From an optimization exercise on the open Yosys and OpenROAD flow, aimed at small area, a short achievable clock period and few clock cycles; shortcuts taken in it are not production practice.
RTL that was checked went through simulation tests only; none was proved equivalent to the original.
Not every run is shown, and edits may drop behaviour that the tests do not exercise.
Function not checked in runs 4 to 6: the RTL went through the layout flow alone.

<file path="design/flow/run.sh">
#!/bin/bash
# synth_recipe.tcl (not shown) runs the flow's synth.tcl, then flattens the netlist and writes it again
# the make line also repeats each setting of config.mk as NAME=value (left out here)
make -C /OpenROAD-flow-scripts/flow DESIGN_CONFIG=/design/flow/config.mk WORK_HOME=/design/flow/orfs CLKGATE_MAP_FILE= SYNTH_SCRIPT=/design/flow/synth_recipe.tcl finish
</file>
<file path="design/flow/config.mk">
export PLATFORM = sky130hd
export DESIGN_NAME = lmfe_top
export DESIGN_NICKNAME = lmfe_top
export VERILOG_FILES = /design/flow/design.v
export SDC_FILE = /design/flow/constraint.sdc
export NUM_CORES = 4
export LEC_CHECK = 0
export CAP_MARGIN = 20
export CORE_MARGIN = 2
export CORE_UTILIZATION = 22
export PLACE_DENSITY = 0.3
export SLEW_MARGIN = 20
</file>
<file path="design/flow/constraint.sdc">
create_clock -name core_clock -period 10.0 [get_ports {clk}]
set_input_delay 2.0000 -clock core_clock [delete_from_list [all_inputs] [get_ports {clk}]]
set_output_delay 2.0000 -clock core_clock [all_outputs]
set_load 0.01 [all_outputs]
</file>
<file path="design/flow/design.v">
module lmfe_med49 (
	clk,
	RST,
	SEN,
	INS,
	DEL,
	MED
);
input  clk;
input  RST;
input  SEN;
input  [7:0] INS;
input  [7:0] DEL;
output [7:0] MED;
wire [7:0] out00, out01, out02, out03, out04, out05, out06, out07, out08, out09,
	out10, out11, out12, out13, out14, out15, out16, out17, out18, out19,
	out20, out21, out22, out23, out24, out25, out26, out27, out28, out29,
	out30, out31, out32, out33, out34, out35, out36, out37, out38, out39,
	out40, out41, out42, out43, out44, out45, out46, out47, out48;
wire [7:0] w_INS, w_DEL, w_min, w_max;
assign MED = out24;
assign w_INS = (SEN)? 255: INS;
assign w_DEL = (SEN)? 255: DEL;
assign w_min = 8'h00;
assign w_max = 8'hff;
COMPARE C00 (.clk(clk), .RST(RST), .INS(w_INS), .DEL(w_DEL), .PRE(w_min), .NXT(out01), .OUT(out00));
COMPARE C01 (.clk(clk), .RST(RST), .INS(w_INS), .DEL(w_DEL), .PRE(out00), .NXT(out02), .OUT(out01));
COMPARE C02 (.clk(clk), .RST(RST), .INS(w_INS), .DEL(w_DEL), .PRE(out01), .NXT(out03), .OUT(out02));
COMPARE C03 (.clk(clk), .RST(RST), .INS(w_INS), .DEL(w_DEL), .PRE(out02), .NXT(out04), .OUT(out03));
COMPARE C04 (.clk(clk), .RST(RST), .INS(w_INS), .DEL(w_DEL), .PRE(out03), .NXT(out05), .OUT(out04));
COMPARE C05 (.clk(clk), .RST(RST), .INS(w_INS), .DEL(w_DEL), .PRE(out04), .NXT(out06), .OUT(out05));
COMPARE C06 (.clk(clk), .RST(RST), .INS(w_INS), .DEL(w_DEL), .PRE(out05), .NXT(out07), .OUT(out06));
COMPARE C07 (.clk(clk), .RST(RST), .INS(w_INS), .DEL(w_DEL), .PRE(out06), .NXT(out08), .OUT(out07));
COMPARE C08 (.clk(clk), .RST(RST), .INS(w_INS), .DEL(w_DEL), .PRE(out07), .NXT(out09), .OUT(out08));
COMPARE C09 (.clk(clk), .RST(RST), .INS(w_INS), .DEL(w_DEL), .PRE(out08), .NXT(out10), .OUT(out09));
COMPARE C10 (.clk(clk), .RST(RST), .INS(w_INS), .DEL(w_DEL), .PRE(out09), .NXT(out11), .OUT(out10));
COMPARE C11 (.clk(clk), .RST(RST), .INS(w_INS), .DEL(w_DEL), .PRE(out10), .NXT(out12), .OUT(out11));
COMPARE C12 (.clk(clk), .RST(RST), .INS(w_INS), .DEL(w_DEL), .PRE(out11), .NXT(out13), .OUT(out12));
COMPARE C13 (.clk(clk), .RST(RST), .INS(w_INS), .DEL(w_DEL), .PRE(out12), .NXT(out14), .OUT(out13));
COMPARE C14 (.clk(clk), .RST(RST), .INS(w_INS), .DEL(w_DEL), .PRE(out13), .NXT(out15), .OUT(out14));
COMPARE C15 (.clk(clk), .RST(RST), .INS(w_INS), .DEL(w_DEL), .PRE(out14), .NXT(out16), .OUT(out15));
COMPARE C16 (.clk(clk), .RST(RST), .INS(w_INS), .DEL(w_DEL), .PRE(out15), .NXT(out17), .OUT(out16));
COMPARE C17 (.clk(clk), .RST(RST), .INS(w_INS), .DEL(w_DEL), .PRE(out16), .NXT(out18), .OUT(out17));
COMPARE C18 (.clk(clk), .RST(RST), .INS(w_INS), .DEL(w_DEL), .PRE(out17), .NXT(out19), .OUT(out18));
COMPARE C19 (.clk(clk), .RST(RST), .INS(w_INS), .DEL(w_DEL), .PRE(out18), .NXT(out20), .OUT(out19));
COMPARE C20 (.clk(clk), .RST(RST), .INS(w_INS), .DEL(w_DEL), .PRE(out19), .NXT(out21), .OUT(out20));
COMPARE C21 (.clk(clk), .RST(RST), .INS(w_INS), .DEL(w_DEL), .PRE(out20), .NXT(out22), .OUT(out21));
COMPARE C22 (.clk(clk), .RST(RST), .INS(w_INS), .DEL(w_DEL), .PRE(out21), .NXT(out23), .OUT(out22));
COMPARE C23 (.clk(clk), .RST(RST), .INS(w_INS), .DEL(w_DEL), .PRE(out22), .NXT(out24), .OUT(out23));
COMPARE C24 (.clk(clk), .RST(RST), .INS(w_INS), .DEL(w_DEL), .PRE(out23), .NXT(out25), .OUT(out24));
COMPARE C25 (.clk(clk), .RST(RST), .INS(w_INS), .DEL(w_DEL), .PRE(out24), .NXT(out26), .OUT(out25));
COMPARE C26 (.clk(clk), .RST(RST), .INS(w_INS), .DEL(w_DEL), .PRE(out25), .NXT(out27), .OUT(out26));
COMPARE C27 (.clk(clk), .RST(RST), .INS(w_INS), .DEL(w_DEL), .PRE(out26), .NXT(out28), .OUT(out27));
COMPARE C28 (.clk(clk), .RST(RST), .INS(w_INS), .DEL(w_DEL), .PRE(out27), .NXT(out29), .OUT(out28));
COMPARE C29 (.clk(clk), .RST(RST), .INS(w_INS), .DEL(w_DEL), .PRE(out28), .NXT(out30), .OUT(out29));
COMPARE C30 (.clk(clk), .RST(RST), .INS(w_INS), .DEL(w_DEL), .PRE(out29), .NXT(out31), .OUT(out30));
COMPARE C31 (.clk(clk), .RST(RST), .INS(w_INS), .DEL(w_DEL), .PRE(out30), .NXT(out32), .OUT(out31));
COMPARE C32 (.clk(clk), .RST(RST), .INS(w_INS), .DEL(w_DEL), .PRE(out31), .NXT(out33), .OUT(out32));
COMPARE C33 (.clk(clk), .RST(RST), .INS(w_INS), .DEL(w_DEL), .PRE(out32), .NXT(out34), .OUT(out33));
COMPARE C34 (.clk(clk), .RST(RST), .INS(w_INS), .DEL(w_DEL), .PRE(out33), .NXT(out35), .OUT(out34));
COMPARE C35 (.clk(clk), .RST(RST), .INS(w_INS), .DEL(w_DEL), .PRE(out34), .NXT(out36), .OUT(out35));
COMPARE C36 (.clk(clk), .RST(RST), .INS(w_INS), .DEL(w_DEL), .PRE(out35), .NXT(out37), .OUT(out36));
COMPARE C37 (.clk(clk), .RST(RST), .INS(w_INS), .DEL(w_DEL), .PRE(out36), .NXT(out38), .OUT(out37));
COMPARE C38 (.clk(clk), .RST(RST), .INS(w_INS), .DEL(w_DEL), .PRE(out37), .NXT(out39), .OUT(out38));
COMPARE C39 (.clk(clk), .RST(RST), .INS(w_INS), .DEL(w_DEL), .PRE(out38), .NXT(out40), .OUT(out39));
COMPARE C40 (.clk(clk), .RST(RST), .INS(w_INS), .DEL(w_DEL), .PRE(out39), .NXT(out41), .OUT(out40));
COMPARE C41 (.clk(clk), .RST(RST), .INS(w_INS), .DEL(w_DEL), .PRE(out40), .NXT(out42), .OUT(out41));
COMPARE C42 (.clk(clk), .RST(RST), .INS(w_INS), .DEL(w_DEL), .PRE(out41), .NXT(out43), .OUT(out42));
COMPARE C43 (.clk(clk), .RST(RST), .INS(w_INS), .DEL(w_DEL), .PRE(out42), .NXT(out44), .OUT(out43));
COMPARE C44 (.clk(clk), .RST(RST), .INS(w_INS), .DEL(w_DEL), .PRE(out43), .NXT(out45), .OUT(out44));
COMPARE C45 (.clk(clk), .RST(RST), .INS(w_INS), .DEL(w_DEL), .PRE(out44), .NXT(out46), .OUT(out45));
COMPARE C46 (.clk(clk), .RST(RST), .INS(w_INS), .DEL(w_DEL), .PRE(out45), .NXT(out47), .OUT(out46));
COMPARE C47 (.clk(clk), .RST(RST), .INS(w_INS), .DEL(w_DEL), .PRE(out46), .NXT(out48), .OUT(out47));
COMPARE C48 (.clk(clk), .RST(RST), .INS(w_INS), .DEL(w_DEL), .PRE(out47), .NXT(w_max), .OUT(out48));
endmodule
module COMPARE (clk, RST, INS, DEL, PRE, NXT, OUT);
input clk;
input RST;
input [7:0] INS;
input [7:0] DEL;
input [7:0] PRE;
input [7:0] NXT;
output reg [7:0] OUT;
reg [7:0] n_OUT;
always @ (posedge clk, posedge RST) begin
	if (RST) begin
		OUT <= 8'hff;
	end else begin
		OUT <= n_OUT;
	end
end
always @ * begin
	n_OUT = OUT;
	if (INS<DEL) begin
		if (OUT>INS && OUT<=DEL && PRE>INS) begin
			n_OUT = PRE;
		end else if (OUT>INS && OUT<=DEL && PRE<=INS) begin
			n_OUT = INS;
		end
	end else if (INS>DEL) begin
		if (OUT<INS && OUT>=DEL && NXT<INS) begin
			n_OUT = NXT;
		end else if (OUT<INS && OUT>=DEL && NXT>=INS) begin
			n_OUT = INS;
		end
	end
end
endmodule
module lmfe_filter_ctrl (
	clk,
	RST,
	IEN,
	DIN,
	Q,
	MED,
	A,
	D,
	CE,
	WE,
	SE,
	INS,
	DEL,
	DOUT,
	OV,
	BZ
);
input			clk;
input			RST;
input			IEN;
input	[7:0]	DIN;
input	[7:0]	Q;
input	[7:0]	MED;
output	[9:0]	A;
output	[7:0]	D;
output			CE;
output			WE;
output			SE;
output	[7:0]	INS;
output	[7:0]	DEL;
output	[7:0]	DOUT;
output			OV;
output			BZ;
parameter ST_IDL = 4'h0;
parameter ST_W7L = 4'h1;
parameter ST_R49 = 4'h2;
parameter ST_R7R = 4'h3;
parameter ST_W1L = 4'h4;
parameter ST_R7D = 4'h5;
parameter ST_R7L = 4'h6;
parameter ST_O1LU = 4'h7;
parameter ST_W1LU = 4'h8;
parameter ST_R7DU = 4'h9;
parameter ST_END = 4'ha;
reg		[9:0]	A;
reg		[7:0]	D;
reg				CE;
reg				WE;
reg				SE;
reg		[7:0]	INS;
reg		[7:0]	DEL;
reg		[7:0]	DOUT;
reg				OV;
reg				BZ;
reg		[7:0]	i;
integer			j;
reg		[7:0]	n_DOUT;
reg				n_BZ;
reg				n_OV;
reg		[9:0]	n_A;
reg		[7:0]	n_D;
reg				n_CE;
reg				n_WE;
reg				n_SE;
reg		[7:0]	n_INS;
reg		[7:0]	n_DEL;
reg		[3:0]	state, n_state;
reg		[9:0]	wa, n_wa;
reg		[9:0]	wc, n_wc;
reg		[5:0]	rc, n_rc;
reg		[7:0]	lc, n_lc;
reg		[14:0]	pc, n_pc;	 
reg		[7:0]	px, n_px;
reg		[7:0]	py, n_py;
reg		[7:0]	mv[0:48];
reg		[7:0]	n_mv[0:48];
reg		[7:0]	mx[0:48];
reg		[7:0]	my[0:48];
reg		[7:0]	ix[0:48];
reg		[7:0]	iy[0:48];
reg				noob[0:48];
reg		[7:0]	med_buf[0:126];
reg		[7:0]	n_med_buf[0:126];
always @ (posedge clk, posedge RST) begin
	if (RST) begin
		state <= ST_IDL;
	end else begin
		state <= n_state;
	end
end
always @ * begin
	n_state = state;
	case (state)
		ST_IDL: begin
			if (IEN) begin
				n_state = ST_W7L;
			end else begin
				n_state = ST_IDL;
			end
		end
		ST_W7L: begin
			if (wc<895) begin
				n_state = ST_W7L;
			end else begin
				n_state = ST_R49;
			end
		end
		ST_R49: begin
			if (rc<51) begin
				n_state = ST_R49;
			end else begin
				n_state = ST_R7R;
			end
		end
		ST_R7R: begin
			if (rc<9) begin
				n_state = ST_R7R;
			end else if (lc==127 && (pc<639 || pc>16000)) begin
				n_state = ST_R7D;
			end else if (lc==127) begin
				n_state = ST_W1L;
			end else begin
				n_state = ST_R7R;
			end
		end
		ST_W1L: begin
			if (wc<128) begin
				n_state = ST_W1L;
			end else begin
				n_state = ST_R7D;
			end
		end
		ST_R7D: begin
			if (rc<9) begin
				n_state = ST_R7D;
			end else begin
				n_state = ST_R7L;
			end
		end
		ST_R7L: begin
			if (rc<9) begin
				n_state = ST_R7L;
			end else if (lc==127 && (pc<511 || pc>16000)) begin
				n_state = ST_O1LU;
			end else if (lc==127) begin
				n_state = ST_W1LU;
			end else begin
				n_state = ST_R7L;
			end
		end
		ST_O1LU: begin
			if (lc<128) begin
				n_state = ST_O1LU;
			end else if (pc<16256) begin
				n_state = ST_R7DU;
			end else begin
				n_state = ST_END;
			end
		end
		ST_W1LU: begin
			if (wc<128) begin
				n_state = ST_W1LU;
			end else begin
				n_state = ST_R7DU;
			end
		end
		ST_R7DU: begin
			if (rc<9) begin
				n_state = ST_R7DU;
			end else begin
				n_state = ST_R7R;
			end
		end
		ST_END: begin
			n_state = ST_END;
		end
		default: begin
			n_state = ST_IDL;
		end
	endcase
end
always @ (posedge clk, posedge RST) begin
	if (RST) begin
		DOUT <= 1'b0;
		BZ   <= 1'b0;
		OV   <= 1'b0;
		A    <= 1'b0;
		D    <= 1'b0;
		CE   <= 1'b1;
		WE   <= 1'b1;
		SE   <= 1'b1;
		INS  <= 8'hff;
		DEL  <= 8'hff;
	end else begin
		DOUT <= n_DOUT;
		BZ   <= n_BZ;
		OV   <= n_OV;
		A    <= n_A;
		D    <= n_D;
		CE   <= n_CE;
		WE   <= n_WE;
		SE   <= n_SE;
		INS  <= n_INS;
		DEL  <= n_DEL;
	end
end
always @ * begin
	n_DOUT = DOUT;
	n_BZ   = BZ;
	n_OV   = OV;
	n_A    = A;
	n_D    = D;
	n_CE   = CE;
	n_WE   = WE;
	n_SE   = SE;
	n_INS  = INS;
	n_DEL  = DEL;
	case (state)
		ST_IDL: begin
			if (IEN) begin
				n_A    = wa;
				n_D    = DIN;
				n_CE   = 1'b0;
				n_WE   = 1'b0;
			end else begin
			end
		end
		ST_W7L: begin
			if (wc<895) begin
				n_BZ = (wc==894)? 1'b1: 1'b0;
				n_A  = wa;
				n_D  = DIN;
			end else begin
				n_CE  = 1'b0;
				n_WE  = 1'b1;
			end
		end
		ST_R49: begin
			if (rc<51) begin
				n_A   = (rc<49)? ((my[rc]-3)<<7) + (mx[rc]-3): 0;				
				n_SE  = (rc>1)? 1'b0: 1'b1;
				n_INS = (rc>1)? (noob[rc-2]>0)? Q: 0: 8'hff;
			end else begin
				n_SE = 1'b1;
			end
		end		
		ST_R7R: begin
			if (rc<9) begin
				n_OV   = (rc<1)? 1'b1: 0;
				n_DOUT = (rc<1)? MED: 0;
				n_A    = (rc<7)? ((my[6+rc*7]-3)<<7) + (mx[6+rc*7]-3): 0;
				n_SE   = (rc>1)? 1'b0: 1'b1;
				n_INS  = (rc>1)? (noob[6+(rc-2)*7]>0)? Q: 0: 8'hff;
				n_DEL  = (rc>1)? mv[0+(rc-2)*7]: 8'hff;
			end else if (lc==127 && (pc<639 || pc>16000)) begin
				n_SE = 1'b1;
			end else if (lc==127) begin
				n_BZ = 1'b0;
				n_SE = 1'b1;
			end else begin
				n_SE = 1'b1;
			end
		end
		ST_W1L: begin
			if (wc<128) begin
				n_BZ   = (wc==127)? 1'b1: 1'b0;
				n_OV   = (rc<1)? 1'b1: 0;
				n_DOUT = (rc<1)? MED: 0;
				n_A    = wa;
				n_D    = DIN;
				n_CE = 0;
				n_WE = 0;
			end else begin
				n_CE = 1'b0;
				n_WE = 1'b1;
			end
		end
		ST_R7D: begin
			if (rc<9) begin
				n_OV   = (rc<1)? 1'b1: 0;
				n_DOUT = (rc<1)? MED: 0;
				n_A    = (rc<7)? ((my[42+rc]-3)<<7) + (mx[42+rc]-3): 0;
				n_SE   = (rc>1)? 1'b0: 1'b1;
				n_INS  = (rc>1)? (noob[42+(rc-2)]>0)? Q: 0: 8'hff;
				n_DEL  = (rc>1)? mv[0+(rc-2)]: 8'hff;
			end else begin
				n_SE = 1'b1;
			end
		end
		ST_R7L: begin
			if (rc<9) begin
				n_A    = (rc<7)? ((my[rc*7]-3)<<7) + (mx[rc*7]-3): 0;
				n_SE   = (rc>1)? 1'b0: 1'b1;
				n_INS  = (rc>1)? (noob[(rc-2)*7]>0)? Q: 0: 8'hff;
				n_DEL  = (rc>1)? mv[6+(rc-2)*7]: 8'hff;				
			end else if (lc==127 && (pc<511 || pc>16000)) begin
				n_SE = 1'b1;
			end else if (lc==127) begin
				n_BZ = 1'b0;
				n_SE = 1'b1;
			end else begin
				n_SE = 1'b1;
			end
		end
		ST_O1LU: begin
			if (lc<128) begin
				n_OV   = 1'b1;
				n_DOUT = (lc<1)? MED: med_buf[127-lc];
			end else if (pc<16256) begin
				n_OV = 1'b0;
			end else begin
				n_OV = 1'b0;
			end
		end
		ST_W1LU: begin
			if (wc<128) begin
				n_BZ = (wc==127)? 1'b1: 1'b0;
				n_OV   = 1'b1;
				n_DOUT = (lc<1)? MED: med_buf[127-lc];
				n_A  = wa;
				n_D  = DIN;
				n_CE = 1'b0;
				n_WE = 1'b0;
			end else begin
				n_OV = 1'b0;
				n_CE = 1'b0;
				n_WE = 1'b1;
			end
		end
		ST_R7DU: begin
			if (rc<9) begin
				n_A    = (rc<7)? ((my[42+rc]-3)<<7) + (mx[42+rc]-3): 0;
				n_SE   = (rc>1)? 1'b0: 1'b1;
				n_INS  = (rc>1)? (noob[42+(rc-2)]>0)? Q: 0: 8'hff;
				n_DEL  = (rc>1)? mv[0+(rc-2)]: 8'hff;
			end else begin
				n_SE = 1'b1;
			end
		end
		ST_END: begin
		end
	endcase
end
always @ (posedge clk, posedge RST) begin
	if (RST) begin
		wa <= 0;
		wc <= 0;
		rc <= 0;
		lc <= 0;
		pc <= 0;
		px <= 3;
		py <= 3;
	end else begin
		wa <= n_wa;
		wc <= n_wc;
		rc <= n_rc;
		lc <= n_lc;
		pc <= n_pc;
		px <= n_px;
		py <= n_py;		
	end
end
always @ (posedge clk, posedge RST) begin
	if (RST) begin
		for (i=0; i<49; i=i+1) begin
			mv[i] <= 0;
		end
	end else begin
		for (i=0; i<49; i=i+1) begin
			mv[i] <= n_mv[i];
		end
	end
end
always @ (posedge clk, posedge RST) begin
	if (RST) begin
		for (i=0; i<127; i=i+1) begin
			med_buf[i] <= 0;
		end
	end else begin
		for (i=0; i<127; i=i+1) begin
			med_buf[i] <= n_med_buf[i];
		end
	end
end
always @ * begin
	n_wa = wa;
	n_wc = wc;
	n_rc = rc;
	n_lc = lc;
	n_pc = pc;
	n_px = px;
	n_py = py;
	case (state)
		ST_IDL: begin
			if (IEN) begin
				n_wa = wa + 1;
				n_wc = 0;
			end else begin
			end
		end
		ST_W7L: begin
			if (wc<895) begin
				n_wa = wa + 1;
				n_wc = wc + 1;
			end else begin
				n_rc = 0;
			end
		end
		ST_R49: begin
			if (rc<51) begin
				n_rc = rc + 1;
			end else begin
				n_rc = 0;
				n_lc = lc + 1;
				n_pc = pc + 1;
				n_px = px + 1;
			end
		end
		ST_R7R: begin	
			if (rc<9) begin
				n_rc = rc + 1;
			end else if (lc==127 && (pc<639 || pc>16000)) begin
				n_rc = 0;
				n_lc = 0;
				n_pc = pc + 1;
				n_py = py + 1;
			end else if (lc==127) begin
				n_wc = 0;
				n_lc = 0;
				n_pc = pc + 1;
				n_py = py + 1;
			end else begin
				n_rc = 0;
				n_lc = lc + 1;
				n_pc = pc + 1;
				n_px = px + 1;
			end
		end
		ST_W1L: begin
			if (wc<128) begin
				n_lc = lc + 1;
				n_wa = wa + 1;
				n_wc = wc + 1;
			end else begin
				n_lc = 0;
				n_rc = 0;
			end
		end
		ST_R7D: begin
			if (rc<9) begin
				n_rc = rc + 1;
			end else begin
				n_rc = 0;
				n_lc = lc + 1;
				n_pc = pc + 1;
				n_px = px - 1;
			end
		end
		ST_R7L: begin
			if (rc<9) begin
				n_rc = rc + 1;
			end else if (lc==127 && (pc<511 || pc>16000)) begin
				n_rc = 0;
				n_lc = 0;
				n_pc = pc + 1;
				n_py = py + 1;
			end else if (lc==127) begin
				n_wc = 0;
				n_lc = 0;
				n_pc = pc + 1;
				n_py = py + 1;
			end else begin
				n_rc = 0;
				n_lc = lc + 1;
				n_pc = pc + 1;
				n_px = px - 1;
			end
		end
		ST_O1LU: begin
			if (lc<128) begin
				n_lc = lc + 1;
			end else if (pc<16256) begin
				n_lc = 0;
			end else begin
			end
		end
		ST_W1LU: begin
			if (wc<128) begin
				n_lc = lc + 1;
				n_wa = wa + 1;
				n_wc = wc + 1;
			end else begin
				n_lc = 0;
				n_rc = 0;
			end
		end
		ST_R7DU: begin
			if (rc<9) begin
				n_rc = rc + 1;
			end else begin
				n_rc = 0;
				n_lc = lc + 1;
				n_pc = pc + 1;
				n_px = px + 1;
			end
		end
		ST_END: begin
		end
	endcase
end
always @ * begin
	for (j=0; j<49; j=j+1) begin
		n_mv[j] = mv[j];
		if (state==ST_R49 && rc<51 && rc>1) begin
			if (j==rc-2) n_mv[j] = (noob[j]>0)? Q: 0;
		end else if (state==ST_R7R && rc<9 && rc >1) begin
			if (j/7==rc-2) n_mv[j] = (j%7==6)? ((noob[j]>0)? Q: 0): mv[(j%7==6)? j: j+1];
		end else if ((state==ST_R7D || state==ST_R7DU) && rc<9 && rc >1) begin
			if (j%7==rc-2) n_mv[j] = (j/7==6)? ((noob[j]>0)? Q: 0): mv[(j/7==6)? j: j+7];
		end else if (state==ST_R7L && rc<9 && rc >1) begin
			if (j/7==rc-2) n_mv[j] = (j%7==0)? ((noob[j]>0)? Q: 0): mv[(j%7==0)? j: j-1];
		end
	end
end
always @ * begin
	for (i=0; i<127; i=i+1) begin
		n_med_buf[i] = med_buf[i];
	end
	if (state==ST_R7L && rc<1) begin
		n_med_buf[lc-1] = MED;
	end else begin
	end
end
always @ * begin
	for (i=0; i<7; i=i+1) begin
		mx[7*i+0] = px-3;
		mx[7*i+1] = px-2;
		mx[7*i+2] = px-1;
		mx[7*i+3] = px;
		mx[7*i+4] = px+1;
		mx[7*i+5] = px+2;
		mx[7*i+6] = px+3;
	end
end
always @ * begin
	for (i=0; i<7; i=i+1) begin
		my[i+0] = py-3;
		my[i+7] = py-2;
		my[i+14] = py-1;
		my[i+21] = py;
		my[i+28] = py+1;
		my[i+35] = py+2;
		my[i+42] = py+3;
	end
end
always @ * begin
	for (i=0; i<49; i=i+1) begin
		noob[i] = (mx[i]>2 && mx[i]<131 && my[i]>2 && my[i]<131)? 1'b1: 1'b0;
	end
end
endmodule
module lmfe_top (
	clk,
	reset,
	Din,
	in_en,
	busy,
	out_valid,
	Dout,
	sram_a,
	sram_d,
	sram_cen,
	sram_wen,
	sram_q
);
input			clk;
input			reset;
input	[7:0]	Din;
input			in_en;
output			busy;
output			out_valid;
output	[7:0]	Dout;
output	[9:0]	sram_a;
output	[7:0]	sram_d;
output			sram_cen;
output			sram_wen;
input	[7:0]	sram_q;
wire	[9:0]	sram_address;
wire	[7:0]	sram_in;
wire	[7:0]	sram_out;
wire	[7:0]	sort_insert;
wire	[7:0]	sort_delete;
wire	[7:0]	sort_median;
wire 			chip_enable;
wire			write_enable;
wire			sort_enable;
lmfe_filter_ctrl i_lmfe_filter_ctrl (
	.clk	(clk),
	.RST	(reset),
	.IEN	(in_en),
	.DIN	(Din),
	.Q		(sram_out),
	.MED	(sort_median),
	.A		(sram_address),
	.D		(sram_in),	
	.CE		(chip_enable),
	.WE		(write_enable),
	.SE		(sort_enable),
	.INS	(sort_insert),
	.DEL	(sort_delete),
	.DOUT	(Dout),
	.OV		(out_valid),
	.BZ		(busy)
);
lmfe_med49 i_lmfe_med49 (
	.clk	(clk),
	.RST	(reset),
	.SEN	(sort_enable),
	.INS	(sort_insert),
	.DEL	(sort_delete),
	.MED	(sort_median)
);
assign sram_a   = sram_address;
assign sram_d   = sram_in;
assign sram_cen = chip_enable;
assign sram_wen = write_enable;
assign sram_out = sram_q;
endmodule
</file>
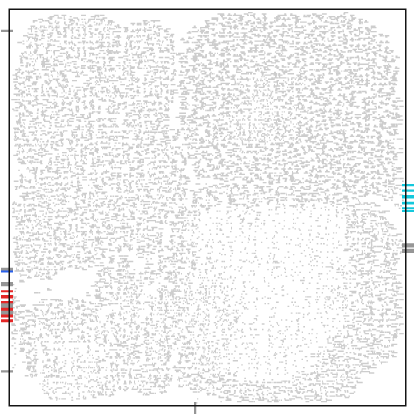
Figure 1: run 1, pin map.
Drawn at 0.5 px/micron. Pins as bars across the die edge, other pins in grey.
legend:
  red:
    port: sram_a
    pins: 10
    direction: output
    edge: left
  blue:
    port: sram_cen
    pins: 1
    direction: output
    edge: left
  cyan:
    port: Dout
    pins: 8
    direction: output
    edge: right
horizontal extent of the die: 790 microns
buffers added on ports: 48
die extent in y: 790 microns

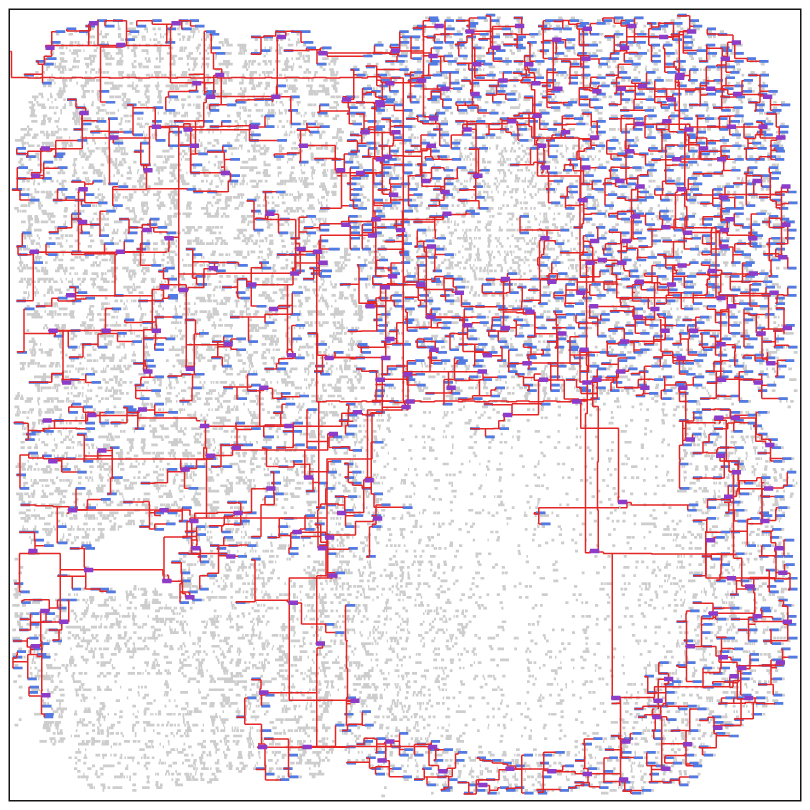
Figure 2: run 1, routed clock nets over the placement.
Drawn at 1 px/micron.
legend:
  purple:
    item: clock-net drivers
    count: 279
  blue:
    item: flip-flops
    count: 1,916
  red:
    item: clock wires
    length: 40.3 mm
routed clock nets: 280
Clock Skews: 113 ps

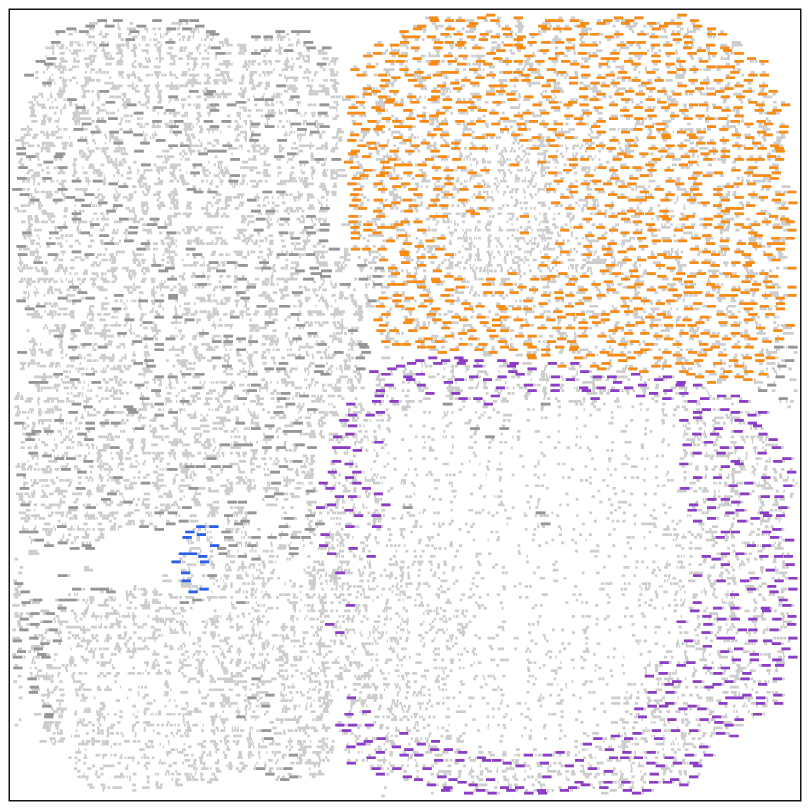
Figure 3: run 1, where the registers sit.
Drawn at 1 px/micron. Other sequential cells in the stronger grey, the rest of the logic in the fainter grey.
legend:
  orange:
    netlist_name: i_lmfe_filter_ctrl.med_buf
    flops: 1,016
  purple:
    netlist_name: i_lmfe_filter_ctrl.mv
    flops: 392
  blue:
    netlist_name: i_lmfe_filter_ctrl.pc
    flops: 15
final core utilization: 26.3%
sequential share of cell area: 29.9%
area occupied by registers: 48,500 sq um

==> flow_metrics.env, run 1 <==
export IMPL_pin_count=49
export IMPL_reg_top3="i_lmfe_filter_ctrl.med_buf x1016, i_lmfe_filter_ctrl.mv x392, i_lmfe_filter_ctrl.pc x15"
export IMPL_rr_worst_depth=23
export IMPL_max_slew_worst_pin_slew_ps=1330
export IMPL_syn_area_per_cell_sq_um=9.21
export IMPL_max_slew_margin_rel_pct=11.1
export IMPL_finalCriticalPeriod_ps=8430
export IMPL_grtUsageTotal_pct=33.6
export IMPL_postCtsResizedCells=0
export IMPL_max_clock_freq_ghz=0.119
export IMPL_synth_xor_area_share_pct=1.06
export IMPL_synth_top_flop_cell="sky130_fd_sc_hd__dfrtp_1"
export IMPL_postLayoutCellArea_sq_um=162000
export IMPL_hold_violations=0
export IMPL_setup_violations_final=0
export IMPL_reg2reg_to="i_lmfe_filter_ctrl.INS[3]$_DFFE_PP1P_"
export IMPL_cts_tree="yes"
export IMPL_clock_tree_htree_level_count=5
export IMPL_rows=288
export IMPL_post_synthesis_cell_type_with_the_largest_combined_area="sky130_fd_sc_hd__dfrtp_1"
export IMPL_numCtsBuffers=279
export IMPL_worstPathMaxFanout=25
export IMPL_drt_pass1_iter_count=13
export IMPL_postSynth_asyncResetShare_pct=100
export IMPL_post_dp_cell_area_sq_um=152000
export IMPL_min_to="i_lmfe_filter_ctrl.wa[9]$_DFFE_PP0P_"
export IMPL_layout_cells_most_common_list="sky130_fd_sc_hd__nor2_1 (1,567), sky130_fd_sc_hd__dfrtp_1 (1,497), sky130_fd_sc_hd__mux2_2 (1,090)"
export IMPL_drt_total_wl_mm=1090
export IMPL_setup_total_negative_slack_ps=0
export IMPL_start_kind="flip-flop"
export IMPL_worst_ep_required_time_ps=10870
export IMPL_starting_density_pct=22.1
export IMPL_timing_critical_path_arrival_ps=9300
export IMPL_post_cts_setup_repair_buffer_count=0
export IMPL_hold_path_class="reg -> reg"
export IMPL_design_die_area_sq_um=624000
export IMPL_placed_cells=23000
export IMPL_seq_area_frac_synth_pct=35.7
export IMPL_hold_buffers=0
export IMPL_crit_slowest_cell="sky130_fd_sc_hd__nand2_1"
export IMPL_dp_slack_ps=1860
export IMPL_synthesis_area_sq_um=136000
export IMPL_clkTransAtPathRegs_ps=60
export IMPL_detailedRoute_firstIterationViolations=18900
export IMPL_place_gp_congestion=1.06
export IMPL_syn2layout_area_growth_pct=19.3
export IMPL_grt_pass1_wl_mm=1410
export IMPL_filler_cell_count=65800
export IMPL_timing_rr_start="i_lmfe_filter_ctrl.rc[2]$_DFFE_PP0P_"
export IMPL_worst_setup_path_endpoint="i_lmfe_filter_ctrl.INS[3]$_DFFE_PP1P_"
export IMPL_synthDistinctLibCells=134
export IMPL_yosys_warnings=9
export IMPL_core_area_sq_um=615000
export IMPL_crit_start="i_lmfe_filter_ctrl.rc[2]$_DFFE_PP0P_"
export IMPL_synth_area_mux_share_pct=11.7
export IMPL_post_drt_wl_per_cell_microns=46.0
export IMPL_largest_register_ffs=1016
export IMPL_grt_start_max_net_pins=153
export IMPL_finish_cell_count_without_fillers=23600
export IMPL_routed_vias=140000
export IMPL_synth_top_family_by_area="compound AO/OA/AOI/OAI gates"
export IMPL_crit_path_end_kind="flip-flop"
export IMPL_outcome="timing/DRC/antenna clean"
export IMPL_drt_vias_per_instance=5.94
export IMPL_synth_top_area_share_pct=27.6
export IMPL_synthTopCellsByCount="sky130_fd_sc_hd__nor2_1 (1,765), sky130_fd_sc_hd__dfrtp_1 (1,501), sky130_fd_sc_hd__mux2_2 (1,090), sky130_fd_sc_hd__nand2_1 (1,037), sky130_fd_sc_hd__a21oi_1 (1,010)"
export IMPL_syn_num_nets=15700
export IMPL_clock_tree_root_cell="sky130_fd_sc_hd__clkbuf_16"
export IMPL_worst_path_largest_cell_delay_ps=620
export IMPL_synthAdderAreaFrac_pct=8.16
export IMPL_unrepaired_setup_endpoints_after_global_routing="no"
export IMPL_drt_drc_violations_left=0
export IMPL_critPathKind="reg -> reg"
export IMPL_leading_cell_type_in_the_layout_fill_and_taps_excluded="sky130_fd_sc_hd__nor2_1"
export IMPL_synth_compound_area_share_pct=25.7
export IMPL_crit_chain="buf_4 -> inv_1 -> buf_4 -> ha_1 -> a21boi_1 -> xnor2_2 -> inv_1 -> fa_1 -> inv_1 -> ha_1 -> a21oi_1 -> and2_1 -> xnor2_4 -> nand2_1 -> nor2_2 -> buf_4 -> or3_1 -> nor4_4 -> buf_4 -> a211oi_1 -> a31oi_2 -> o41ai_1 -> a21oi_1"
export IMPL_worst_hold_path_num_cells=1
export IMPL_post_route_cells_drive_above_1_share_pct=22.9
export IMPL_ys_top_cells_by_area="sky130_fd_sc_hd__dfrtp_1 (28%), sky130_fd_sc_hd__mux2_2 (9.0%), sky130_fd_sc_hd__dfstp_2 (8.0%)"
export IMPL_critical_path_depth=23
export IMPL_hpwlAfterDp_mm=776
export IMPL_registers_top_by_ff_count="i_lmfe_filter_ctrl.med_buf"
export IMPL_setup_slack_ps=1570
export IMPL_via_count_of_the_first_global_routing_pass=134000
export IMPL_maxCapViolations=0
export IMPL_synth_most_common_cell="sky130_fd_sc_hd__nor2_1"
export IMPL_finalCritPeriodShare_pct=84.3
export IMPL_rrSetupSlack_ps=1570
Testbench counts for the RTL of run 1, summed over its fixed seeds: cycles 1,085,424.
run 1: routing by layer:
metal  global-route usage [%]  vias to the layer above  wire, microns
met4                     15.6                       42          58900
met5                        0                        -            558
met3                     6.81                     1744          80100
li1                         -                    57800              -
met2                     50.0                     7002         459000
met1                     46.5                    73800         489000
run 1: cell type report:
| class | instances | area (sq um) | area share (%) |
|---|---|---|---|
| timing repair buffer | 1093 | 8710 | 5.38 |
| sequential | 1916 | 48500 | 29.9 |
| clock inverter | 78 | 1060 | 0.655 |
| multi-input combinational | 11700 | 84400 | 52.1 |
| tap | 8120 | 10200 | 6.27 |
| clock buffer | 418 | 8270 | 5.10 |
| antenna | 95 | 238 | 0.147 |
| inverter | 183 | 726 | 0.448 |
Figure 4. Clock nets (run 1).
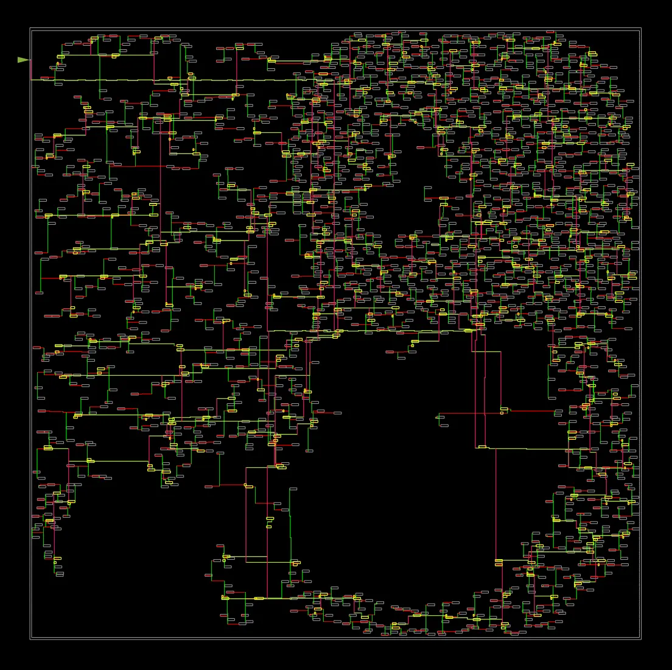

## Run 2: files that changed since run 1, shown whole
==> design/flow/design.v <==
module lmfe_med49 (
	clk,
	INS,
	TR,
	ZF,
	MED
);
input			clk;
input	[7:0]	INS;
input	[2:0]	TR;		 
input			ZF;		 
output	[7:0]	MED;	 
reg		[7:0]	slot [0:55];
reg		[55:0]	flag;
reg		[5:0]	Z;		 
reg		[4:0]	L;		 
reg				d7;
reg		[5:0]	mb;		 
integer			p;
reg		[6:0]	ins_rot;
always @ * begin
	case (TR)
		3'd0: ins_rot = {INS[5:0], INS[6]};
		3'd1: ins_rot = {INS[4:0], INS[6:5]};
		3'd2: ins_rot = {INS[3:0], INS[6:4]};
		3'd3: ins_rot = {INS[2:0], INS[6:3]};
		3'd4: ins_rot = {INS[1:0], INS[6:2]};
		3'd5: ins_rot = {INS[0], INS[6:1]};
		default: ins_rot = INS[6:0];
	endcase
end
reg		[6:0]	s;
always @ * begin
	s = {2'd0, L};
	for (p = 0; p < 56; p = p + 1)
		s = s + {6'd0, flag[p] & ~slot[p][6]};
end
wire	dec0 = (s >= 7'd25);	 
reg		[2:0]	znew, zold;
always @ * begin
	znew = {2'd0, ~INS[7]};
	for (p = 0; p < 6; p = p + 1)
		znew = znew + {2'd0, ~slot[p][7]};
	zold = 3'd0;
	for (p = 48; p < 55; p = p + 1)
		zold = zold + {2'd0, ~slot[p][7]};
end
wire	[5:0]	zn = Z + {3'd0, znew} - {3'd0, zold};
wire			d7n = (zn < 6'd25);
wire			init = (TR == 3'd6);
assign MED = {d7, mb, ~dec0};
always @ (posedge clk) begin
	slot[0] <= {INS[7], ins_rot};
	for (p = 0; p < 55; p = p + 1)
		slot[p+1] <= {slot[p][7], slot[p][5:0], slot[p][6]};
	mb <= {mb[4:0], ~dec0};
	if (init) begin
		flag[0] <= (INS[7] == d7n);
		for (p = 0; p < 48; p = p + 1)
			flag[p+1] <= (slot[p][7] == d7n);
		for (p = 48; p < 55; p = p + 1)
			flag[p+1] <= 1'b0;
		d7 <= d7n;
		L  <= d7n ? zn[4:0] : 5'd0;
	end else begin
		flag[0] <= 1'b0;
		for (p = 0; p < 55; p = p + 1)
			flag[p+1] <= flag[p] & (slot[p][6] ^ dec0);
		if (!dec0) L <= s[4:0];
	end
	if (ZF)
		Z <= 6'd49;
	else if (init)
		Z <= zn;
end
endmodule
module lmfe_filter_ctrl (
	clk,
	RST,
	IEN,
	DIN,
	Q,
	MED,
	A,
	D,
	CEN,
	WEN,
	INS,
	TR,
	ZF,
	DOUT,
	OV,
	BZ
);
input			clk;
input			RST;
input			IEN;
input	[7:0]	DIN;
input	[7:0]	Q;
input	[7:0]	MED;
output	[9:0]	A;
output	[7:0]	D;
output			CEN;
output			WEN;
output	[7:0]	INS;
output	[2:0]	TR;
output			ZF;
output	[7:0]	DOUT;
output			OV;
output			BZ;
localparam ST_IDL  = 2'd0;
localparam ST_LOAD = 2'd1;
localparam ST_RUN  = 2'd2;
localparam ST_END  = 2'd3;
reg		[9:0]	A;
reg		[7:0]	D;
reg				CEN;
reg				WEN;
reg		[7:0]	DOUT;
reg				OV;
reg				BZ;
reg		[1:0]	state;
reg		[2:0]	t;		 
reg		[7:0]	j;		 
reg		[7:0]	y;		 
reg				v1, v2;	 
reg				d1, d2;	 
reg				okA, okB;	 
wire	run = (state == ST_RUN);
wire	col_in = ~j[7];						 
wire	[7:0] yt = y + {5'd0, t};			 
wire	rd_ok = run && col_in && (t != 3'd6) && (yt >= 8'd3) && (yt <= 8'd130);
wire	wr_ok = run && col_in && (y <= 8'd124);
wire	[2:0] rrow = y[2:0] + t + 3'd5;		 
wire	[2:0] wrow = y[2:0] + 3'd3;			 
wire	last_load = (y[1:0] == 2'd2) && (j[6:0] == 7'd127);
wire	last_col = (j == 8'd130);
assign TR = (t >= 3'd2) ? (t - 3'd2) : (t + 3'd5);
assign ZF = ~run;
assign INS = v2 ? (d2 ? D : Q) : 8'd0;
always @ (posedge clk, posedge RST) begin
	if (RST) begin
		state <= ST_IDL;
		t <= 3'd0;
		j <= 8'd0;
		y <= 8'd0;
		A <= 10'd0;
		D <= 8'd0;
		CEN <= 1'b1;
		WEN <= 1'b1;
		DOUT <= 8'd0;
		OV <= 1'b0;
		BZ <= 1'b0;
		v1 <= 1'b0;
		v2 <= 1'b0;
		d1 <= 1'b0;
		d2 <= 1'b0;
		okA <= 1'b0;
		okB <= 1'b0;
	end else begin
		v2 <= v1;
		d2 <= d1;
		v1 <= 1'b0;
		d1 <= 1'b0;
		OV <= 1'b0;
		case (state)
			ST_IDL: begin
				CEN <= 1'b1;
				WEN <= 1'b1;
				if (IEN) begin
					A <= 10'd0;
					D <= DIN;
					CEN <= 1'b0;
					WEN <= 1'b0;
					j <= 8'd1;
					y <= 8'd0;
					state <= ST_LOAD;
				end
			end
			ST_LOAD: begin
				A <= {1'b0, y[1:0], j[6:0]};
				D <= DIN;
				CEN <= 1'b0;
				WEN <= 1'b0;
				{y[1:0], j[6:0]} <= {y[1:0], j[6:0]} + 9'd1;
				if (last_load) begin
					BZ <= 1'b1;
					state <= ST_RUN;
					t <= 3'd0;
					j <= 8'd0;
					y <= 8'd0;
				end
			end
			ST_RUN: begin
				if (t == 3'd6) begin
					A <= {wrow, j[6:0]};
					CEN <= ~wr_ok;
					WEN <= 1'b0;
					v1 <= wr_ok;
					d1 <= 1'b1;
				end else begin
					A <= {rrow, j[6:0]};
					CEN <= ~rd_ok;
					WEN <= 1'b1;
					v1 <= rd_ok;
				end
				if (t == 3'd5) D <= DIN;
				BZ <= ~((t == 3'd4) && wr_ok);
				if (t == 3'd1) begin
					OV <= okB;
					DOUT <= MED;
				end
				if (t == 3'd6) begin
					t <= 3'd0;
					okA <= (j >= 8'd3) && (y <= 8'd127);
					okB <= okA;
					if (last_col) begin
						j <= 8'd0;
						y <= y + 8'd1;
					end else begin
						j <= j + 8'd1;
					end
				end else begin
					t <= t + 3'd1;
				end
				if ((y == 8'd128) && (j == 8'd1) && (t == 3'd1)) begin
					state <= ST_END;
				end
			end
			ST_END: begin
				CEN <= 1'b1;
				WEN <= 1'b1;
				BZ <= 1'b1;
			end
		endcase
	end
end
endmodule
module lmfe_top (
	clk,
	reset,
	Din,
	in_en,
	busy,
	out_valid,
	Dout,
	sram_a,
	sram_d,
	sram_cen,
	sram_wen,
	sram_q
);
input			clk;
input			reset;
input	[7:0]	Din;
input			in_en;
output			busy;
output			out_valid;
output	[7:0]	Dout;
output	[9:0]	sram_a;
output	[7:0]	sram_d;
output			sram_cen;
output			sram_wen;
input	[7:0]	sram_q;
wire	[7:0]	ins;
wire	[2:0]	tr;
wire			zforce;
wire	[7:0]	med;
lmfe_filter_ctrl i_lmfe_filter_ctrl (
	.clk	(clk),
	.RST	(reset),
	.IEN	(in_en),
	.DIN	(Din),
	.Q		(sram_q),
	.MED	(med),
	.A		(sram_a),
	.D		(sram_d),
	.CEN	(sram_cen),
	.WEN	(sram_wen),
	.INS	(ins),
	.TR		(tr),
	.ZF		(zforce),
	.DOUT	(Dout),
	.OV		(out_valid),
	.BZ		(busy)
);
lmfe_med49 i_lmfe_med49 (
	.clk	(clk),
	.INS	(ins),
	.TR		(tr),
	.ZF		(zforce),
	.MED	(med)
);
endmodule
==> design/flow/config.mk <==
export PLATFORM = sky130hd
export DESIGN_NAME = lmfe_top
export DESIGN_NICKNAME = lmfe_top
export VERILOG_FILES = /design/flow/design.v
export SDC_FILE = /design/flow/constraint.sdc
export NUM_CORES = 4
export LEC_CHECK = 0
export ABC_CLOCK_PERIOD_IN_PS = 5000
export CAP_MARGIN = 20
export CORE_MARGIN = 2
export CORE_UTILIZATION = 22
export PLACE_DENSITY = 0.3
export SETUP_SLACK_MARGIN = 4
export SLEW_MARGIN = 20
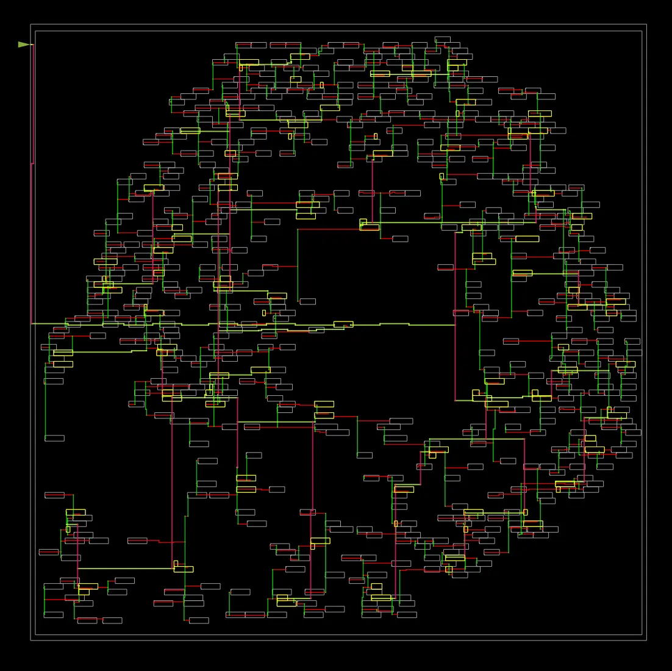
Figure 5: run 2, clock nets.
count of sequential standard cells: 557
total clock sinks: 557
Clock Skews: 16.2 ps

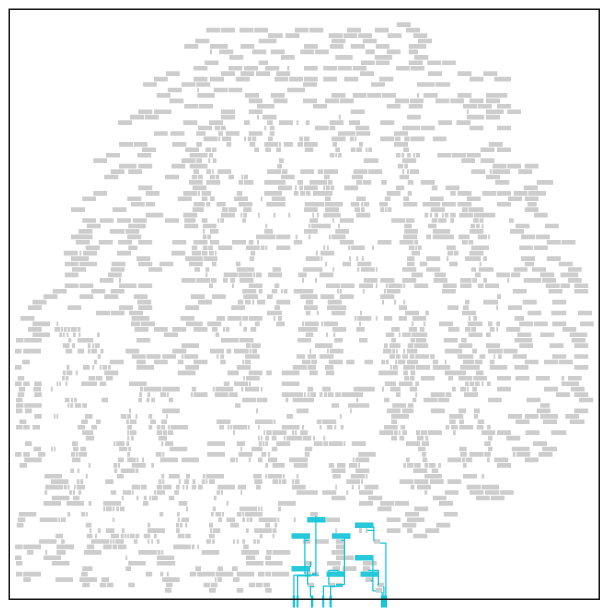
Figure 6: run 2, port wiring.
Drawn at 2 px/micron.
legend:
  cyan:
    port: Dout
    direction: output
    end_cells: 8
    buffers: 8
    wire: 270 microns
io pins: 49

==> run 2 against run 1 <==
Effect of this change:
- via count down 92%
- count of clock-buffer cells in the layout decreased by 324
- cell area down 85%
- flip-flop and latch count down 1359
- sequential share of layout area rose by 18 points
- non-clock buffer count is 982 lower
- still clean
==> flow_metrics.env, run 2 <==
export IMPL_hold_violations=0
export IMPL_yosys_warnings=3
export IMPL_multiInputGateArea_sq_um=7150
export IMPL_register_area_sq_um=11500
export IMPL_max_slew_margin_rel_pct=32.2
export IMPL_synth_area_mux_share_pct=2.47
export IMPL_via_count_of_the_first_global_routing_pass=11400
export IMPL_finalCriticalPeriod_ps=7070
export IMPL_synthTopCellsByCount="sky130_fd_sc_hd__dfxtp_1 (494), sky130_fd_sc_hd__inv_1 (104), sky130_fd_sc_hd__nand2_1 (104), sky130_fd_sc_hd__fa_1 (59), sky130_fd_sc_hd__ha_1 (59)"
export IMPL_clkTransAtPathRegs_ps=60
export IMPL_syn_num_nets=1648
export IMPL_nonClockBufferCount=111
export IMPL_placed_cells=2583
export IMPL_worst_path_largest_cell_delay_ps=550
export IMPL_multi_input_comb_cells=782
export IMPL_postLayoutCellArea_sq_um=23900
export IMPL_detailedRoute_firstIterationViolations=415
export IMPL_rrSetupSlack_ps=2930
export IMPL_final_clk_cell_share_pct=9.01
export IMPL_seq_area_frac_synth_pct=62.0
export IMPL_grtUsageTotal_pct=10.5
export IMPL_crit_slowest_cell="sky130_fd_sc_hd__fa_1"
export IMPL_synth_top_flop_cell="sky130_fd_sc_hd__dfxtp_1"
export IMPL_synth_xor_area_share_pct=3.45
export IMPL_post_route_cells_drive_above_1_share_pct=19.5
export IMPL_numCtsBuffers=61
export IMPL_syn_area_per_cell_sq_um=12.3
export IMPL_postSynth_asyncResetShare_pct=10.2
export IMPL_antenna_found_initial=1
export IMPL_dominant_cells="sequential cells"
export IMPL_port_buffers=48
export IMPL_rr_worst_depth=23
export IMPL_design_die_area_sq_um=86600
export IMPL_place_gp_congestion=0.712
export IMPL_cts_max_path_buffers=3
export IMPL_syn2layout_area_growth_pct=29.1
export IMPL_final_signal_inverter_count=105
export IMPL_outcome="timing/DRC/antenna clean"
export IMPL_hold_buffers=0
export IMPL_min_to="i_lmfe_med49.slot[24][2]$_DFF_P_"
export IMPL_post_drt_wl_per_cell_microns=16.2
export IMPL_tap_cells=1080
export IMPL_crit_chain="nand2b_4 -> fa_2 -> fa_1 -> inv_1 -> fa_1 -> inv_2 -> fa_1 -> fa_1 -> fa_1 -> fa_1 -> fa_1 -> inv_1 -> ha_2 -> fa_2 -> a211oi_4 -> or2_4 -> nand4b_1 -> buf_4 -> o22a_4 -> buf_6 -> clkbuf_16 -> a211oi_1 -> a211o_1"
export IMPL_postCtsResizedCells=76
export IMPL_share_of_cell_area_taken_by_multi_input_logic_gates_pct=29.9
export IMPL_crit_path_end_kind="flip-flop"
export IMPL_starting_density_pct=22.2
export IMPL_final_core_utilization_pct=28.6
export IMPL_leading_cell_type_in_the_layout_fill_and_taps_excluded="sky130_fd_sc_hd__dfxtp_1"
export IMPL_post_dp_cell_area_sq_um=20600
export IMPL_setup_violations_final=0
export IMPL_dp_slack_ps=2310
export IMPL_grtUsageMet2_pct=16.8
export IMPL_max_slew_worst_pin_slew_ps=1000
export IMPL_core_area_sq_um=83600
export IMPL_timing_critical_path_arrival_ps=7620
export IMPL_global_routing_met3_resource_utilization_pct=1.93
export IMPL_synth_most_common_cell="sky130_fd_sc_hd__dfxtp_1"
export IMPL_layout_cells_most_common_list="sky130_fd_sc_hd__dfxtp_1 (482), sky130_fd_sc_hd__nand2_1 (101), sky130_fd_sc_hd__inv_1 (98)"
export IMPL_finish_cell_count_without_fillers=2750
export IMPL_unrepaired_setup_endpoints_after_global_routing="yes"
export IMPL_grt_pass1_wl_mm=69.6
export IMPL_clock_tree_htree_level_count=2
export IMPL_synth_compound_area_share_pct=8.64
export IMPL_synth_top_family_by_area="adder cells"
export IMPL_filler_cell_count=8550
export IMPL_reg_top3="i_lmfe_med49.slot x426, i_lmfe_med49.flag x56, i_lmfe_filter_ctrl.A x10"
export IMPL_maxCapViolations=0
export IMPL_largest_register_ffs=426
export IMPL_count_of_clock_net_buffers_in_the_final_layout=94
export IMPL_setup_slack_ps=2930
export IMPL_hold_path_class="reg -> reg"
export IMPL_drt_vias_per_instance=3.95
export IMPL_synth_edf_count=6
export IMPL_grt_most_used_layer="met2"
export IMPL_die_x_microns=294
export IMPL_cts_tree="yes"
export IMPL_latest_clock_arrival_within_the_worst_skew_pair_ps=610
export IMPL_routed_vias=10900
export IMPL_ys_top_cells_by_area="sky130_fd_sc_hd__dfxtp_1 (53%), sky130_fd_sc_hd__dfrtp_1 (7.4%), sky130_fd_sc_hd__fa_1 (6.4%)"
export IMPL_setup_total_negative_slack_ps=0
export IMPL_synthesis_area_sq_um=18500
export IMPL_crit_start="i_lmfe_med49.slot[35][6]$_DFF_P_"
export IMPL_reg2reg_to="i_lmfe_med49.flag[14]$_DFF_P_"
export IMPL_worstPathMaxFanout=5
export IMPL_clock_tree_root_cell="sky130_fd_sc_hd__clkbuf_16"
export IMPL_synthDistinctLibCells=72
export IMPL_critPathKind="reg -> reg"
export IMPL_hpwlAfterDp_mm=27.9
export IMPL_antenna_left=0
export IMPL_drt_pass1_iter_count=5
export IMPL_n_antenna_cell=1
export IMPL_grtUsageMet1_pct=14.2
export IMPL_post_synthesis_cell_type_with_the_largest_combined_area="sky130_fd_sc_hd__dfxtp_1"
export IMPL_die_y_microns=294
export IMPL_start_kind="flip-flop"
export IMPL_rows=106
export IMPL_timing_hold_worst_start="i_lmfe_med49.slot[23][1]$_DFF_P_"
export IMPL_registers_top_by_ff_count="i_lmfe_med49.slot"
export IMPL_nNetsFinal=1755
export IMPL_worst_ep_required_time_ps=10550
export IMPL_grt_start_max_net_pins=76
export IMPL_sequential_share_of_cell_area_pct=48.1
export IMPL_timing_rr_start="i_lmfe_med49.slot[35][6]$_DFF_P_"
export IMPL_drt_total_wl_mm=44.6
export IMPL_synth_top_area_share_pct=53.3
export IMPL_hold_slack_ps=318
export IMPL_drt_drc_violations_left=0
export IMPL_post_cts_setup_repair_buffer_count=33
export IMPL_worst_setup_path_endpoint="i_lmfe_med49.flag[14]$_DFF_P_"
export IMPL_max_clock_freq_ghz=0.141
export IMPL_worst_hold_path_num_cells=0
export IMPL_synthAdderAreaFrac_pct=10.4
export IMPL_layout_non_clock_buf_share_pct=5.67
export IMPL_finalCritPeriodShare_pct=70.7
Testbench counts for the RTL of run 2, summed over its fixed seeds: cycles 706,620.
[run 2: cell count changes after synthesis, moves of 494 or more]
cell / previous run / this run
sky130_fd_sc_hd__dfrtp_1: 1501 / 55
sky130_fd_sc_hd__a21oi_1: 1010 / 20
sky130_fd_sc_hd__a22oi_1: 678 / 2
sky130_fd_sc_hd__o21ai_0: 750 / 39
sky130_fd_sc_hd__dfxtp_1: 0 / 494
sky130_fd_sc_hd__clkbuf_1: 765 / 46
sky130_fd_sc_hd__ha_1: 868 / 59
sky130_fd_sc_hd__nor2_1: 1765 / 38
sky130_fd_sc_hd__mux2_2: 1090 / 26
sky130_fd_sc_hd__nand2_1: 1037 / 104
[run 2: worst max-delay path: cells and delay by family, from the launching register on]
| kind | cells | cell delay (ps) |
|---|---|---|
| adders and majority gates | 10 | 4590 |
| AOI/OAI and AO/OA | 4 | 910 |
| buffers and inverters | 6 | 670 |
| and+or+nand+nor | 3 | 500 |
| DFF | 1 | 350 |
[run 2: per-layer routing]
metal / up-vias / share of wire [%] / wire length (microns)
met5: - / 0 / 0
met3: 68 / 3.2 / 1450
met1: 5293 / 48 / 21300
li1: 5380 / - / -
met4: 0 / 2.9 / 1280
met2: 135 / 46 / 20600
Figure 7. Routed clock nets over the placement (run 2).
Drawn at 1 px/micron.
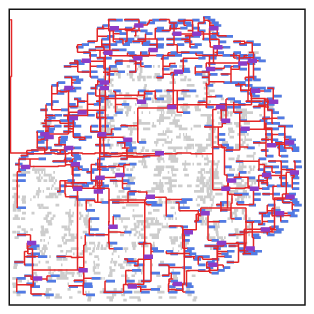

==> run 3: changes to the inputs <==
==> design/flow/config.mk (replaced) <==
export PLATFORM = sky130hd
export DESIGN_NAME = lmfe_top
export DESIGN_NICKNAME = lmfe_top
export VERILOG_FILES = /design/flow/design.v
export SDC_FILE = /design/flow/constraint.sdc
export NUM_CORES = 4
export LEC_CHECK = 0
export CAP_MARGIN = 20
export CORE_MARGIN = 2
export CORE_UTILIZATION = 22
export PLACE_DENSITY = 0.3
export SLEW_MARGIN = 20
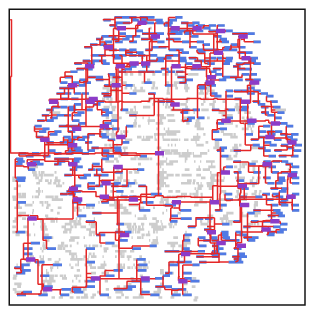
Figure 8: run 3, routed clock nets over the placement.
Drawn at 1 px/micron.
legend:
  purple:
    item: clock-net drivers
    count: 66
  red:
    item: clock wires
    length: 7,780 microns
  blue:
    item: flip-flops
    count: 557
routed clock nets: 67
flops lie: all over the die
Clock Skews: 26.2 ps
latest clock arrival within the worst-skew pair: 590 ps

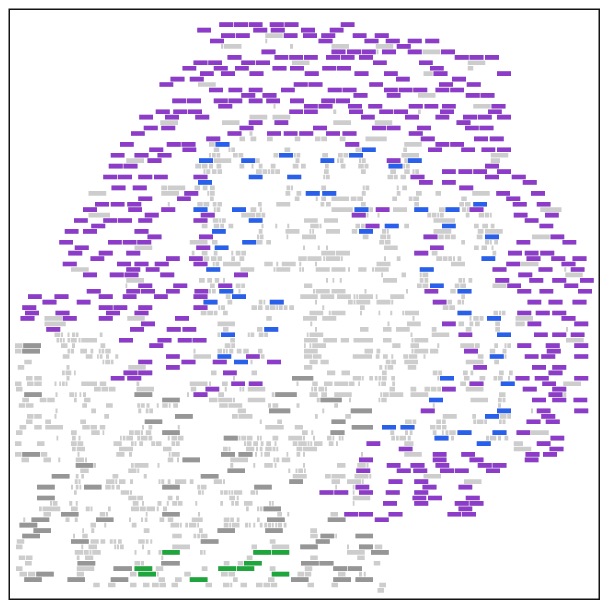
Figure 9: run 3, where the registers sit.
Drawn at 2 px/micron. Other sequential cells in the stronger grey, the rest of the logic in the fainter grey.
legend:
  blue:
    netlist_name: i_lmfe_med49.flag
    flops: 56
  purple:
    netlist_name: i_lmfe_med49.slot
    flops: 426
    where: all over the die
  green:
    netlist_name: i_lmfe_filter_ctrl.A
    flops: 10
    where: bottom middle
final core utilization: 26.8%
sequential share of cell area: 51.3%
area occupied by registers: 11,500 sq um

==> run 3 against run 2 <==
Effect of this change:
- count of clock-buffer cells in the layout down 7
- worst setup slack worse by 1300 ps
- via count down 2.8%
- die area unchanged
==> flow_metrics.env, run 3 <==
export IMPL_outcome="timing/DRC/antenna clean"
export IMPL_syn2layout_area_growth_pct=20.9
export IMPL_cpMostUsedCell="sky130_fd_sc_hd__fa_1"
export IMPL_synthDistinctLibCells=72
export IMPL_syn_area_per_cell_sq_um=12.3
export IMPL_synthesis_area_sq_um=18500
export IMPL_layout_cells_most_common_list="sky130_fd_sc_hd__dfxtp_1 (494), sky130_fd_sc_hd__nand2_1 (104), sky130_fd_sc_hd__inv_1 (103)"
export IMPL_post_route_cells_drive_above_1_share_pct=10.2
export IMPL_max_clock_freq_ghz=0.119
export IMPL_antenna_found_initial=0
export IMPL_yosys_warnings=3
export IMPL_ys_top_cells_by_area="sky130_fd_sc_hd__dfxtp_1 (53%), sky130_fd_sc_hd__dfrtp_1 (7.4%), sky130_fd_sc_hd__fa_1 (6.4%)"
export IMPL_via_count_of_the_first_global_routing_pass=11100
export IMPL_rows=106
export IMPL_crit_chain="nor2b_1 -> ha_1 -> inv_1 -> fa_1 -> fa_1 -> fa_1 -> fa_1 -> fa_1 -> fa_1 -> fa_1 -> fa_1 -> inv_1 -> ha_1 -> fa_1 -> a211oi_1 -> o21bai_1 -> a211oi_1 -> o22a_1 -> buf_4 -> a211oi_1 -> a211o_1"
export IMPL_rrSetupSlack_ps=1600
export IMPL_finish_cell_count_without_fillers=2698
export IMPL_worst_setup_path_endpoint="i_lmfe_med49.flag[14]$_DFF_P_"
export IMPL_grt_pass1_wl_mm=64.6
export IMPL_die_y_microns=294
export IMPL_timing_hold_worst_start="i_lmfe_med49.slot[3][4]$_DFF_P_"
export IMPL_hpwlAfterDp_mm=27.0
export IMPL_nNetsFinal=1708
export IMPL_drt_pass1_iter_count=5
export IMPL_grt_start_max_net_pins=83
export IMPL_rr_worst_depth=21
export IMPL_hold_slack_ps=308
export IMPL_clock_tree_htree_level_count=3
export IMPL_timing_rr_start="i_lmfe_med49.flag[0]$_SDFF_PN0_"
export IMPL_critical_path_depth=21
export IMPL_worst_hold_path_num_cells=0
export IMPL_setup_total_negative_slack_ps=0
export IMPL_place_gp_congestion=0.708
export IMPL_cts_tree="yes"
export IMPL_critPathKind="reg -> reg"
export IMPL_start_kind="flip-flop"
export IMPL_synth_edf_count=6
export IMPL_drt_drc_violations_left=0
export IMPL_cts_max_path_buffers=3
export IMPL_numCtsBuffers=66
export IMPL_drt_vias_per_instance=3.92
export IMPL_min_to="i_lmfe_med49.slot[4][5]$_DFF_P_"
export IMPL_pin_count=49
export IMPL_core_area_sq_um=83600
export IMPL_postLayoutCellArea_sq_um=22400
export IMPL_die_x_microns=294
export IMPL_postCtsResizedCells=0
export IMPL_registers_top_by_ff_count="i_lmfe_med49.slot"
export IMPL_unrepaired_setup_endpoints_after_global_routing="no"
export IMPL_setup_violations_final=0
export IMPL_max_slew_worst_pin_slew_ps=956
export IMPL_hold_path_class="reg -> reg"
export IMPL_crit_slowest_cell="sky130_fd_sc_hd__o22a_1"
export IMPL_drt_total_wl_mm=40.5
export IMPL_post_drt_wl_per_cell_microns=15.0
export IMPL_n_antenna_cell=0
export IMPL_post_cts_setup_repair_buffer_count=0
export IMPL_antenna_left=0
export IMPL_placed_cells=2583
export IMPL_finalCritPeriodShare_pct=84.0
export IMPL_worstPathBufferInverterCount=3
export IMPL_largest_register_ffs=426
export IMPL_timing_critical_path_arrival_ps=8860
export IMPL_clkTransAtPathRegs_ps=60
export IMPL_worst_path_largest_cell_delay_ps=820
export IMPL_postSynthCellCount=1511
export IMPL_reg_top3="i_lmfe_med49.slot x426, i_lmfe_med49.flag x56, i_lmfe_filter_ctrl.A x10"
export IMPL_synth_top_area_share_pct=53.3
export IMPL_maxCapViolations=0
export IMPL_reg2reg_to="i_lmfe_med49.flag[14]$_DFF_P_"
export IMPL_synth_most_common_cell="sky130_fd_sc_hd__dfxtp_1"
export IMPL_hold_violations=0
export IMPL_synthTopCellsByCount="sky130_fd_sc_hd__dfxtp_1 (494), sky130_fd_sc_hd__inv_1 (104), sky130_fd_sc_hd__nand2_1 (104), sky130_fd_sc_hd__fa_1 (59), sky130_fd_sc_hd__ha_1 (59)"
export IMPL_hold_buffers=0
export IMPL_starting_density_pct=22.2
export IMPL_max_slew_margin_rel_pct=36.3
export IMPL_critPathTopFamily="adder cells"
export IMPL_count_of_final_max_slew_check_failures=0
export IMPL_port_buffers=48
export IMPL_crit_path_end_kind="flip-flop"
export IMPL_leading_cell_type_in_the_layout_fill_and_taps_excluded="sky130_fd_sc_hd__dfxtp_1"
export IMPL_dp_slack_ps=1430
export IMPL_detailedRoute_firstIterationViolations=404
export IMPL_seq_area_frac_synth_pct=62.0
export IMPL_overall_overflow_remaining_after_global_route=0
export IMPL_routed_vias=10600
export IMPL_setup_slack_ps=1600
export IMPL_worst_ep_required_time_ps=10460
export IMPL_syn_num_nets=1648
export IMPL_post_dp_cell_area_sq_um=20300
export IMPL_synth_seq_cells=557
export IMPL_postSynth_asyncResetShare_pct=10.2
export IMPL_synth_top_flop_cell="sky130_fd_sc_hd__dfxtp_1"
export IMPL_crit_start="i_lmfe_med49.flag[0]$_SDFF_PN0_"
export IMPL_grtUsageTotal_pct=9.67
export IMPL_worstPathMaxFanout=19
export IMPL_design_die_area_sq_um=86600
export IMPL_post_synthesis_cell_type_with_the_largest_combined_area="sky130_fd_sc_hd__dfxtp_1"
export IMPL_finalCriticalPeriod_ps=8400
export IMPL_clock_tree_root_cell="sky130_fd_sc_hd__clkbuf_16"
export IMPL_tritoncts_num_sinks=557
==> run 3: cell type report <==
| cell class | count | area [sq um] |
|---|---|---|
| Clock buffer | 87 | 1830 |
| Clock inverter | 28 | 319 |
| Fill cell | 8646 | 61100 |
| Inverter | 105 | 397 |
| Multi-Input combinational cell | 781 | 6430 |
| Sequential cell | 557 | 11500 |
| Tap cell | 1080 | 1350 |
| Timing Repair Buffer | 60 | 583 |
==> run 3: cells by family after synthesis <==
kind of cell / count (synthesis) / share of synthesized area, %
flip-flops: 557 / 62.0
AND/OR/NAND/NOR: 328 / 9.35
AO/OA/AOI/OAI: 222 / 8.64
buffers and inverters: 173 / 3.71
adder cells (fa/ha/maj): 118 / 10.4
XOR/XNOR: 73 / 3.45
multiplexers: 40 / 2.47
==> run 3: layer usage <==
metal  vias to the layer above  share of wire (%)  GRT usage (%)
met5                         -                  0              0
met4                         0                2.7           3.53
met3                        72                4.0           2.41
met2                       185                 45           14.9
met1                      5051                 49           13.1
li1                       5262                  -              -
Figure 10. Clock nets (run 3).
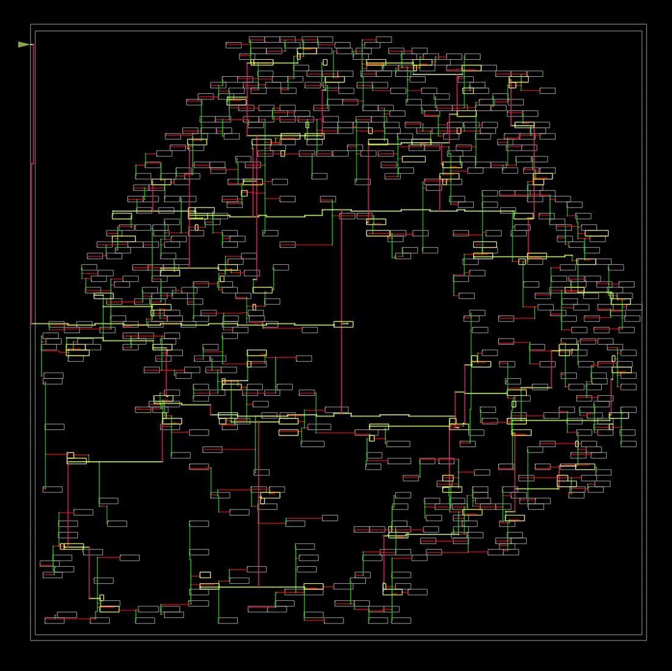

--- run 4 (changed files replaced; the others as in run 3) ---
==> design/flow/design.v <==
module lmfe_med49 (
	clk,
	INS,
	TR,
	ZF,
	MED
);
input			clk;
input	[7:0]	INS;
input	[2:0]	TR;		 
input			ZF;		 
output	[7:0]	MED;	 
reg		[7:0]	slot [0:55];
reg		[55:0]	flag;
reg		[5:0]	Z;		 
reg		[4:0]	L;		 
reg		[5:0]	CA, CB;	 
reg				d7;
reg		[5:0]	mb;		 
integer			p;
reg		[6:0]	ins_rot;
always @ * begin
	case (TR)
		3'd0: ins_rot = {INS[5:0], INS[6]};
		3'd1: ins_rot = {INS[4:0], INS[6:5]};
		3'd2: ins_rot = {INS[3:0], INS[6:4]};
		3'd3: ins_rot = {INS[2:0], INS[6:3]};
		3'd4: ins_rot = {INS[1:0], INS[6:2]};
		3'd5: ins_rot = {INS[0], INS[6:1]};
		default: ins_rot = INS[6:0];
	endcase
end
wire			init = (TR == 3'd6);
wire	[6:0]	s = {2'd0, L} + {1'd0, CA} + {1'd0, CB};
wire			dec0 = (s >= 7'd25);	 
reg		[2:0]	znew, zold;
always @ * begin
	znew = {2'd0, ~INS[7]};
	for (p = 0; p < 6; p = p + 1)
		znew = znew + {2'd0, ~slot[p][7]};
	zold = 3'd0;
	for (p = 48; p < 55; p = p + 1)
		zold = zold + {2'd0, ~slot[p][7]};
end
wire	[5:0]	zn = Z + {3'd0, znew} - {3'd0, zold};
wire			d7n = (zn < 6'd25);
reg		[56:0]	x0, x1;
reg				fe, bb;
always @ * begin
	for (p = 0; p < 56; p = p + 1) begin
		fe = init ? (p < 48) : flag[p];
		bb = init ? slot[p][7] : slot[p][6];
		x0[p] = fe & ~bb & ~slot[p][5];
		x1[p] = fe & bb & ~slot[p][5];
	end
	x0[56] = init & ~INS[7] & ~INS[6];
	x1[56] = init & INS[7] & ~INS[6];
end
wire	[5:0]	C0A, C0B, C1A, C1B;
lmfe_popc57 i_pc0 (.x(x0), .A(C0A), .B(C0B));
lmfe_popc57 i_pc1 (.x(x1), .A(C1A), .B(C1B));
wire			sel0 = init ? ~d7n : dec0;
assign MED = {d7, mb, ~dec0};
always @ (posedge clk) begin
	slot[0] <= {INS[7], ins_rot};
	for (p = 0; p < 55; p = p + 1)
		slot[p+1] <= {slot[p][7], slot[p][5:0], slot[p][6]};
	mb <= {mb[4:0], ~dec0};
	CA <= sel0 ? C0A : C1A;
	CB <= sel0 ? C0B : C1B;
	if (init) begin
		flag[0] <= (INS[7] == d7n);
		for (p = 0; p < 48; p = p + 1)
			flag[p+1] <= (slot[p][7] == d7n);
		for (p = 48; p < 55; p = p + 1)
			flag[p+1] <= 1'b0;
		d7 <= d7n;
		L  <= d7n ? zn[4:0] : 5'd0;
	end else begin
		flag[0] <= 1'b0;
		for (p = 0; p < 55; p = p + 1)
			flag[p+1] <= flag[p] & (slot[p][6] ^ dec0);
		if (!dec0) L <= s[4:0];
	end
	if (ZF)
		Z <= 6'd49;
	else if (init)
		Z <= zn;
end
endmodule
module lmfe_popc57 (x, A, B);
input	[56:0]	x;
output	[5:0]	A;
output	[5:0]	B;
wire s1;
wire c2;
assign s1 = x[0] ^ x[1] ^ x[2];
assign c2 = (x[0] & x[1]) | (x[0] & x[2]) | (x[1] & x[2]);
wire s3;
wire c4;
assign s3 = x[3] ^ x[4] ^ x[5];
assign c4 = (x[3] & x[4]) | (x[3] & x[5]) | (x[4] & x[5]);
wire s5;
wire c6;
assign s5 = x[6] ^ x[7] ^ x[8];
assign c6 = (x[6] & x[7]) | (x[6] & x[8]) | (x[7] & x[8]);
wire s7;
wire c8;
assign s7 = x[9] ^ x[10] ^ x[11];
assign c8 = (x[9] & x[10]) | (x[9] & x[11]) | (x[10] & x[11]);
wire s9;
wire c10;
assign s9 = x[12] ^ x[13] ^ x[14];
assign c10 = (x[12] & x[13]) | (x[12] & x[14]) | (x[13] & x[14]);
wire s11;
wire c12;
assign s11 = x[15] ^ x[16] ^ x[17];
assign c12 = (x[15] & x[16]) | (x[15] & x[17]) | (x[16] & x[17]);
wire s13;
wire c14;
assign s13 = x[18] ^ x[19] ^ x[20];
assign c14 = (x[18] & x[19]) | (x[18] & x[20]) | (x[19] & x[20]);
wire s15;
wire c16;
assign s15 = x[21] ^ x[22];
assign c16 = x[21] & x[22];
wire s17;
wire c18;
assign s17 = x[23] ^ x[24] ^ x[25];
assign c18 = (x[23] & x[24]) | (x[23] & x[25]) | (x[24] & x[25]);
wire s19;
wire c20;
assign s19 = x[26] ^ x[27] ^ x[28];
assign c20 = (x[26] & x[27]) | (x[26] & x[28]) | (x[27] & x[28]);
wire s21;
wire c22;
assign s21 = x[29] ^ x[30] ^ x[31];
assign c22 = (x[29] & x[30]) | (x[29] & x[31]) | (x[30] & x[31]);
wire s23;
wire c24;
assign s23 = x[32] ^ x[33] ^ x[34];
assign c24 = (x[32] & x[33]) | (x[32] & x[34]) | (x[33] & x[34]);
wire s25;
wire c26;
assign s25 = x[35] ^ x[36] ^ x[37];
assign c26 = (x[35] & x[36]) | (x[35] & x[37]) | (x[36] & x[37]);
wire s27;
wire c28;
assign s27 = x[38] ^ x[39] ^ x[40];
assign c28 = (x[38] & x[39]) | (x[38] & x[40]) | (x[39] & x[40]);
wire s29;
wire c30;
assign s29 = x[41] ^ x[42] ^ x[43];
assign c30 = (x[41] & x[42]) | (x[41] & x[43]) | (x[42] & x[43]);
wire s31;
wire c32;
assign s31 = x[44] ^ x[45] ^ x[46];
assign c32 = (x[44] & x[45]) | (x[44] & x[46]) | (x[45] & x[46]);
wire s33;
wire c34;
assign s33 = x[47] ^ x[48] ^ x[49];
assign c34 = (x[47] & x[48]) | (x[47] & x[49]) | (x[48] & x[49]);
wire s35;
wire c36;
assign s35 = x[50] ^ x[51] ^ x[52];
assign c36 = (x[50] & x[51]) | (x[50] & x[52]) | (x[51] & x[52]);
wire s37;
wire c38;
assign s37 = x[53] ^ x[54] ^ x[55];
assign c38 = (x[53] & x[54]) | (x[53] & x[55]) | (x[54] & x[55]);
wire s39;
wire c40;
assign s39 = x[56] ^ s1;
assign c40 = x[56] & s1;
wire s41;
wire c42;
assign s41 = c2 ^ c4;
assign c42 = c2 & c4;
wire s43;
wire c44;
assign s43 = s3 ^ s5 ^ s7;
assign c44 = (s3 & s5) | (s3 & s7) | (s5 & s7);
wire s45;
wire c46;
assign s45 = s9 ^ s11 ^ s13;
assign c46 = (s9 & s11) | (s9 & s13) | (s11 & s13);
wire s47;
wire c48;
assign s47 = s15 ^ s17 ^ s19;
assign c48 = (s15 & s17) | (s15 & s19) | (s17 & s19);
wire s49;
wire c50;
assign s49 = c6 ^ c8 ^ c10;
assign c50 = (c6 & c8) | (c6 & c10) | (c8 & c10);
wire s51;
wire c52;
assign s51 = c12 ^ c14 ^ c16;
assign c52 = (c12 & c14) | (c12 & c16) | (c14 & c16);
wire s53;
wire c54;
assign s53 = c18 ^ c20 ^ c22;
assign c54 = (c18 & c20) | (c18 & c22) | (c20 & c22);
wire s55;
wire c56;
assign s55 = c24 ^ c26 ^ c28;
assign c56 = (c24 & c26) | (c24 & c28) | (c26 & c28);
wire s57;
wire c58;
assign s57 = c30 ^ c32;
assign c58 = c30 & c32;
wire s59;
wire c60;
assign s59 = s21 ^ s23 ^ s25;
assign c60 = (s21 & s23) | (s21 & s25) | (s23 & s25);
wire s61;
wire c62;
assign s61 = s27 ^ s29 ^ s31;
assign c62 = (s27 & s29) | (s27 & s31) | (s29 & s31);
wire s63;
wire c64;
assign s63 = c34 ^ c36 ^ c38;
assign c64 = (c34 & c36) | (c34 & c38) | (c36 & c38);
wire s65;
wire c66;
assign s65 = c40 ^ s41 ^ c44;
assign c66 = (c40 & s41) | (c40 & c44) | (s41 & c44);
wire s67;
wire c68;
assign s67 = c46 ^ c48 ^ s49;
assign c68 = (c46 & c48) | (c46 & s49) | (c48 & s49);
wire s69;
wire c70;
assign s69 = s33 ^ s35 ^ s37;
assign c70 = (s33 & s35) | (s33 & s37) | (s35 & s37);
wire s71;
wire c72;
assign s71 = s39 ^ s43;
assign c72 = s39 & s43;
wire s73;
wire c74;
assign s73 = s51 ^ s53 ^ s55;
assign c74 = (s51 & s53) | (s51 & s55) | (s53 & s55);
wire s75;
wire c76;
assign s75 = s57 ^ c60 ^ c62;
assign c76 = (s57 & c60) | (s57 & c62) | (c60 & c62);
wire s77;
wire c78;
assign s77 = s63 ^ s65;
assign c78 = s63 & s65;
wire s79;
wire c80;
assign s79 = c42 ^ c50 ^ c52;
assign c80 = (c42 & c50) | (c42 & c52) | (c50 & c52);
wire s81;
wire c82;
assign s81 = c54 ^ c56 ^ c58;
assign c82 = (c54 & c56) | (c54 & c58) | (c56 & c58);
wire s83;
wire c84;
assign s83 = c64 ^ c66 ^ c68;
assign c84 = (c64 & c66) | (c64 & c68) | (c66 & c68);
wire s85;
wire c86;
assign s85 = s45 ^ s47 ^ s59;
assign c86 = (s45 & s47) | (s45 & s59) | (s47 & s59);
wire s87;
wire c88;
assign s87 = s67 ^ c70 ^ c72;
assign c88 = (s67 & c70) | (s67 & c72) | (c70 & c72);
wire s89;
wire c90;
assign s89 = s73 ^ s75;
assign c90 = s73 & s75;
wire s91;
wire c92;
assign s91 = c74 ^ c76 ^ c78;
assign c92 = (c74 & c76) | (c74 & c78) | (c76 & c78);
wire s93;
wire c94;
assign s93 = s79 ^ s81 ^ s83;
assign c94 = (s79 & s81) | (s79 & s83) | (s81 & s83);
wire s95;
wire c96;
assign s95 = c80 ^ c82;
assign c96 = c80 & c82;
wire s97;
wire c98;
assign s97 = s61 ^ s69;
assign c98 = s61 & s69;
wire s99;
wire c100;
assign s99 = s77 ^ c86 ^ s87;
assign c100 = (s77 & c86) | (s77 & s87) | (c86 & s87);
wire s101;
wire c102;
assign s101 = c88 ^ c90 ^ s91;
assign c102 = (c88 & c90) | (c88 & s91) | (c90 & s91);
wire s103;
wire c104;
assign s103 = c84 ^ c92 ^ c94;
assign c104 = (c84 & c92) | (c84 & c94) | (c92 & c94);
wire s105;
wire c106;
assign s105 = s71 ^ s85;
assign c106 = s71 & s85;
wire s107;
wire c108;
assign s107 = s89 ^ c98 ^ s99;
assign c108 = (s89 & c98) | (s89 & s99) | (c98 & s99);
wire s109;
wire c110;
assign s109 = s93 ^ c100 ^ s101;
assign c110 = (s93 & c100) | (s93 & s101) | (c100 & s101);
wire s111;
wire c112;
assign s111 = s95 ^ c102 ^ s103;
assign c112 = (s95 & c102) | (s95 & s103) | (c102 & s103);
wire s113;
wire c114;
assign s113 = c96 ^ c104;
assign c114 = c96 & c104;
assign A = {c114, c112, c110, c108, c106, s97};
assign B = {1'b0, s113, s111, s109, s107, s105};
endmodule
module lmfe_filter_ctrl (
	clk,
	RST,
	IEN,
	DIN,
	Q,
	MED,
	A,
	D,
	CEN,
	WEN,
	INS,
	TR,
	ZF,
	DOUT,
	OV,
	BZ
);
input			clk;
input			RST;
input			IEN;
input	[7:0]	DIN;
input	[7:0]	Q;
input	[7:0]	MED;
output	[9:0]	A;
output	[7:0]	D;
output			CEN;
output			WEN;
output	[7:0]	INS;
output	[2:0]	TR;
output			ZF;
output	[7:0]	DOUT;
output			OV;
output			BZ;
localparam ST_IDL  = 2'd0;
localparam ST_LOAD = 2'd1;
localparam ST_RUN  = 2'd2;
localparam ST_END  = 2'd3;
reg		[9:0]	A;
reg		[7:0]	D;
reg				CEN;
reg				WEN;
reg		[7:0]	DOUT;
reg				OV;
reg				BZ;
reg		[1:0]	state;
reg		[2:0]	t;		 
reg		[7:0]	j;		 
reg		[7:0]	y;		 
reg				v1, v2;	 
reg				d1, d2;	 
reg				okA, okB;	 
wire	run = (state == ST_RUN);
wire	col_in = ~j[7];						 
wire	[7:0] yt = y + {5'd0, t};			 
wire	rd_ok = run && col_in && (t != 3'd6) && (yt >= 8'd3) && (yt <= 8'd130);
wire	wr_ok = run && col_in && (y <= 8'd124);
wire	[2:0] rrow = y[2:0] + t + 3'd5;		 
wire	[2:0] wrow = y[2:0] + 3'd3;			 
wire	last_load = (y[1:0] == 2'd2) && (j[6:0] == 7'd127);
wire	last_col = (j == 8'd130);
assign TR = (t >= 3'd2) ? (t - 3'd2) : (t + 3'd5);
assign ZF = ~run;
assign INS = v2 ? (d2 ? D : Q) : 8'd0;
always @ (posedge clk, posedge RST) begin
	if (RST) begin
		state <= ST_IDL;
		t <= 3'd0;
		j <= 8'd0;
		y <= 8'd0;
		A <= 10'd0;
		D <= 8'd0;
		CEN <= 1'b1;
		WEN <= 1'b1;
		DOUT <= 8'd0;
		OV <= 1'b0;
		BZ <= 1'b0;
		v1 <= 1'b0;
		v2 <= 1'b0;
		d1 <= 1'b0;
		d2 <= 1'b0;
		okA <= 1'b0;
		okB <= 1'b0;
	end else begin
		v2 <= v1;
		d2 <= d1;
		v1 <= 1'b0;
		d1 <= 1'b0;
		OV <= 1'b0;
		case (state)
			ST_IDL: begin
				CEN <= 1'b1;
				WEN <= 1'b1;
				if (IEN) begin
					A <= 10'd0;
					D <= DIN;
					CEN <= 1'b0;
					WEN <= 1'b0;
					j <= 8'd1;
					y <= 8'd0;
					state <= ST_LOAD;
				end
			end
			ST_LOAD: begin
				A <= {1'b0, y[1:0], j[6:0]};
				D <= DIN;
				CEN <= 1'b0;
				WEN <= 1'b0;
				{y[1:0], j[6:0]} <= {y[1:0], j[6:0]} + 9'd1;
				if (last_load) begin
					BZ <= 1'b1;
					state <= ST_RUN;
					t <= 3'd0;
					j <= 8'd0;
					y <= 8'd0;
				end
			end
			ST_RUN: begin
				if (t == 3'd6) begin
					A <= {wrow, j[6:0]};
					CEN <= ~wr_ok;
					WEN <= 1'b0;
					v1 <= wr_ok;
					d1 <= 1'b1;
				end else begin
					A <= {rrow, j[6:0]};
					CEN <= ~rd_ok;
					WEN <= 1'b1;
					v1 <= rd_ok;
				end
				if (t == 3'd5) D <= DIN;
				BZ <= ~((t == 3'd4) && wr_ok);
				if (t == 3'd1) begin
					OV <= okB;
					DOUT <= MED;
				end
				if (t == 3'd6) begin
					t <= 3'd0;
					okA <= (j >= 8'd3) && (y <= 8'd127);
					okB <= okA;
					if (last_col) begin
						j <= 8'd0;
						y <= y + 8'd1;
					end else begin
						j <= j + 8'd1;
					end
				end else begin
					t <= t + 3'd1;
				end
				if ((y == 8'd128) && (j == 8'd1) && (t == 3'd1)) begin
					state <= ST_END;
				end
			end
			ST_END: begin
				CEN <= 1'b1;
				WEN <= 1'b1;
				BZ <= 1'b1;
			end
		endcase
	end
end
endmodule
module lmfe_top (
	clk,
	reset,
	Din,
	in_en,
	busy,
	out_valid,
	Dout,
	sram_a,
	sram_d,
	sram_cen,
	sram_wen,
	sram_q
);
input			clk;
input			reset;
input	[7:0]	Din;
input			in_en;
output			busy;
output			out_valid;
output	[7:0]	Dout;
output	[9:0]	sram_a;
output	[7:0]	sram_d;
output			sram_cen;
output			sram_wen;
input	[7:0]	sram_q;
wire	[7:0]	ins;
wire	[2:0]	tr;
wire			zforce;
wire	[7:0]	med;
lmfe_filter_ctrl i_lmfe_filter_ctrl (
	.clk	(clk),
	.RST	(reset),
	.IEN	(in_en),
	.DIN	(Din),
	.Q		(sram_q),
	.MED	(med),
	.A		(sram_a),
	.D		(sram_d),
	.CEN	(sram_cen),
	.WEN	(sram_wen),
	.INS	(ins),
	.TR		(tr),
	.ZF		(zforce),
	.DOUT	(Dout),
	.OV		(out_valid),
	.BZ		(busy)
);
lmfe_med49 i_lmfe_med49 (
	.clk	(clk),
	.INS	(ins),
	.TR		(tr),
	.ZF		(zforce),
	.MED	(med)
);
endmodule
==> design/flow/config.mk <==
export PLATFORM = sky130hd
export DESIGN_NAME = lmfe_top
export DESIGN_NICKNAME = lmfe_top
export VERILOG_FILES = /design/flow/design.v
export SDC_FILE = /design/flow/constraint.sdc
export NUM_CORES = 4
export LEC_CHECK = 0
export ABC_CLOCK_PERIOD_IN_PS = 4000
export CAP_MARGIN = 20
export CORE_MARGIN = 2
export CORE_UTILIZATION = 40
export PLACE_DENSITY = 0.55
export SETUP_SLACK_MARGIN = 5
export SLEW_MARGIN = 20
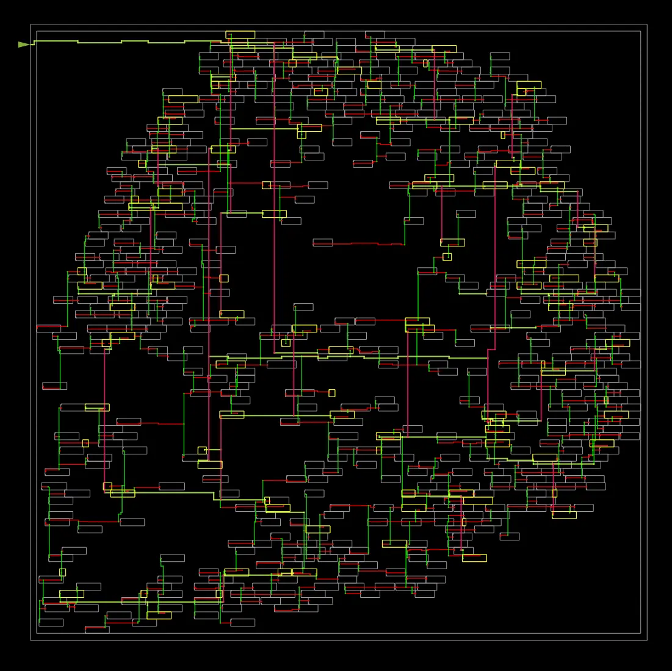
Figure 11: run 4, clock nets.
number of buffers created by CTS: 57

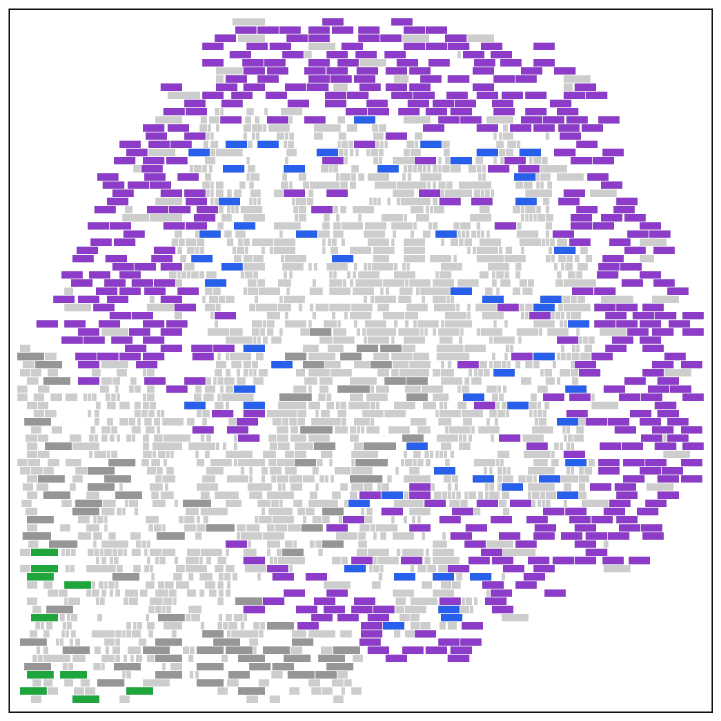
Figure 12: run 4, where the registers sit.
Drawn at 3 px/micron. Other sequential cells in the stronger grey, the rest of the logic in the fainter grey.
legend:
  green:
    netlist_name: i_lmfe_filter_ctrl.A
    flops: 10
    where: bottom left
  blue:
    netlist_name: i_lmfe_med49.flag
    flops: 56
  purple:
    netlist_name: i_lmfe_med49.slot
    flops: 432
    where: all over the die
not coloured: 76
sequential share of cell area: 46.7%

==> run 4 against run 3 <==
Effect of this change:
- still clean on timing, DRC and antenna
- register-to-register slack better by 2200 ps
- first-iteration DRC count is 130% higher
- flip-flop and latch count rose by 17
- via count is 26% higher
- count of clock-buffer cells in the layout fell by 17
- global-route usage is 7.6 points higher
==> flow_metrics.env, run 4 <==
export IMPL_outcome="timing/DRC/antenna clean"
export IMPL_finalClockSkew_ps=23.2
export IMPL_grtUsageMet1_pct=23.6
export IMPL_dp_slack_ps=1790
export IMPL_port_buffers=48
export IMPL_synth_top_flop_cell="sky130_fd_sc_hd__dfxtp_1"
export IMPL_critical_path_depth=21
export IMPL_crit_path_end_kind="flip-flop"
export IMPL_setup_total_negative_slack_ps=0
export IMPL_postSynthCellCount=1862
export IMPL_worstPathMaxFanout=6
export IMPL_timing_critical_path_arrival_ps=6830
export IMPL_max_slew_worst_pin_slew_ps=1010
export IMPL_synthesis_area_sq_um=21100
export IMPL_postLayoutCellArea_sq_um=25400
export IMPL_post_drt_wl_per_cell_microns=17.4
export IMPL_ys_top_cells_by_area="sky130_fd_sc_hd__dfxtp_1 (48%), sky130_fd_sc_hd__fa_1 (10%), sky130_fd_sc_hd__dfrtp_1 (6.5%)"
export IMPL_finalCritPeriodShare_pct=63.4
export IMPL_clock_tree_root_cell="sky130_fd_sc_hd__clkbuf_16"
export IMPL_synth_edf_count=6
export IMPL_overall_overflow_remaining_after_global_route=0
export IMPL_post_route_cells_drive_above_1_share_pct=13.9
export IMPL_max_slew_margin_rel_pct=32.5
export IMPL_drt_vias_per_instance=4.98
export IMPL_n_antenna_cell=0
export IMPL_synth_top_area_share_pct=48.4
export IMPL_routedLengthMet1_mm=21.4
export IMPL_crit_chain="buf_6 -> mux2_4 -> nand2_4 -> ha_4 -> fa_1 -> fa_1 -> ha_2 -> fa_2 -> inv_2 -> fa_2 -> inv_2 -> ha_4 -> a211oi_4 -> buf_4 -> buf_6 -> nor2_4 -> nor3_4 -> a31o_2 -> a2bb2oi_4 -> buf_12 -> mux2_4"
export IMPL_setup_slack_ps=3660
export IMPL_worst_setup_path_endpoint="i_lmfe_med49.CA[1]$_DFF_P_"
export IMPL_drt_total_wl_mm=46.5
export IMPL_drt_pass1_iter_count=5
export IMPL_count_of_final_max_slew_check_failures=0
export IMPL_core_area_sq_um=52300
export IMPL_syn_area_per_cell_sq_um=11.3
export IMPL_worstPathBufferInverterCount=6
export IMPL_grt_most_used_layer="met2"
export IMPL_rr_worst_depth=22
export IMPL_reg_top3="i_lmfe_med49.slot x432, i_lmfe_med49.flag x56, i_lmfe_filter_ctrl.A x10"
export IMPL_start_kind="primary input"
export IMPL_final_core_utilization_pct=48.5
export IMPL_layout_cells_most_common_list="sky130_fd_sc_hd__dfxtp_1 (511), sky130_fd_sc_hd__nor2_1 (170), sky130_fd_sc_hd__inv_1 (154)"
export IMPL_cts_tree="yes"
export IMPL_rrSetupSlack_ps=3780
export IMPL_pin_count=49
export IMPL_crit_start="sram_q[7]"
export IMPL_grtUsageMet2_pct=27.7
export IMPL_syn_num_nets=2053
export IMPL_antenna_left=0
export IMPL_seq_area_frac_synth_pct=56.0
export IMPL_finalCriticalPeriod_ps=6340
export IMPL_setup_violations_final=0
export IMPL_synth_most_common_cell="sky130_fd_sc_hd__dfxtp_1"
export IMPL_post_synthesis_cell_type_with_the_largest_combined_area="sky130_fd_sc_hd__dfxtp_1"
export IMPL_hold_buffers=0
export IMPL_max_clock_freq_ghz=0.158
export IMPL_leading_cell_type_in_the_layout_fill_and_taps_excluded="sky130_fd_sc_hd__dfxtp_1"
export IMPL_antenna_found_initial=0
export IMPL_worst_path_largest_cell_delay_ps=550
[run 4: cell types whose count changed after synthesis, sizes merged, moves of 38 or more]
cell / delta
nor2: +134
o21ai: +38
nand2b: -44
a211oi: -38
a21oi: +47
inv: +57
mux2i: +39
and3: +55
nor3b: +53
fa: +50
[run 4: area by class of cell]
class	count	area, sq um
repair buffers	93	1160
repair inverters	1	8.76
fillers	4703	27000
clock buffers	70	1580
multi-input cells	1061	8850
well taps	688	861
inverters	162	632
flip-flops and latches	574	11800
clock inverters	32	439
[run 4: kinds of logic (layout without fill, tap and decap cells)]
logic type	Yosys count	count (layout)	synth area share, %
XOR/XNOR	24	24	0.995
flip-flops	574	574	56.0
adder cells (fa/ha/maj)	172	172	14.1
AND/OR/NAND/NOR	480	486	11.3
AO/OA/AOI/OAI	290	290	8.97
multiplexers	89	89	4.44
buffers and inverters	233	358	4.22
Figure 13. Port wiring (run 4).
Drawn at 3 px/micron.
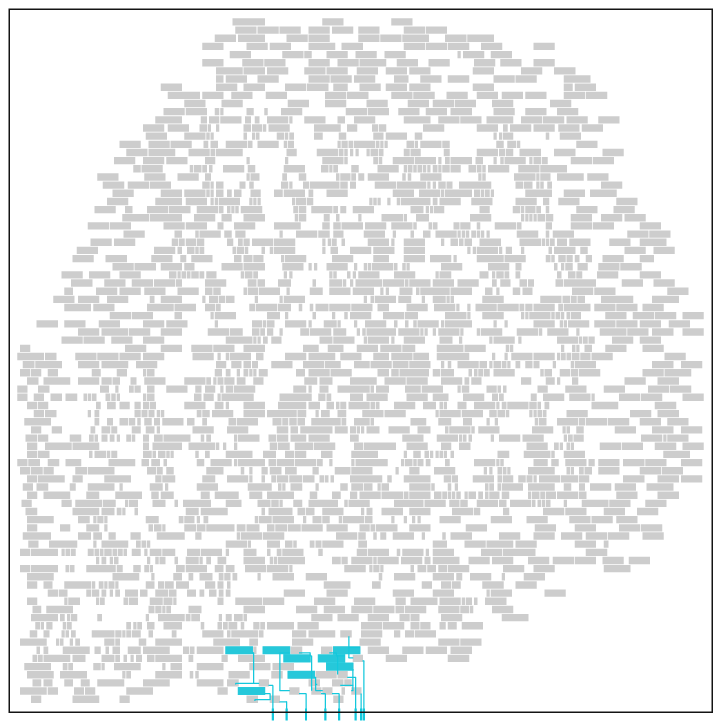

==> run 5: changes to the inputs <==
==> design/flow/config.mk (replaced) <==
export PLATFORM = sky130hd
export DESIGN_NAME = lmfe_top
export DESIGN_NICKNAME = lmfe_top
export VERILOG_FILES = /design/flow/design.v
export SDC_FILE = /design/flow/constraint.sdc
export NUM_CORES = 4
export LEC_CHECK = 0
export CAP_MARGIN = 20
export CORE_MARGIN = 2
export CORE_UTILIZATION = 40
export PLACE_DENSITY = 0.55
export SETUP_SLACK_MARGIN = 3
export SLEW_MARGIN = 20
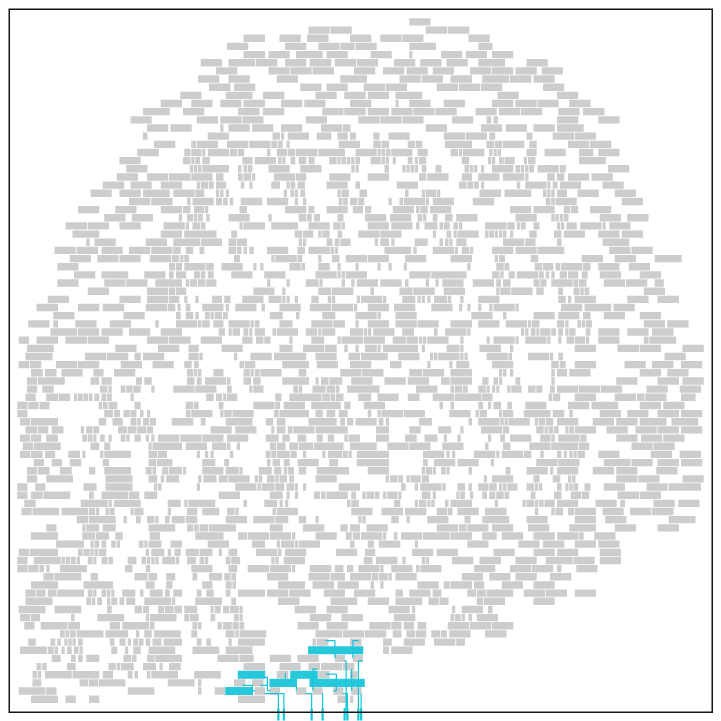
Figure 14: run 5, port wiring.
Drawn at 3 px/micron.
legend:
  cyan:
    port: Dout
    direction: output
    end_cells: 8
    buffers: 8
    wire: 151 microns

==> run 5 against run 4 <==
Effect of this change:
- still clean
- wire length shrank 8.0%
- critical path depth shrank 2
- clock skew increased by 0.75 ps
- core utilization fell by 1.8 points
- worst setup slack got worse by 460 ps
- cell area fell by 3.6%
- die area unchanged
==> flow_metrics.env, run 5 <==
export IMPL_rrSetupSlack_ps=3440
export IMPL_die_x_microns=234
export IMPL_clock_tree_root_cell="sky130_fd_sc_hd__clkbuf_16"
export IMPL_final_core_utilization_pct=46.7
export IMPL_clock_tree_htree_level_count=2
export IMPL_core_area_sq_um=52300
export IMPL_max_slew_worst_pin_slew_ps=1060
export IMPL_starting_density_pct=40.4
export IMPL_hpwlAfterDp_mm=28.2
export IMPL_seq_area_frac_synth_pct=56.0
export IMPL_wl_met3_mm=1.89
export IMPL_synth_top_flop_cell="sky130_fd_sc_hd__dfxtp_1"
export IMPL_finalCriticalPeriod_ps=6810
export IMPL_synth_seq_cells=574
export IMPL_worst_hold_path_num_cells=0
export IMPL_detailedRoute_firstIterationViolations=878
export IMPL_syn2layout_area_growth_pct=15.7
export IMPL_global_routing_met3_resource_utilization_pct=2.70
export IMPL_leading_cell_type_in_the_layout_fill_and_taps_excluded="sky130_fd_sc_hd__dfxtp_1"
export IMPL_port_buffers=48
export IMPL_cpMostUsedCell="sky130_fd_sc_hd__fa_1"
export IMPL_synthTopCellsByCount="sky130_fd_sc_hd__dfxtp_1 (511), sky130_fd_sc_hd__nor2_1 (172), sky130_fd_sc_hd__inv_1 (161), sky130_fd_sc_hd__nand2_1 (110), sky130_fd_sc_hd__fa_1 (109)"
export IMPL_rows=84
export IMPL_max_clock_freq_ghz=0.147
export IMPL_min_to="i_lmfe_med49.slot[17][3]$_DFF_P_"
export IMPL_routed_vias=13000
export IMPL_rr_worst_depth=19
export IMPL_reg2reg_to="i_lmfe_med49.CB[3]$_DFF_P_"
export IMPL_n_antenna_cell=0
export IMPL_post_cts_setup_repair_buffer_count=1
export IMPL_largest_register_ffs=432
export IMPL_design_die_area_sq_um=54700
export IMPL_hold_violations=0
export IMPL_overall_overflow_remaining_after_global_route=0
export IMPL_clkTransAtPathRegs_ps=70
export IMPL_start_kind="primary input"
export IMPL_setup_slack_ps=3190
export IMPL_post_drt_wl_per_cell_microns=16.2
export IMPL_syn_num_nets=2053
export IMPL_grt_pass1_wl_mm=69.5
export IMPL_ys_top_cells_by_area="sky130_fd_sc_hd__dfxtp_1 (48%), sky130_fd_sc_hd__fa_1 (10%), sky130_fd_sc_hd__dfrtp_1 (6.5%)"
export IMPL_timing_critical_path_arrival_ps=7290
export IMPL_grtUsageMet1_pct=22.0
export IMPL_worst_ep_required_time_ps=10480
export IMPL_antenna_left=0
export IMPL_synth_top_area_share_pct=48.4
export IMPL_count_of_final_max_slew_check_failures=0
export IMPL_grt_most_used_layer="met2"
export IMPL_worstPathMaxFanout=50
export IMPL_drt_vias_per_instance=4.92
export IMPL_met2WireLength_mm=19.7
export IMPL_critical_path_depth=19
export IMPL_post_route_cells_drive_above_1_share_pct=9.44
export IMPL_registers_top_by_ff_count="i_lmfe_med49.slot"
export IMPL_pin_count=49
export IMPL_cts_tree="yes"
export IMPL_critPathTopFamily="adder cells"
export IMPL_die_y_microns=234
export IMPL_crit_slowest_cell="sky130_fd_sc_hd__fa_1"
export IMPL_setup_violations_final=0
export IMPL_setup_total_negative_slack_ps=0
export IMPL_crit_start="sram_q[7]"
export IMPL_grt_start_max_net_pins=85
export IMPL_cts_max_path_buffers=3
export IMPL_postSynth_asyncResetShare_pct=9.93
export IMPL_postSynthCellCount=1862
export IMPL_unrepaired_setup_endpoints_after_global_routing="no"
export IMPL_synthesis_area_sq_um=21100
export IMPL_drt_drc_violations_left=0
export IMPL_critPathKind="in -> reg"
export IMPL_timing_rr_start="i_lmfe_filter_ctrl.t[1]$_DFFE_PP0P_"
export IMPL_layout_cells_most_common_list="sky130_fd_sc_hd__dfxtp_1 (511), sky130_fd_sc_hd__nor2_1 (172), sky130_fd_sc_hd__inv_1 (160)"
export IMPL_max_slew_margin_rel_pct=29.6
export IMPL_grtUsageTotal_pct=16.0
export IMPL_numCtsBuffers=56
export IMPL_yosys_warnings=3
export IMPL_antenna_found_initial=0
export IMPL_worstPathBufferInverterCount=3
export IMPL_finalClockSkew_ps=23.9
export IMPL_reg_top3="i_lmfe_med49.slot x432, i_lmfe_med49.flag x56, i_lmfe_filter_ctrl.A x10"
export IMPL_grtUsageMet2_pct=25.1
export IMPL_postCtsResizedCells=16
export IMPL_highest_layer="met4"
export IMPL_syn_area_per_cell_sq_um=11.3
export IMPL_finalCritPeriodShare_pct=68.1
export IMPL_timing_hold_worst_start="i_lmfe_med49.slot[16][2]$_DFF_P_"
export IMPL_routedLengthMet1_mm=20.0
export IMPL_hold_path_class="reg -> reg"
export IMPL_crit_chain="clkdlybuf4s50_1 -> mux2_2 -> nand2_2 -> ha_1 -> fa_1 -> fa_1 -> ha_1 -> fa_1 -> xnor2_1 -> fa_1 -> inv_1 -> ha_1 -> nor2b_1 -> o21a_1 -> or3_1 -> and3_1 -> clkbuf_8 -> o21ai_0 -> o211ai_1"
export IMPL_place_gp_congestion=0.810
export IMPL_hold_buffers=0
export IMPL_maxCapViolations=0
export IMPL_synth_edf_count=6
export IMPL_drt_pass1_iter_count=5
export IMPL_synth_most_common_cell="sky130_fd_sc_hd__dfxtp_1"
export IMPL_outcome="timing/DRC/antenna clean"
export IMPL_via_count_of_the_first_global_routing_pass=13200
export IMPL_crit_path_end_kind="flip-flop"
export IMPL_post_synthesis_cell_type_with_the_largest_combined_area="sky130_fd_sc_hd__dfxtp_1"
export IMPL_worst_setup_path_endpoint="i_lmfe_med49.flag[23]$_DFF_P_"
export IMPL_synthDistinctLibCells=70
export IMPL_nNetsFinal=2105
export IMPL_worst_path_largest_cell_delay_ps=540
export IMPL_dp_slack_ps=1610
export IMPL_drt_total_wl_mm=42.8
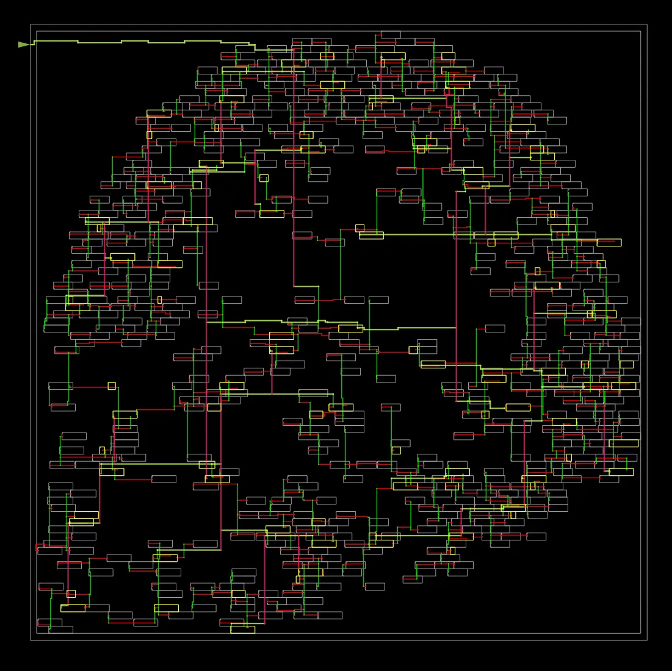
Figure 15: run 5, clock nets.
count of clock-net buffers in the final layout: 76
latest clock arrival within the worst-skew pair: 620 ps
total clock sinks: 574
count of sequential standard cells: 574

[run 5: cell counts after synthesis]
No cell type changed its count.
[run 5: metrics by stage]
step / cells / cell area, sq um / hold WS (ps)
after floorplan: 1862 / 21100 / 310
after global placement: 2536 / 22300 / 310
after detailed placement: 2536 / 22300 / 312
after CTS: 2643 / 24300 / 325
after global routing: 2647 / 24400 / 329
final: 2647 / 24400 / 324
[run 5: cell type report]
class / count / area, sq um
fill: 4775 / 27900
multi-input combinational: 1057 / 8510
tap: 688 / 861
timing repair buffer: 63 / 706
inverter: 162 / 634
clock buffer: 76 / 1640
clock inverter: 27 / 253
sequential: 574 / 11800
[run 5: logic make-up after synthesis]
group | after synthesis | share of synthesized area (%)
muxes | 89 | 4.44
AOI/OAI and AO/OA | 290 | 8.97
and+or+nand+nor | 480 | 11.3
buffers and inverters | 233 | 4.22
xor gates and xnor gates | 24 | 0.995
DFF | 574 | 56.0
adders and majority gates | 172 | 14.1
Figure 16. Routed clock nets over the placement (run 5).
Drawn at 1.5 px/micron.
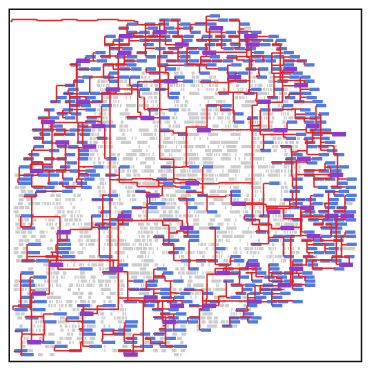

==> run 6: changes to the inputs <==
--- a/design/flow/design.v
+++ b/design/flow/design.v
@@ -1,13 +1,19 @@
 module lmfe_med49 (
 	clk,
 	INS,
+	PIX,
 	TR,
+	INIT,
+	PRE,
 	ZF,
 	MED
 );
 input			clk;
 input	[7:0]	INS;
+input	[7:0]	PIX;	 
 input	[2:0]	TR;		 
+input			INIT;	 
+input			PRE;	 
 input			ZF;		 
 output	[7:0]	MED;	 
 reg		[7:0]	slot [0:55];
@@ -30,12 +36,12 @@
 		default: ins_rot = INS[6:0];
 	endcase
 end
-wire			init = (TR == 3'd6);
+wire			init = INIT;
 wire	[6:0]	s = {2'd0, L} + {1'd0, CA} + {1'd0, CB};
 wire			dec0 = (s >= 7'd25);	 
 reg		[2:0]	znew, zold;
 always @ * begin
-	znew = {2'd0, ~INS[7]};
+	znew = {2'd0, ~PIX[7]};
 	for (p = 0; p < 6; p = p + 1)
 		znew = znew + {2'd0, ~slot[p][7]};
 	zold = 3'd0;
@@ -45,16 +51,13 @@
 wire	[5:0]	zn = Z + {3'd0, znew} - {3'd0, zold};
 wire			d7n = (zn < 6'd25);
 reg		[56:0]	x0, x1;
-reg				fe, bb;
 always @ * begin
 	for (p = 0; p < 56; p = p + 1) begin
-		fe = init ? (p < 48) : flag[p];
-		bb = init ? slot[p][7] : slot[p][6];
-		x0[p] = fe & ~bb & ~slot[p][5];
-		x1[p] = fe & bb & ~slot[p][5];
+		x0[p] = ~slot[p][5] & ((flag[p] & ~slot[p][6]) | ((p < 48) & init & ~slot[p][7]));
+		x1[p] = ~slot[p][5] & ((flag[p] & slot[p][6]) | ((p < 48) & init & slot[p][7]));
 	end
-	x0[56] = init & ~INS[7] & ~INS[6];
-	x1[56] = init & INS[7] & ~INS[6];
+	x0[56] = init & ~PIX[7] & ~PIX[6];
+	x1[56] = init & PIX[7] & ~PIX[6];
 end
 wire	[5:0]	C0A, C0B, C1A, C1B;
 lmfe_popc57 i_pc0 (.x(x0), .A(C0A), .B(C0B));
@@ -69,7 +72,7 @@
 	CA <= sel0 ? C0A : C1A;
 	CB <= sel0 ? C0B : C1B;
 	if (init) begin
-		flag[0] <= (INS[7] == d7n);
+		flag[0] <= (PIX[7] == d7n);
 		for (p = 0; p < 48; p = p + 1)
 			flag[p+1] <= (slot[p][7] == d7n);
 		for (p = 48; p < 55; p = p + 1)
@@ -79,7 +82,7 @@
 	end else begin
 		flag[0] <= 1'b0;
 		for (p = 0; p < 55; p = p + 1)
-			flag[p+1] <= flag[p] & (slot[p][6] ^ dec0);
+			flag[p+1] <= flag[p] & (slot[p][6] ^ dec0) & ~PRE;
 		if (!dec0) L <= s[4:0];
 	end
 	if (ZF)
@@ -335,7 +338,10 @@
 	CEN,
 	WEN,
 	INS,
+	PIX,
 	TR,
+	INIT,
+	PRE,
 	ZF,
 	DOUT,
 	OV,
@@ -352,7 +358,10 @@
 output			CEN;
 output			WEN;
 output	[7:0]	INS;
+output	[7:0]	PIX;
 output	[2:0]	TR;
+output			INIT;
+output			PRE;
 output			ZF;
 output	[7:0]	DOUT;
 output			OV;
@@ -375,6 +384,8 @@
 reg				v1, v2;	 
 reg				d1, d2;	 
 reg				okA, okB;	 
+reg				INIT;		 
+reg				PRE;		 
 wire	run = (state == ST_RUN);
 wire	col_in = ~j[7];						 
 wire	[7:0] yt = y + {5'd0, t};			 
@@ -387,94 +398,43 @@
 assign TR = (t >= 3'd2) ? (t - 3'd2) : (t + 3'd5);
 assign ZF = ~run;
 assign INS = v2 ? (d2 ? D : Q) : 8'd0;
+assign PIX = v2 ? D : 8'd0;
 always @ (posedge clk, posedge RST) begin
 	if (RST) begin
 		state <= ST_IDL;
-		t <= 3'd0;
-		j <= 8'd0;
-		y <= 8'd0;
-		A <= 10'd0;
-		D <= 8'd0;
 		CEN <= 1'b1;
 		WEN <= 1'b1;
-		DOUT <= 8'd0;
 		OV <= 1'b0;
 		BZ <= 1'b0;
-		v1 <= 1'b0;
-		v2 <= 1'b0;
-		d1 <= 1'b0;
-		d2 <= 1'b0;
 		okA <= 1'b0;
 		okB <= 1'b0;
 	end else begin
-		v2 <= v1;
-		d2 <= d1;
-		v1 <= 1'b0;
-		d1 <= 1'b0;
 		OV <= 1'b0;
 		case (state)
 			ST_IDL: begin
-				CEN <= 1'b1;
-				WEN <= 1'b1;
-				if (IEN) begin
-					A <= 10'd0;
-					D <= DIN;
-					CEN <= 1'b0;
-					WEN <= 1'b0;
-					j <= 8'd1;
-					y <= 8'd0;
-					state <= ST_LOAD;
-				end
+				CEN <= ~IEN;
+				WEN <= ~IEN;
+				if (IEN) state <= ST_LOAD;	 
 			end
 			ST_LOAD: begin
-				A <= {1'b0, y[1:0], j[6:0]};
-				D <= DIN;
 				CEN <= 1'b0;
 				WEN <= 1'b0;
-				{y[1:0], j[6:0]} <= {y[1:0], j[6:0]} + 9'd1;
 				if (last_load) begin
 					BZ <= 1'b1;
 					state <= ST_RUN;
-					t <= 3'd0;
-					j <= 8'd0;
-					y <= 8'd0;
 				end
 			end
 			ST_RUN: begin
-				if (t == 3'd6) begin
-					A <= {wrow, j[6:0]};
-					CEN <= ~wr_ok;
-					WEN <= 1'b0;
-					v1 <= wr_ok;
-					d1 <= 1'b1;
-				end else begin
-					A <= {rrow, j[6:0]};
-					CEN <= ~rd_ok;
-					WEN <= 1'b1;
-					v1 <= rd_ok;
-				end
-				if (t == 3'd5) D <= DIN;
+				CEN <= (t == 3'd6) ? ~wr_ok : ~rd_ok;
+				WEN <= (t != 3'd6);
 				BZ <= ~((t == 3'd4) && wr_ok);
-				if (t == 3'd1) begin
-					OV <= okB;
-					DOUT <= MED;
-				end
+				if (t == 3'd1) OV <= okB;
 				if (t == 3'd6) begin
-					t <= 3'd0;
-					okA <= (j >= 8'd3) && (y <= 8'd127);
+					okA <= (j >= 8'd3) && ~y[7];
 					okB <= okA;
-					if (last_col) begin
-						j <= 8'd0;
-						y <= y + 8'd1;
-					end else begin
-						j <= j + 8'd1;
-					end
-				end else begin
-					t <= t + 3'd1;
 				end
-				if ((y == 8'd128) && (j == 8'd1) && (t == 3'd1)) begin
+				if ((y == 8'd128) && (j == 8'd1) && (t == 3'd1))
 					state <= ST_END;
-				end
 			end
 			ST_END: begin
 				CEN <= 1'b1;
@@ -484,6 +444,57 @@
 		endcase
 	end
 end
+always @ (posedge clk) begin
+	v2 <= v1;
+	d2 <= d1;
+	v1 <= 1'b0;
+	d1 <= 1'b0;
+	INIT <= run && (t == 3'd0);
+	PRE <= run && (t == 3'd6);
+	case (state)
+		ST_IDL: begin
+			A <= 10'd0;
+			D <= DIN;
+			j <= 8'd1;
+			y <= 8'd0;
+		end
+		ST_LOAD: begin
+			A <= {1'b0, y[1:0], j[6:0]};
+			D <= DIN;
+			{y[1:0], j[6:0]} <= {y[1:0], j[6:0]} + 9'd1;
+			if (last_load) begin
+				t <= 3'd0;
+				j <= 8'd0;
+				y <= 8'd0;
+			end
+		end
+		ST_RUN: begin
+			if (t == 3'd6) begin
+				A <= {wrow, j[6:0]};
+				v1 <= wr_ok;
+				d1 <= 1'b1;
+			end else begin
+				A <= {rrow, j[6:0]};
+				v1 <= rd_ok;
+			end
+			if (t == 3'd5) D <= DIN;
+			if (t == 3'd1) DOUT <= MED;
+			if (t == 3'd6) begin
+				t <= 3'd0;
+				if (last_col) begin
+					j <= 8'd0;
+					y <= y + 8'd1;
+				end else begin
+					j <= j + 8'd1;
+				end
+			end else begin
+				t <= t + 3'd1;
+			end
+		end
+		default: begin
+		end
+	endcase
+end
 endmodule
 module lmfe_top (
 	clk,
@@ -512,7 +523,10 @@
 output			sram_wen;
 input	[7:0]	sram_q;
 wire	[7:0]	ins;
+wire	[7:0]	pix;
 wire	[2:0]	tr;
+wire			init;
+wire			pre;
 wire			zforce;
 wire	[7:0]	med;
 lmfe_filter_ctrl i_lmfe_filter_ctrl (
@@ -527,7 +541,10 @@
 	.CEN	(sram_cen),
 	.WEN	(sram_wen),
 	.INS	(ins),
+	.PIX	(pix),
 	.TR		(tr),
+	.INIT	(init),
+	.PRE	(pre),
 	.ZF		(zforce),
 	.DOUT	(Dout),
 	.OV		(out_valid),
@@ -536,7 +553,10 @@
 lmfe_med49 i_lmfe_med49 (
 	.clk	(clk),
 	.INS	(ins),
+	.PIX	(pix),
 	.TR		(tr),
+	.INIT	(init),
+	.PRE	(pre),
 	.ZF		(zforce),
 	.MED	(med)
 );
--- a/design/flow/config.mk
+++ b/design/flow/config.mk
@@ -7,7 +7,7 @@
 export LEC_CHECK = 0
 export CAP_MARGIN = 20
 export CORE_MARGIN = 2
-export CORE_UTILIZATION = 40
-export PLACE_DENSITY = 0.55
-export SETUP_SLACK_MARGIN = 3
+export CORE_UTILIZATION = 50
+export PLACE_DENSITY = 0.65
+export SETUP_SLACK_MARGIN = 5
 export SLEW_MARGIN = 20
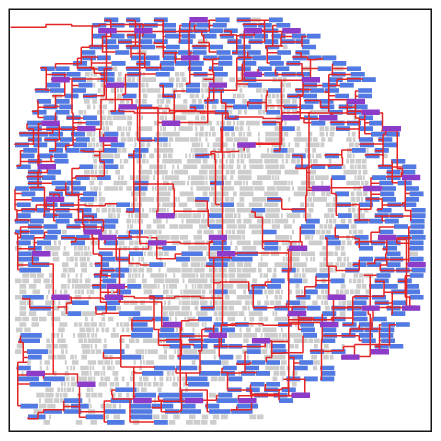
Figure 17: run 6, routed clock nets over the placement.
Drawn at 2 px/micron.
legend:
  purple:
    item: clock-net drivers
    count: 56
  red:
    item: clock wires
    length: 6,340 microns
  blue:
    item: flip-flops
    count: 576
flops lie: all over the die
routed clock nets: 57
Clock Skews: 13.3 ps
latest clock arrival within the worst-skew pair: 600 ps

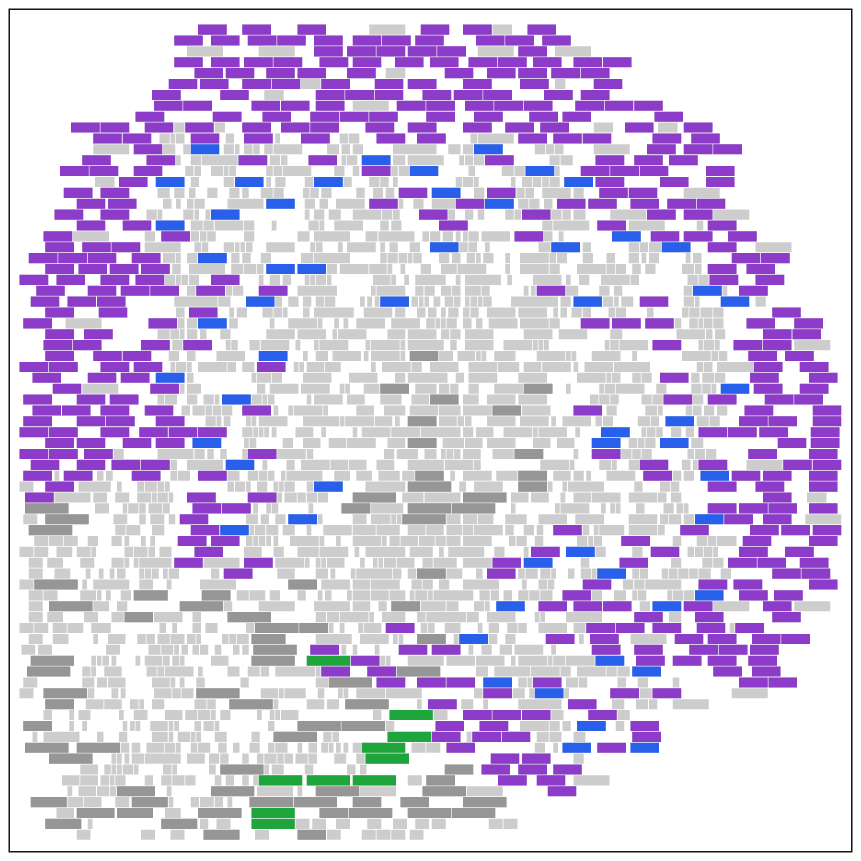
Figure 18: run 6, where the registers sit.
Drawn at 4 px/micron. Other sequential cells in the stronger grey, the rest of the logic in the fainter grey.
legend:
  purple:
    netlist_name: i_lmfe_med49.slot
    flops: 432
    where: all over the die
  green:
    netlist_name: i_lmfe_filter_ctrl.A
    flops: 10
    where: bottom middle
  blue:
    netlist_name: i_lmfe_med49.flag
    flops: 56
not coloured: 78
sequential share of cell area: 48.4%
final core utilization: 59.6%

==> run 6 against run 5 <==
Effect of this change:
- maximum frequency rose by 36%
- core utilization grew 13 points
- critical path depth fell by 2
- highest routed layer unchanged
==> flow_metrics.env, run 6 <==
export IMPL_outcome="timing/DRC/antenna clean"
export IMPL_worstPathBufferInverterCount=3
export IMPL_synth_top_flop_cell="sky130_fd_sc_hd__dfxtp_1"
export IMPL_routedLengthMet1_mm=20.1
export IMPL_syn_area_per_cell_sq_um=12.0
export IMPL_rows=75
export IMPL_yosys_warnings=3
export IMPL_port_buffers=48
export IMPL_max_slew_margin_rel_pct=27.5
export IMPL_synth_seq_cells=576
export IMPL_grtUsageTotal_pct=20.3
export IMPL_design_die_area_sq_um=44200
export IMPL_drt_total_wl_mm=45.3
export IMPL_numCtsBuffers=56
export IMPL_highest_layer="met4"
export IMPL_die_x_microns=210
export IMPL_pin_count=49
export IMPL_synth_top_area_share_pct=48.7
export IMPL_syn2layout_area_growth_pct=17.5
export IMPL_post_dp_cell_area_sq_um=22300
export IMPL_leading_cell_type_in_the_layout_fill_and_taps_excluded="sky130_fd_sc_hd__dfxtp_1"
export IMPL_tritoncts_num_sinks=576
export IMPL_finalCriticalPeriod_ps=5020
export IMPL_count_of_final_max_slew_check_failures=0
export IMPL_synthesis_area_sq_um=21300
export IMPL_starting_density_pct=50.7
export IMPL_max_clock_freq_ghz=0.199
export IMPL_max_slew_worst_pin_slew_ps=1090
export IMPL_antenna_left=0
export IMPL_reg_top3="i_lmfe_med49.slot x432, i_lmfe_med49.flag x56, i_lmfe_filter_ctrl.A x10"
export IMPL_critPathKind="reg -> reg"
export IMPL_area_share_of_and_or_nand_nor_cells_after_synthesis_pct=10.8
export IMPL_largest_register_ffs=432
export IMPL_drt_drc_violations_left=0
export IMPL_setup_slack_ps=4980
export IMPL_cpMostUsedCell="sky130_fd_sc_hd__fa_1"
export IMPL_hold_path_class="reg -> reg"
export IMPL_global_routing_met3_resource_utilization_pct=4.86
export IMPL_nNetsFinal=2055
export IMPL_maxCapViolations=0
export IMPL_post_synthesis_cell_type_with_the_largest_combined_area="sky130_fd_sc_hd__dfxtp_1"
export IMPL_grt_start_max_net_pins=62
export IMPL_synth_most_common_cell="sky130_fd_sc_hd__dfxtp_1"
export IMPL_setup_violations_final=0
export IMPL_synth_compound_area_share_pct=8.93
export IMPL_synthTopCellsByCount="sky130_fd_sc_hd__dfxtp_1 (517), sky130_fd_sc_hd__inv_1 (141), sky130_fd_sc_hd__fa_1 (109), sky130_fd_sc_hd__nand2_1 (90), sky130_fd_sc_hd__nand2b_1 (86)"
export IMPL_hpwlAfterDp_mm=27.9
export IMPL_synthAdderAreaFrac_pct=13.8
export IMPL_postCtsResizedCells=39
export IMPL_layout_cells_most_common_list="sky130_fd_sc_hd__dfxtp_1 (515), sky130_fd_sc_hd__inv_1 (137), sky130_fd_sc_hd__fa_1 (108)"
export IMPL_core_area_sq_um=41900
export IMPL_clock_tree_htree_level_count=2
export IMPL_routed_vias=12900
export IMPL_met2WireLength_mm=21.2
export IMPL_finish_cell_count_without_fillers=2447
export IMPL_post_cts_setup_repair_buffer_count=17
export IMPL_clock_tree_root_cell="sky130_fd_sc_hd__clkbuf_16"
export IMPL_grt_most_used_layer="met2"
export IMPL_synth_edf_count=51
export IMPL_placed_cells=2307
export IMPL_synth_top_family_by_area="adder cells"
export IMPL_via_count_of_the_first_global_routing_pass=13100
export IMPL_grt_pass1_wl_mm=69.8
export IMPL_antenna_found_initial=0
export IMPL_cts_max_path_buffers=3
export IMPL_crit_chain="nand2_2 -> ha_4 -> fa_1 -> fa_1 -> ha_2 -> inv_2 -> fa_1 -> inv_2 -> fa_1 -> ha_1 -> a211oi_4 -> o21bai_2 -> a21oi_4 -> xor2_4 -> buf_12 -> o2bb2ai_4 -> mux2_2"
export IMPL_grtUsageMet2_pct=32.6
export IMPL_synth_area_mux_share_pct=2.29
export IMPL_postSynth_asyncResetShare_pct=1.39
export IMPL_unrepaired_setup_endpoints_after_global_routing="yes"
export IMPL_worstPathMaxFanout=7
export IMPL_syn_num_nets=1963
export IMPL_synth_xor_area_share_pct=3.41
export IMPL_post_route_cells_drive_above_1_share_pct=12.4
export IMPL_postSynthCellCount=1774
export IMPL_drt_pass1_iter_count=5
export IMPL_hold_slack_ps=319
export IMPL_detailedRoute_firstIterationViolations=962
export IMPL_crit_slowest_cell="sky130_fd_sc_hd__fa_1"
export IMPL_worst_ep_required_time_ps=10490
run 6: final cells by class:
cell class	count	area [sq um]
Clock buffer	73	1620
Clock inverter	27	258
Fill cell	3336	16900
Inverter	142	537
Multi-Input combinational cell	996	8670
Sequential cell	576	12100
Tap cell	539	674
Timing Repair Buffer	94	1150
run 6: worst paths after layout:
check / from / to / slack, ps / cells past startpoint
worst max-delay path: i_lmfe_filter_ctrl.D[7]$_DFFE_PP_ / i_lmfe_med49.CB[4]$_DFF_P_ / 4980 / 17
worst min-delay path: i_lmfe_med49.slot[15][4]$_DFF_P_ / i_lmfe_med49.slot[16][5]$_DFF_P_ / 320 / 0
worst max register to register: i_lmfe_filter_ctrl.D[7]$_DFFE_PP_ / i_lmfe_med49.CB[4]$_DFF_P_ / 4980 / 17
worst min register to register: i_lmfe_med49.slot[15][4]$_DFF_P_ / i_lmfe_med49.slot[16][5]$_DFF_P_ / 320 / 0
max in group asynchronous: reset / i_lmfe_filter_ctrl.WEN$_DFF_PP1_ / 8070 / 2
min in group asynchronous: reset / i_lmfe_filter_ctrl.OV$_DFF_PP0_ / 1650 / 2

## Gallery

Port wiring.
(a)
Drawn at 2 px/micron.
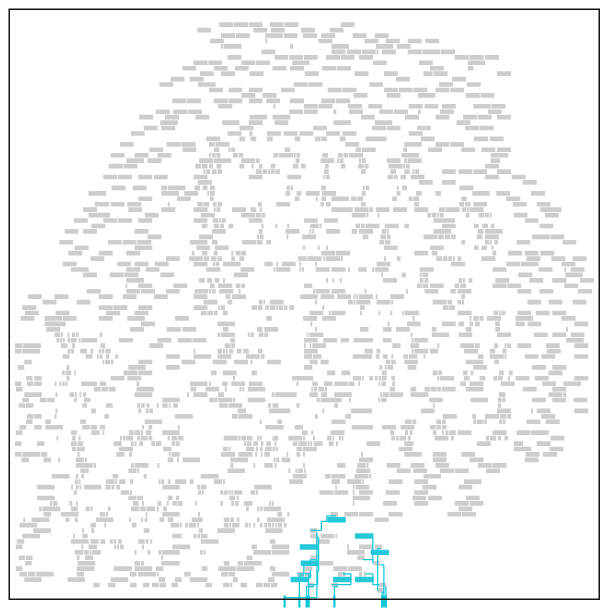
(b)
Drawn at 3 px/micron.
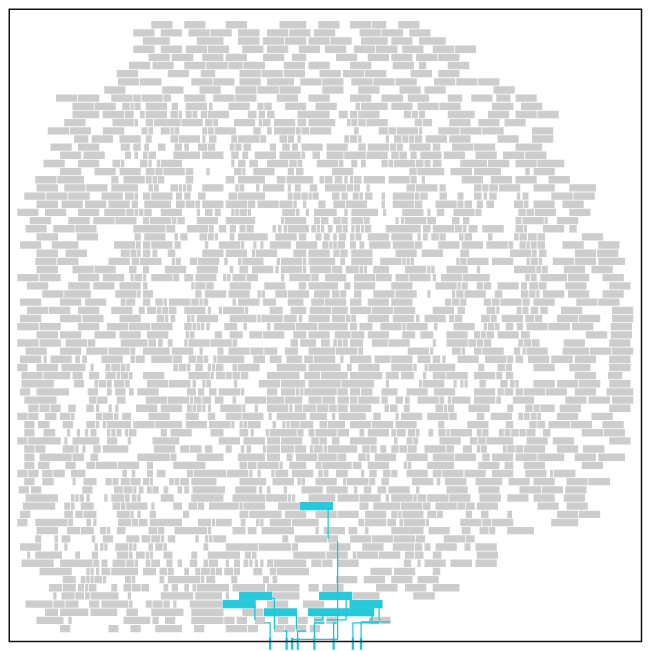
(c)
Drawn at 1 px/micron.
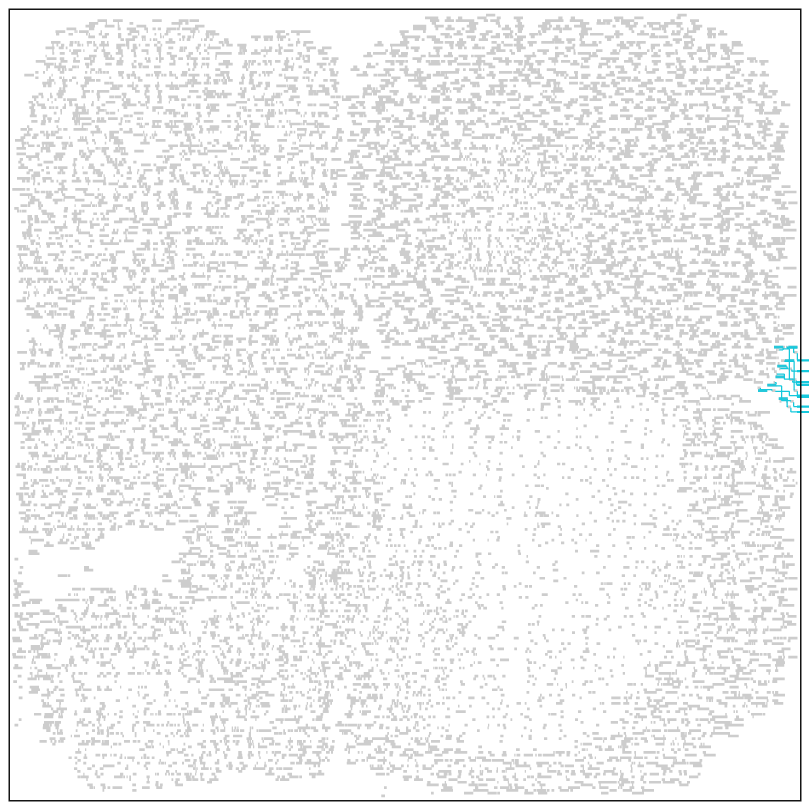
(a) -> run 3
(c) -> run 1
(b) -> run 6

Key to (b):
legend:
  cyan:
    port: Dout
    direction: output
    end_cells: 8
    buffers: 8
    wire: 176 microns


==> notes/layouts.md <==
Pictures saved along the way, in no particular order.

Pin map.
image #1
Drawn at 1 px/micron. Pins as bars across the die edge, other pins in grey.
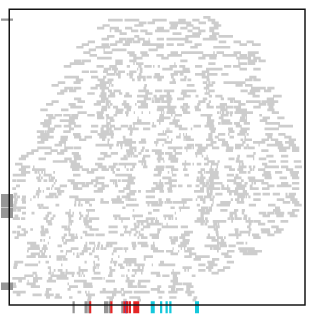
image #2
Drawn at 1.5 px/micron. Pins as bars across the die edge, other pins in grey.
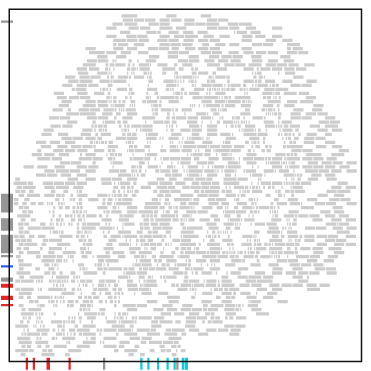
The one with the largest die is image #1.
Image #2 comes from run 4.
Image #1 comes from run 2.

Key to image #2:
legend:
  red:
    port: sram_a
    pins: 10
    direction: output
    edge: 5 bottom, 5 left
  blue:
    port: sram_cen
    pins: 1
    direction: output
    edge: left
  cyan:
    port: Dout
    pins: 8
    direction: output
    edge: bottom
all pins by edge: 34 left, 15 bottom

## static timing again, ports no longer ideal
In the flow no input, the clock included, has a driving cell. The finished layouts below were timed again as built, in two steps.
Step 1, drivers: a clkbuf_16 drives clk and a buf_2 each remaining input, both assumed.
Step 2 adds t to the input delays and takes it off the output delays; t is the mean of the earliest and latest rising clock arrival at the registers after step 1. Input paths then give back, and output paths get back, about the clock's delay inside the block.
Slacks: no drivers / after step 1 / after step 2; pairs: no drivers / after step 1.
| run | shift t [ns] | setup slack, ns | hold WS [ns] | latest minus earliest clock arrival (ns) | worst slew at a driven data input, ns |
|---|---|---|---|---|---|
| run 1 | 1.111 | 1.567 / 1.567 / 1.567 | 0.464 / 0.464 / 0.464 | 0.115 / 0.115 | 0.14 |
| run 2 | 0.665 | 2.928 / 2.928 / 2.805 | 0.318 / 0.318 / 0.318 | 0.019 / 0.019 | 0.06 |
| run 3 | 0.638 | 1.601 / 1.601 / 1.601 | 0.308 / 0.308 / 0.308 | 0.028 / 0.028 | 0.05 |
| run 4 | 0.661 | 3.658 / 3.685 / 3.024 | 0.321 / 0.321 / 0.321 | 0.028 / 0.028 | 0.04 |
| run 5 | 0.669 | 3.193 / 3.225 / 2.555 | 0.324 / 0.324 / 0.324 | 0.027 / 0.027 | 0.03 |
| run 6 | 0.655 | 4.983 / 4.983 / 4.983 | 0.319 / 0.319 / 0.319 | 0.015 / 0.015 | 0.04 |
After both steps setup and hold are still met in every run listed. The setup slack of run 5, which loses most, moves by +0.032 ns with the drivers and by -0.638 ns with both steps.
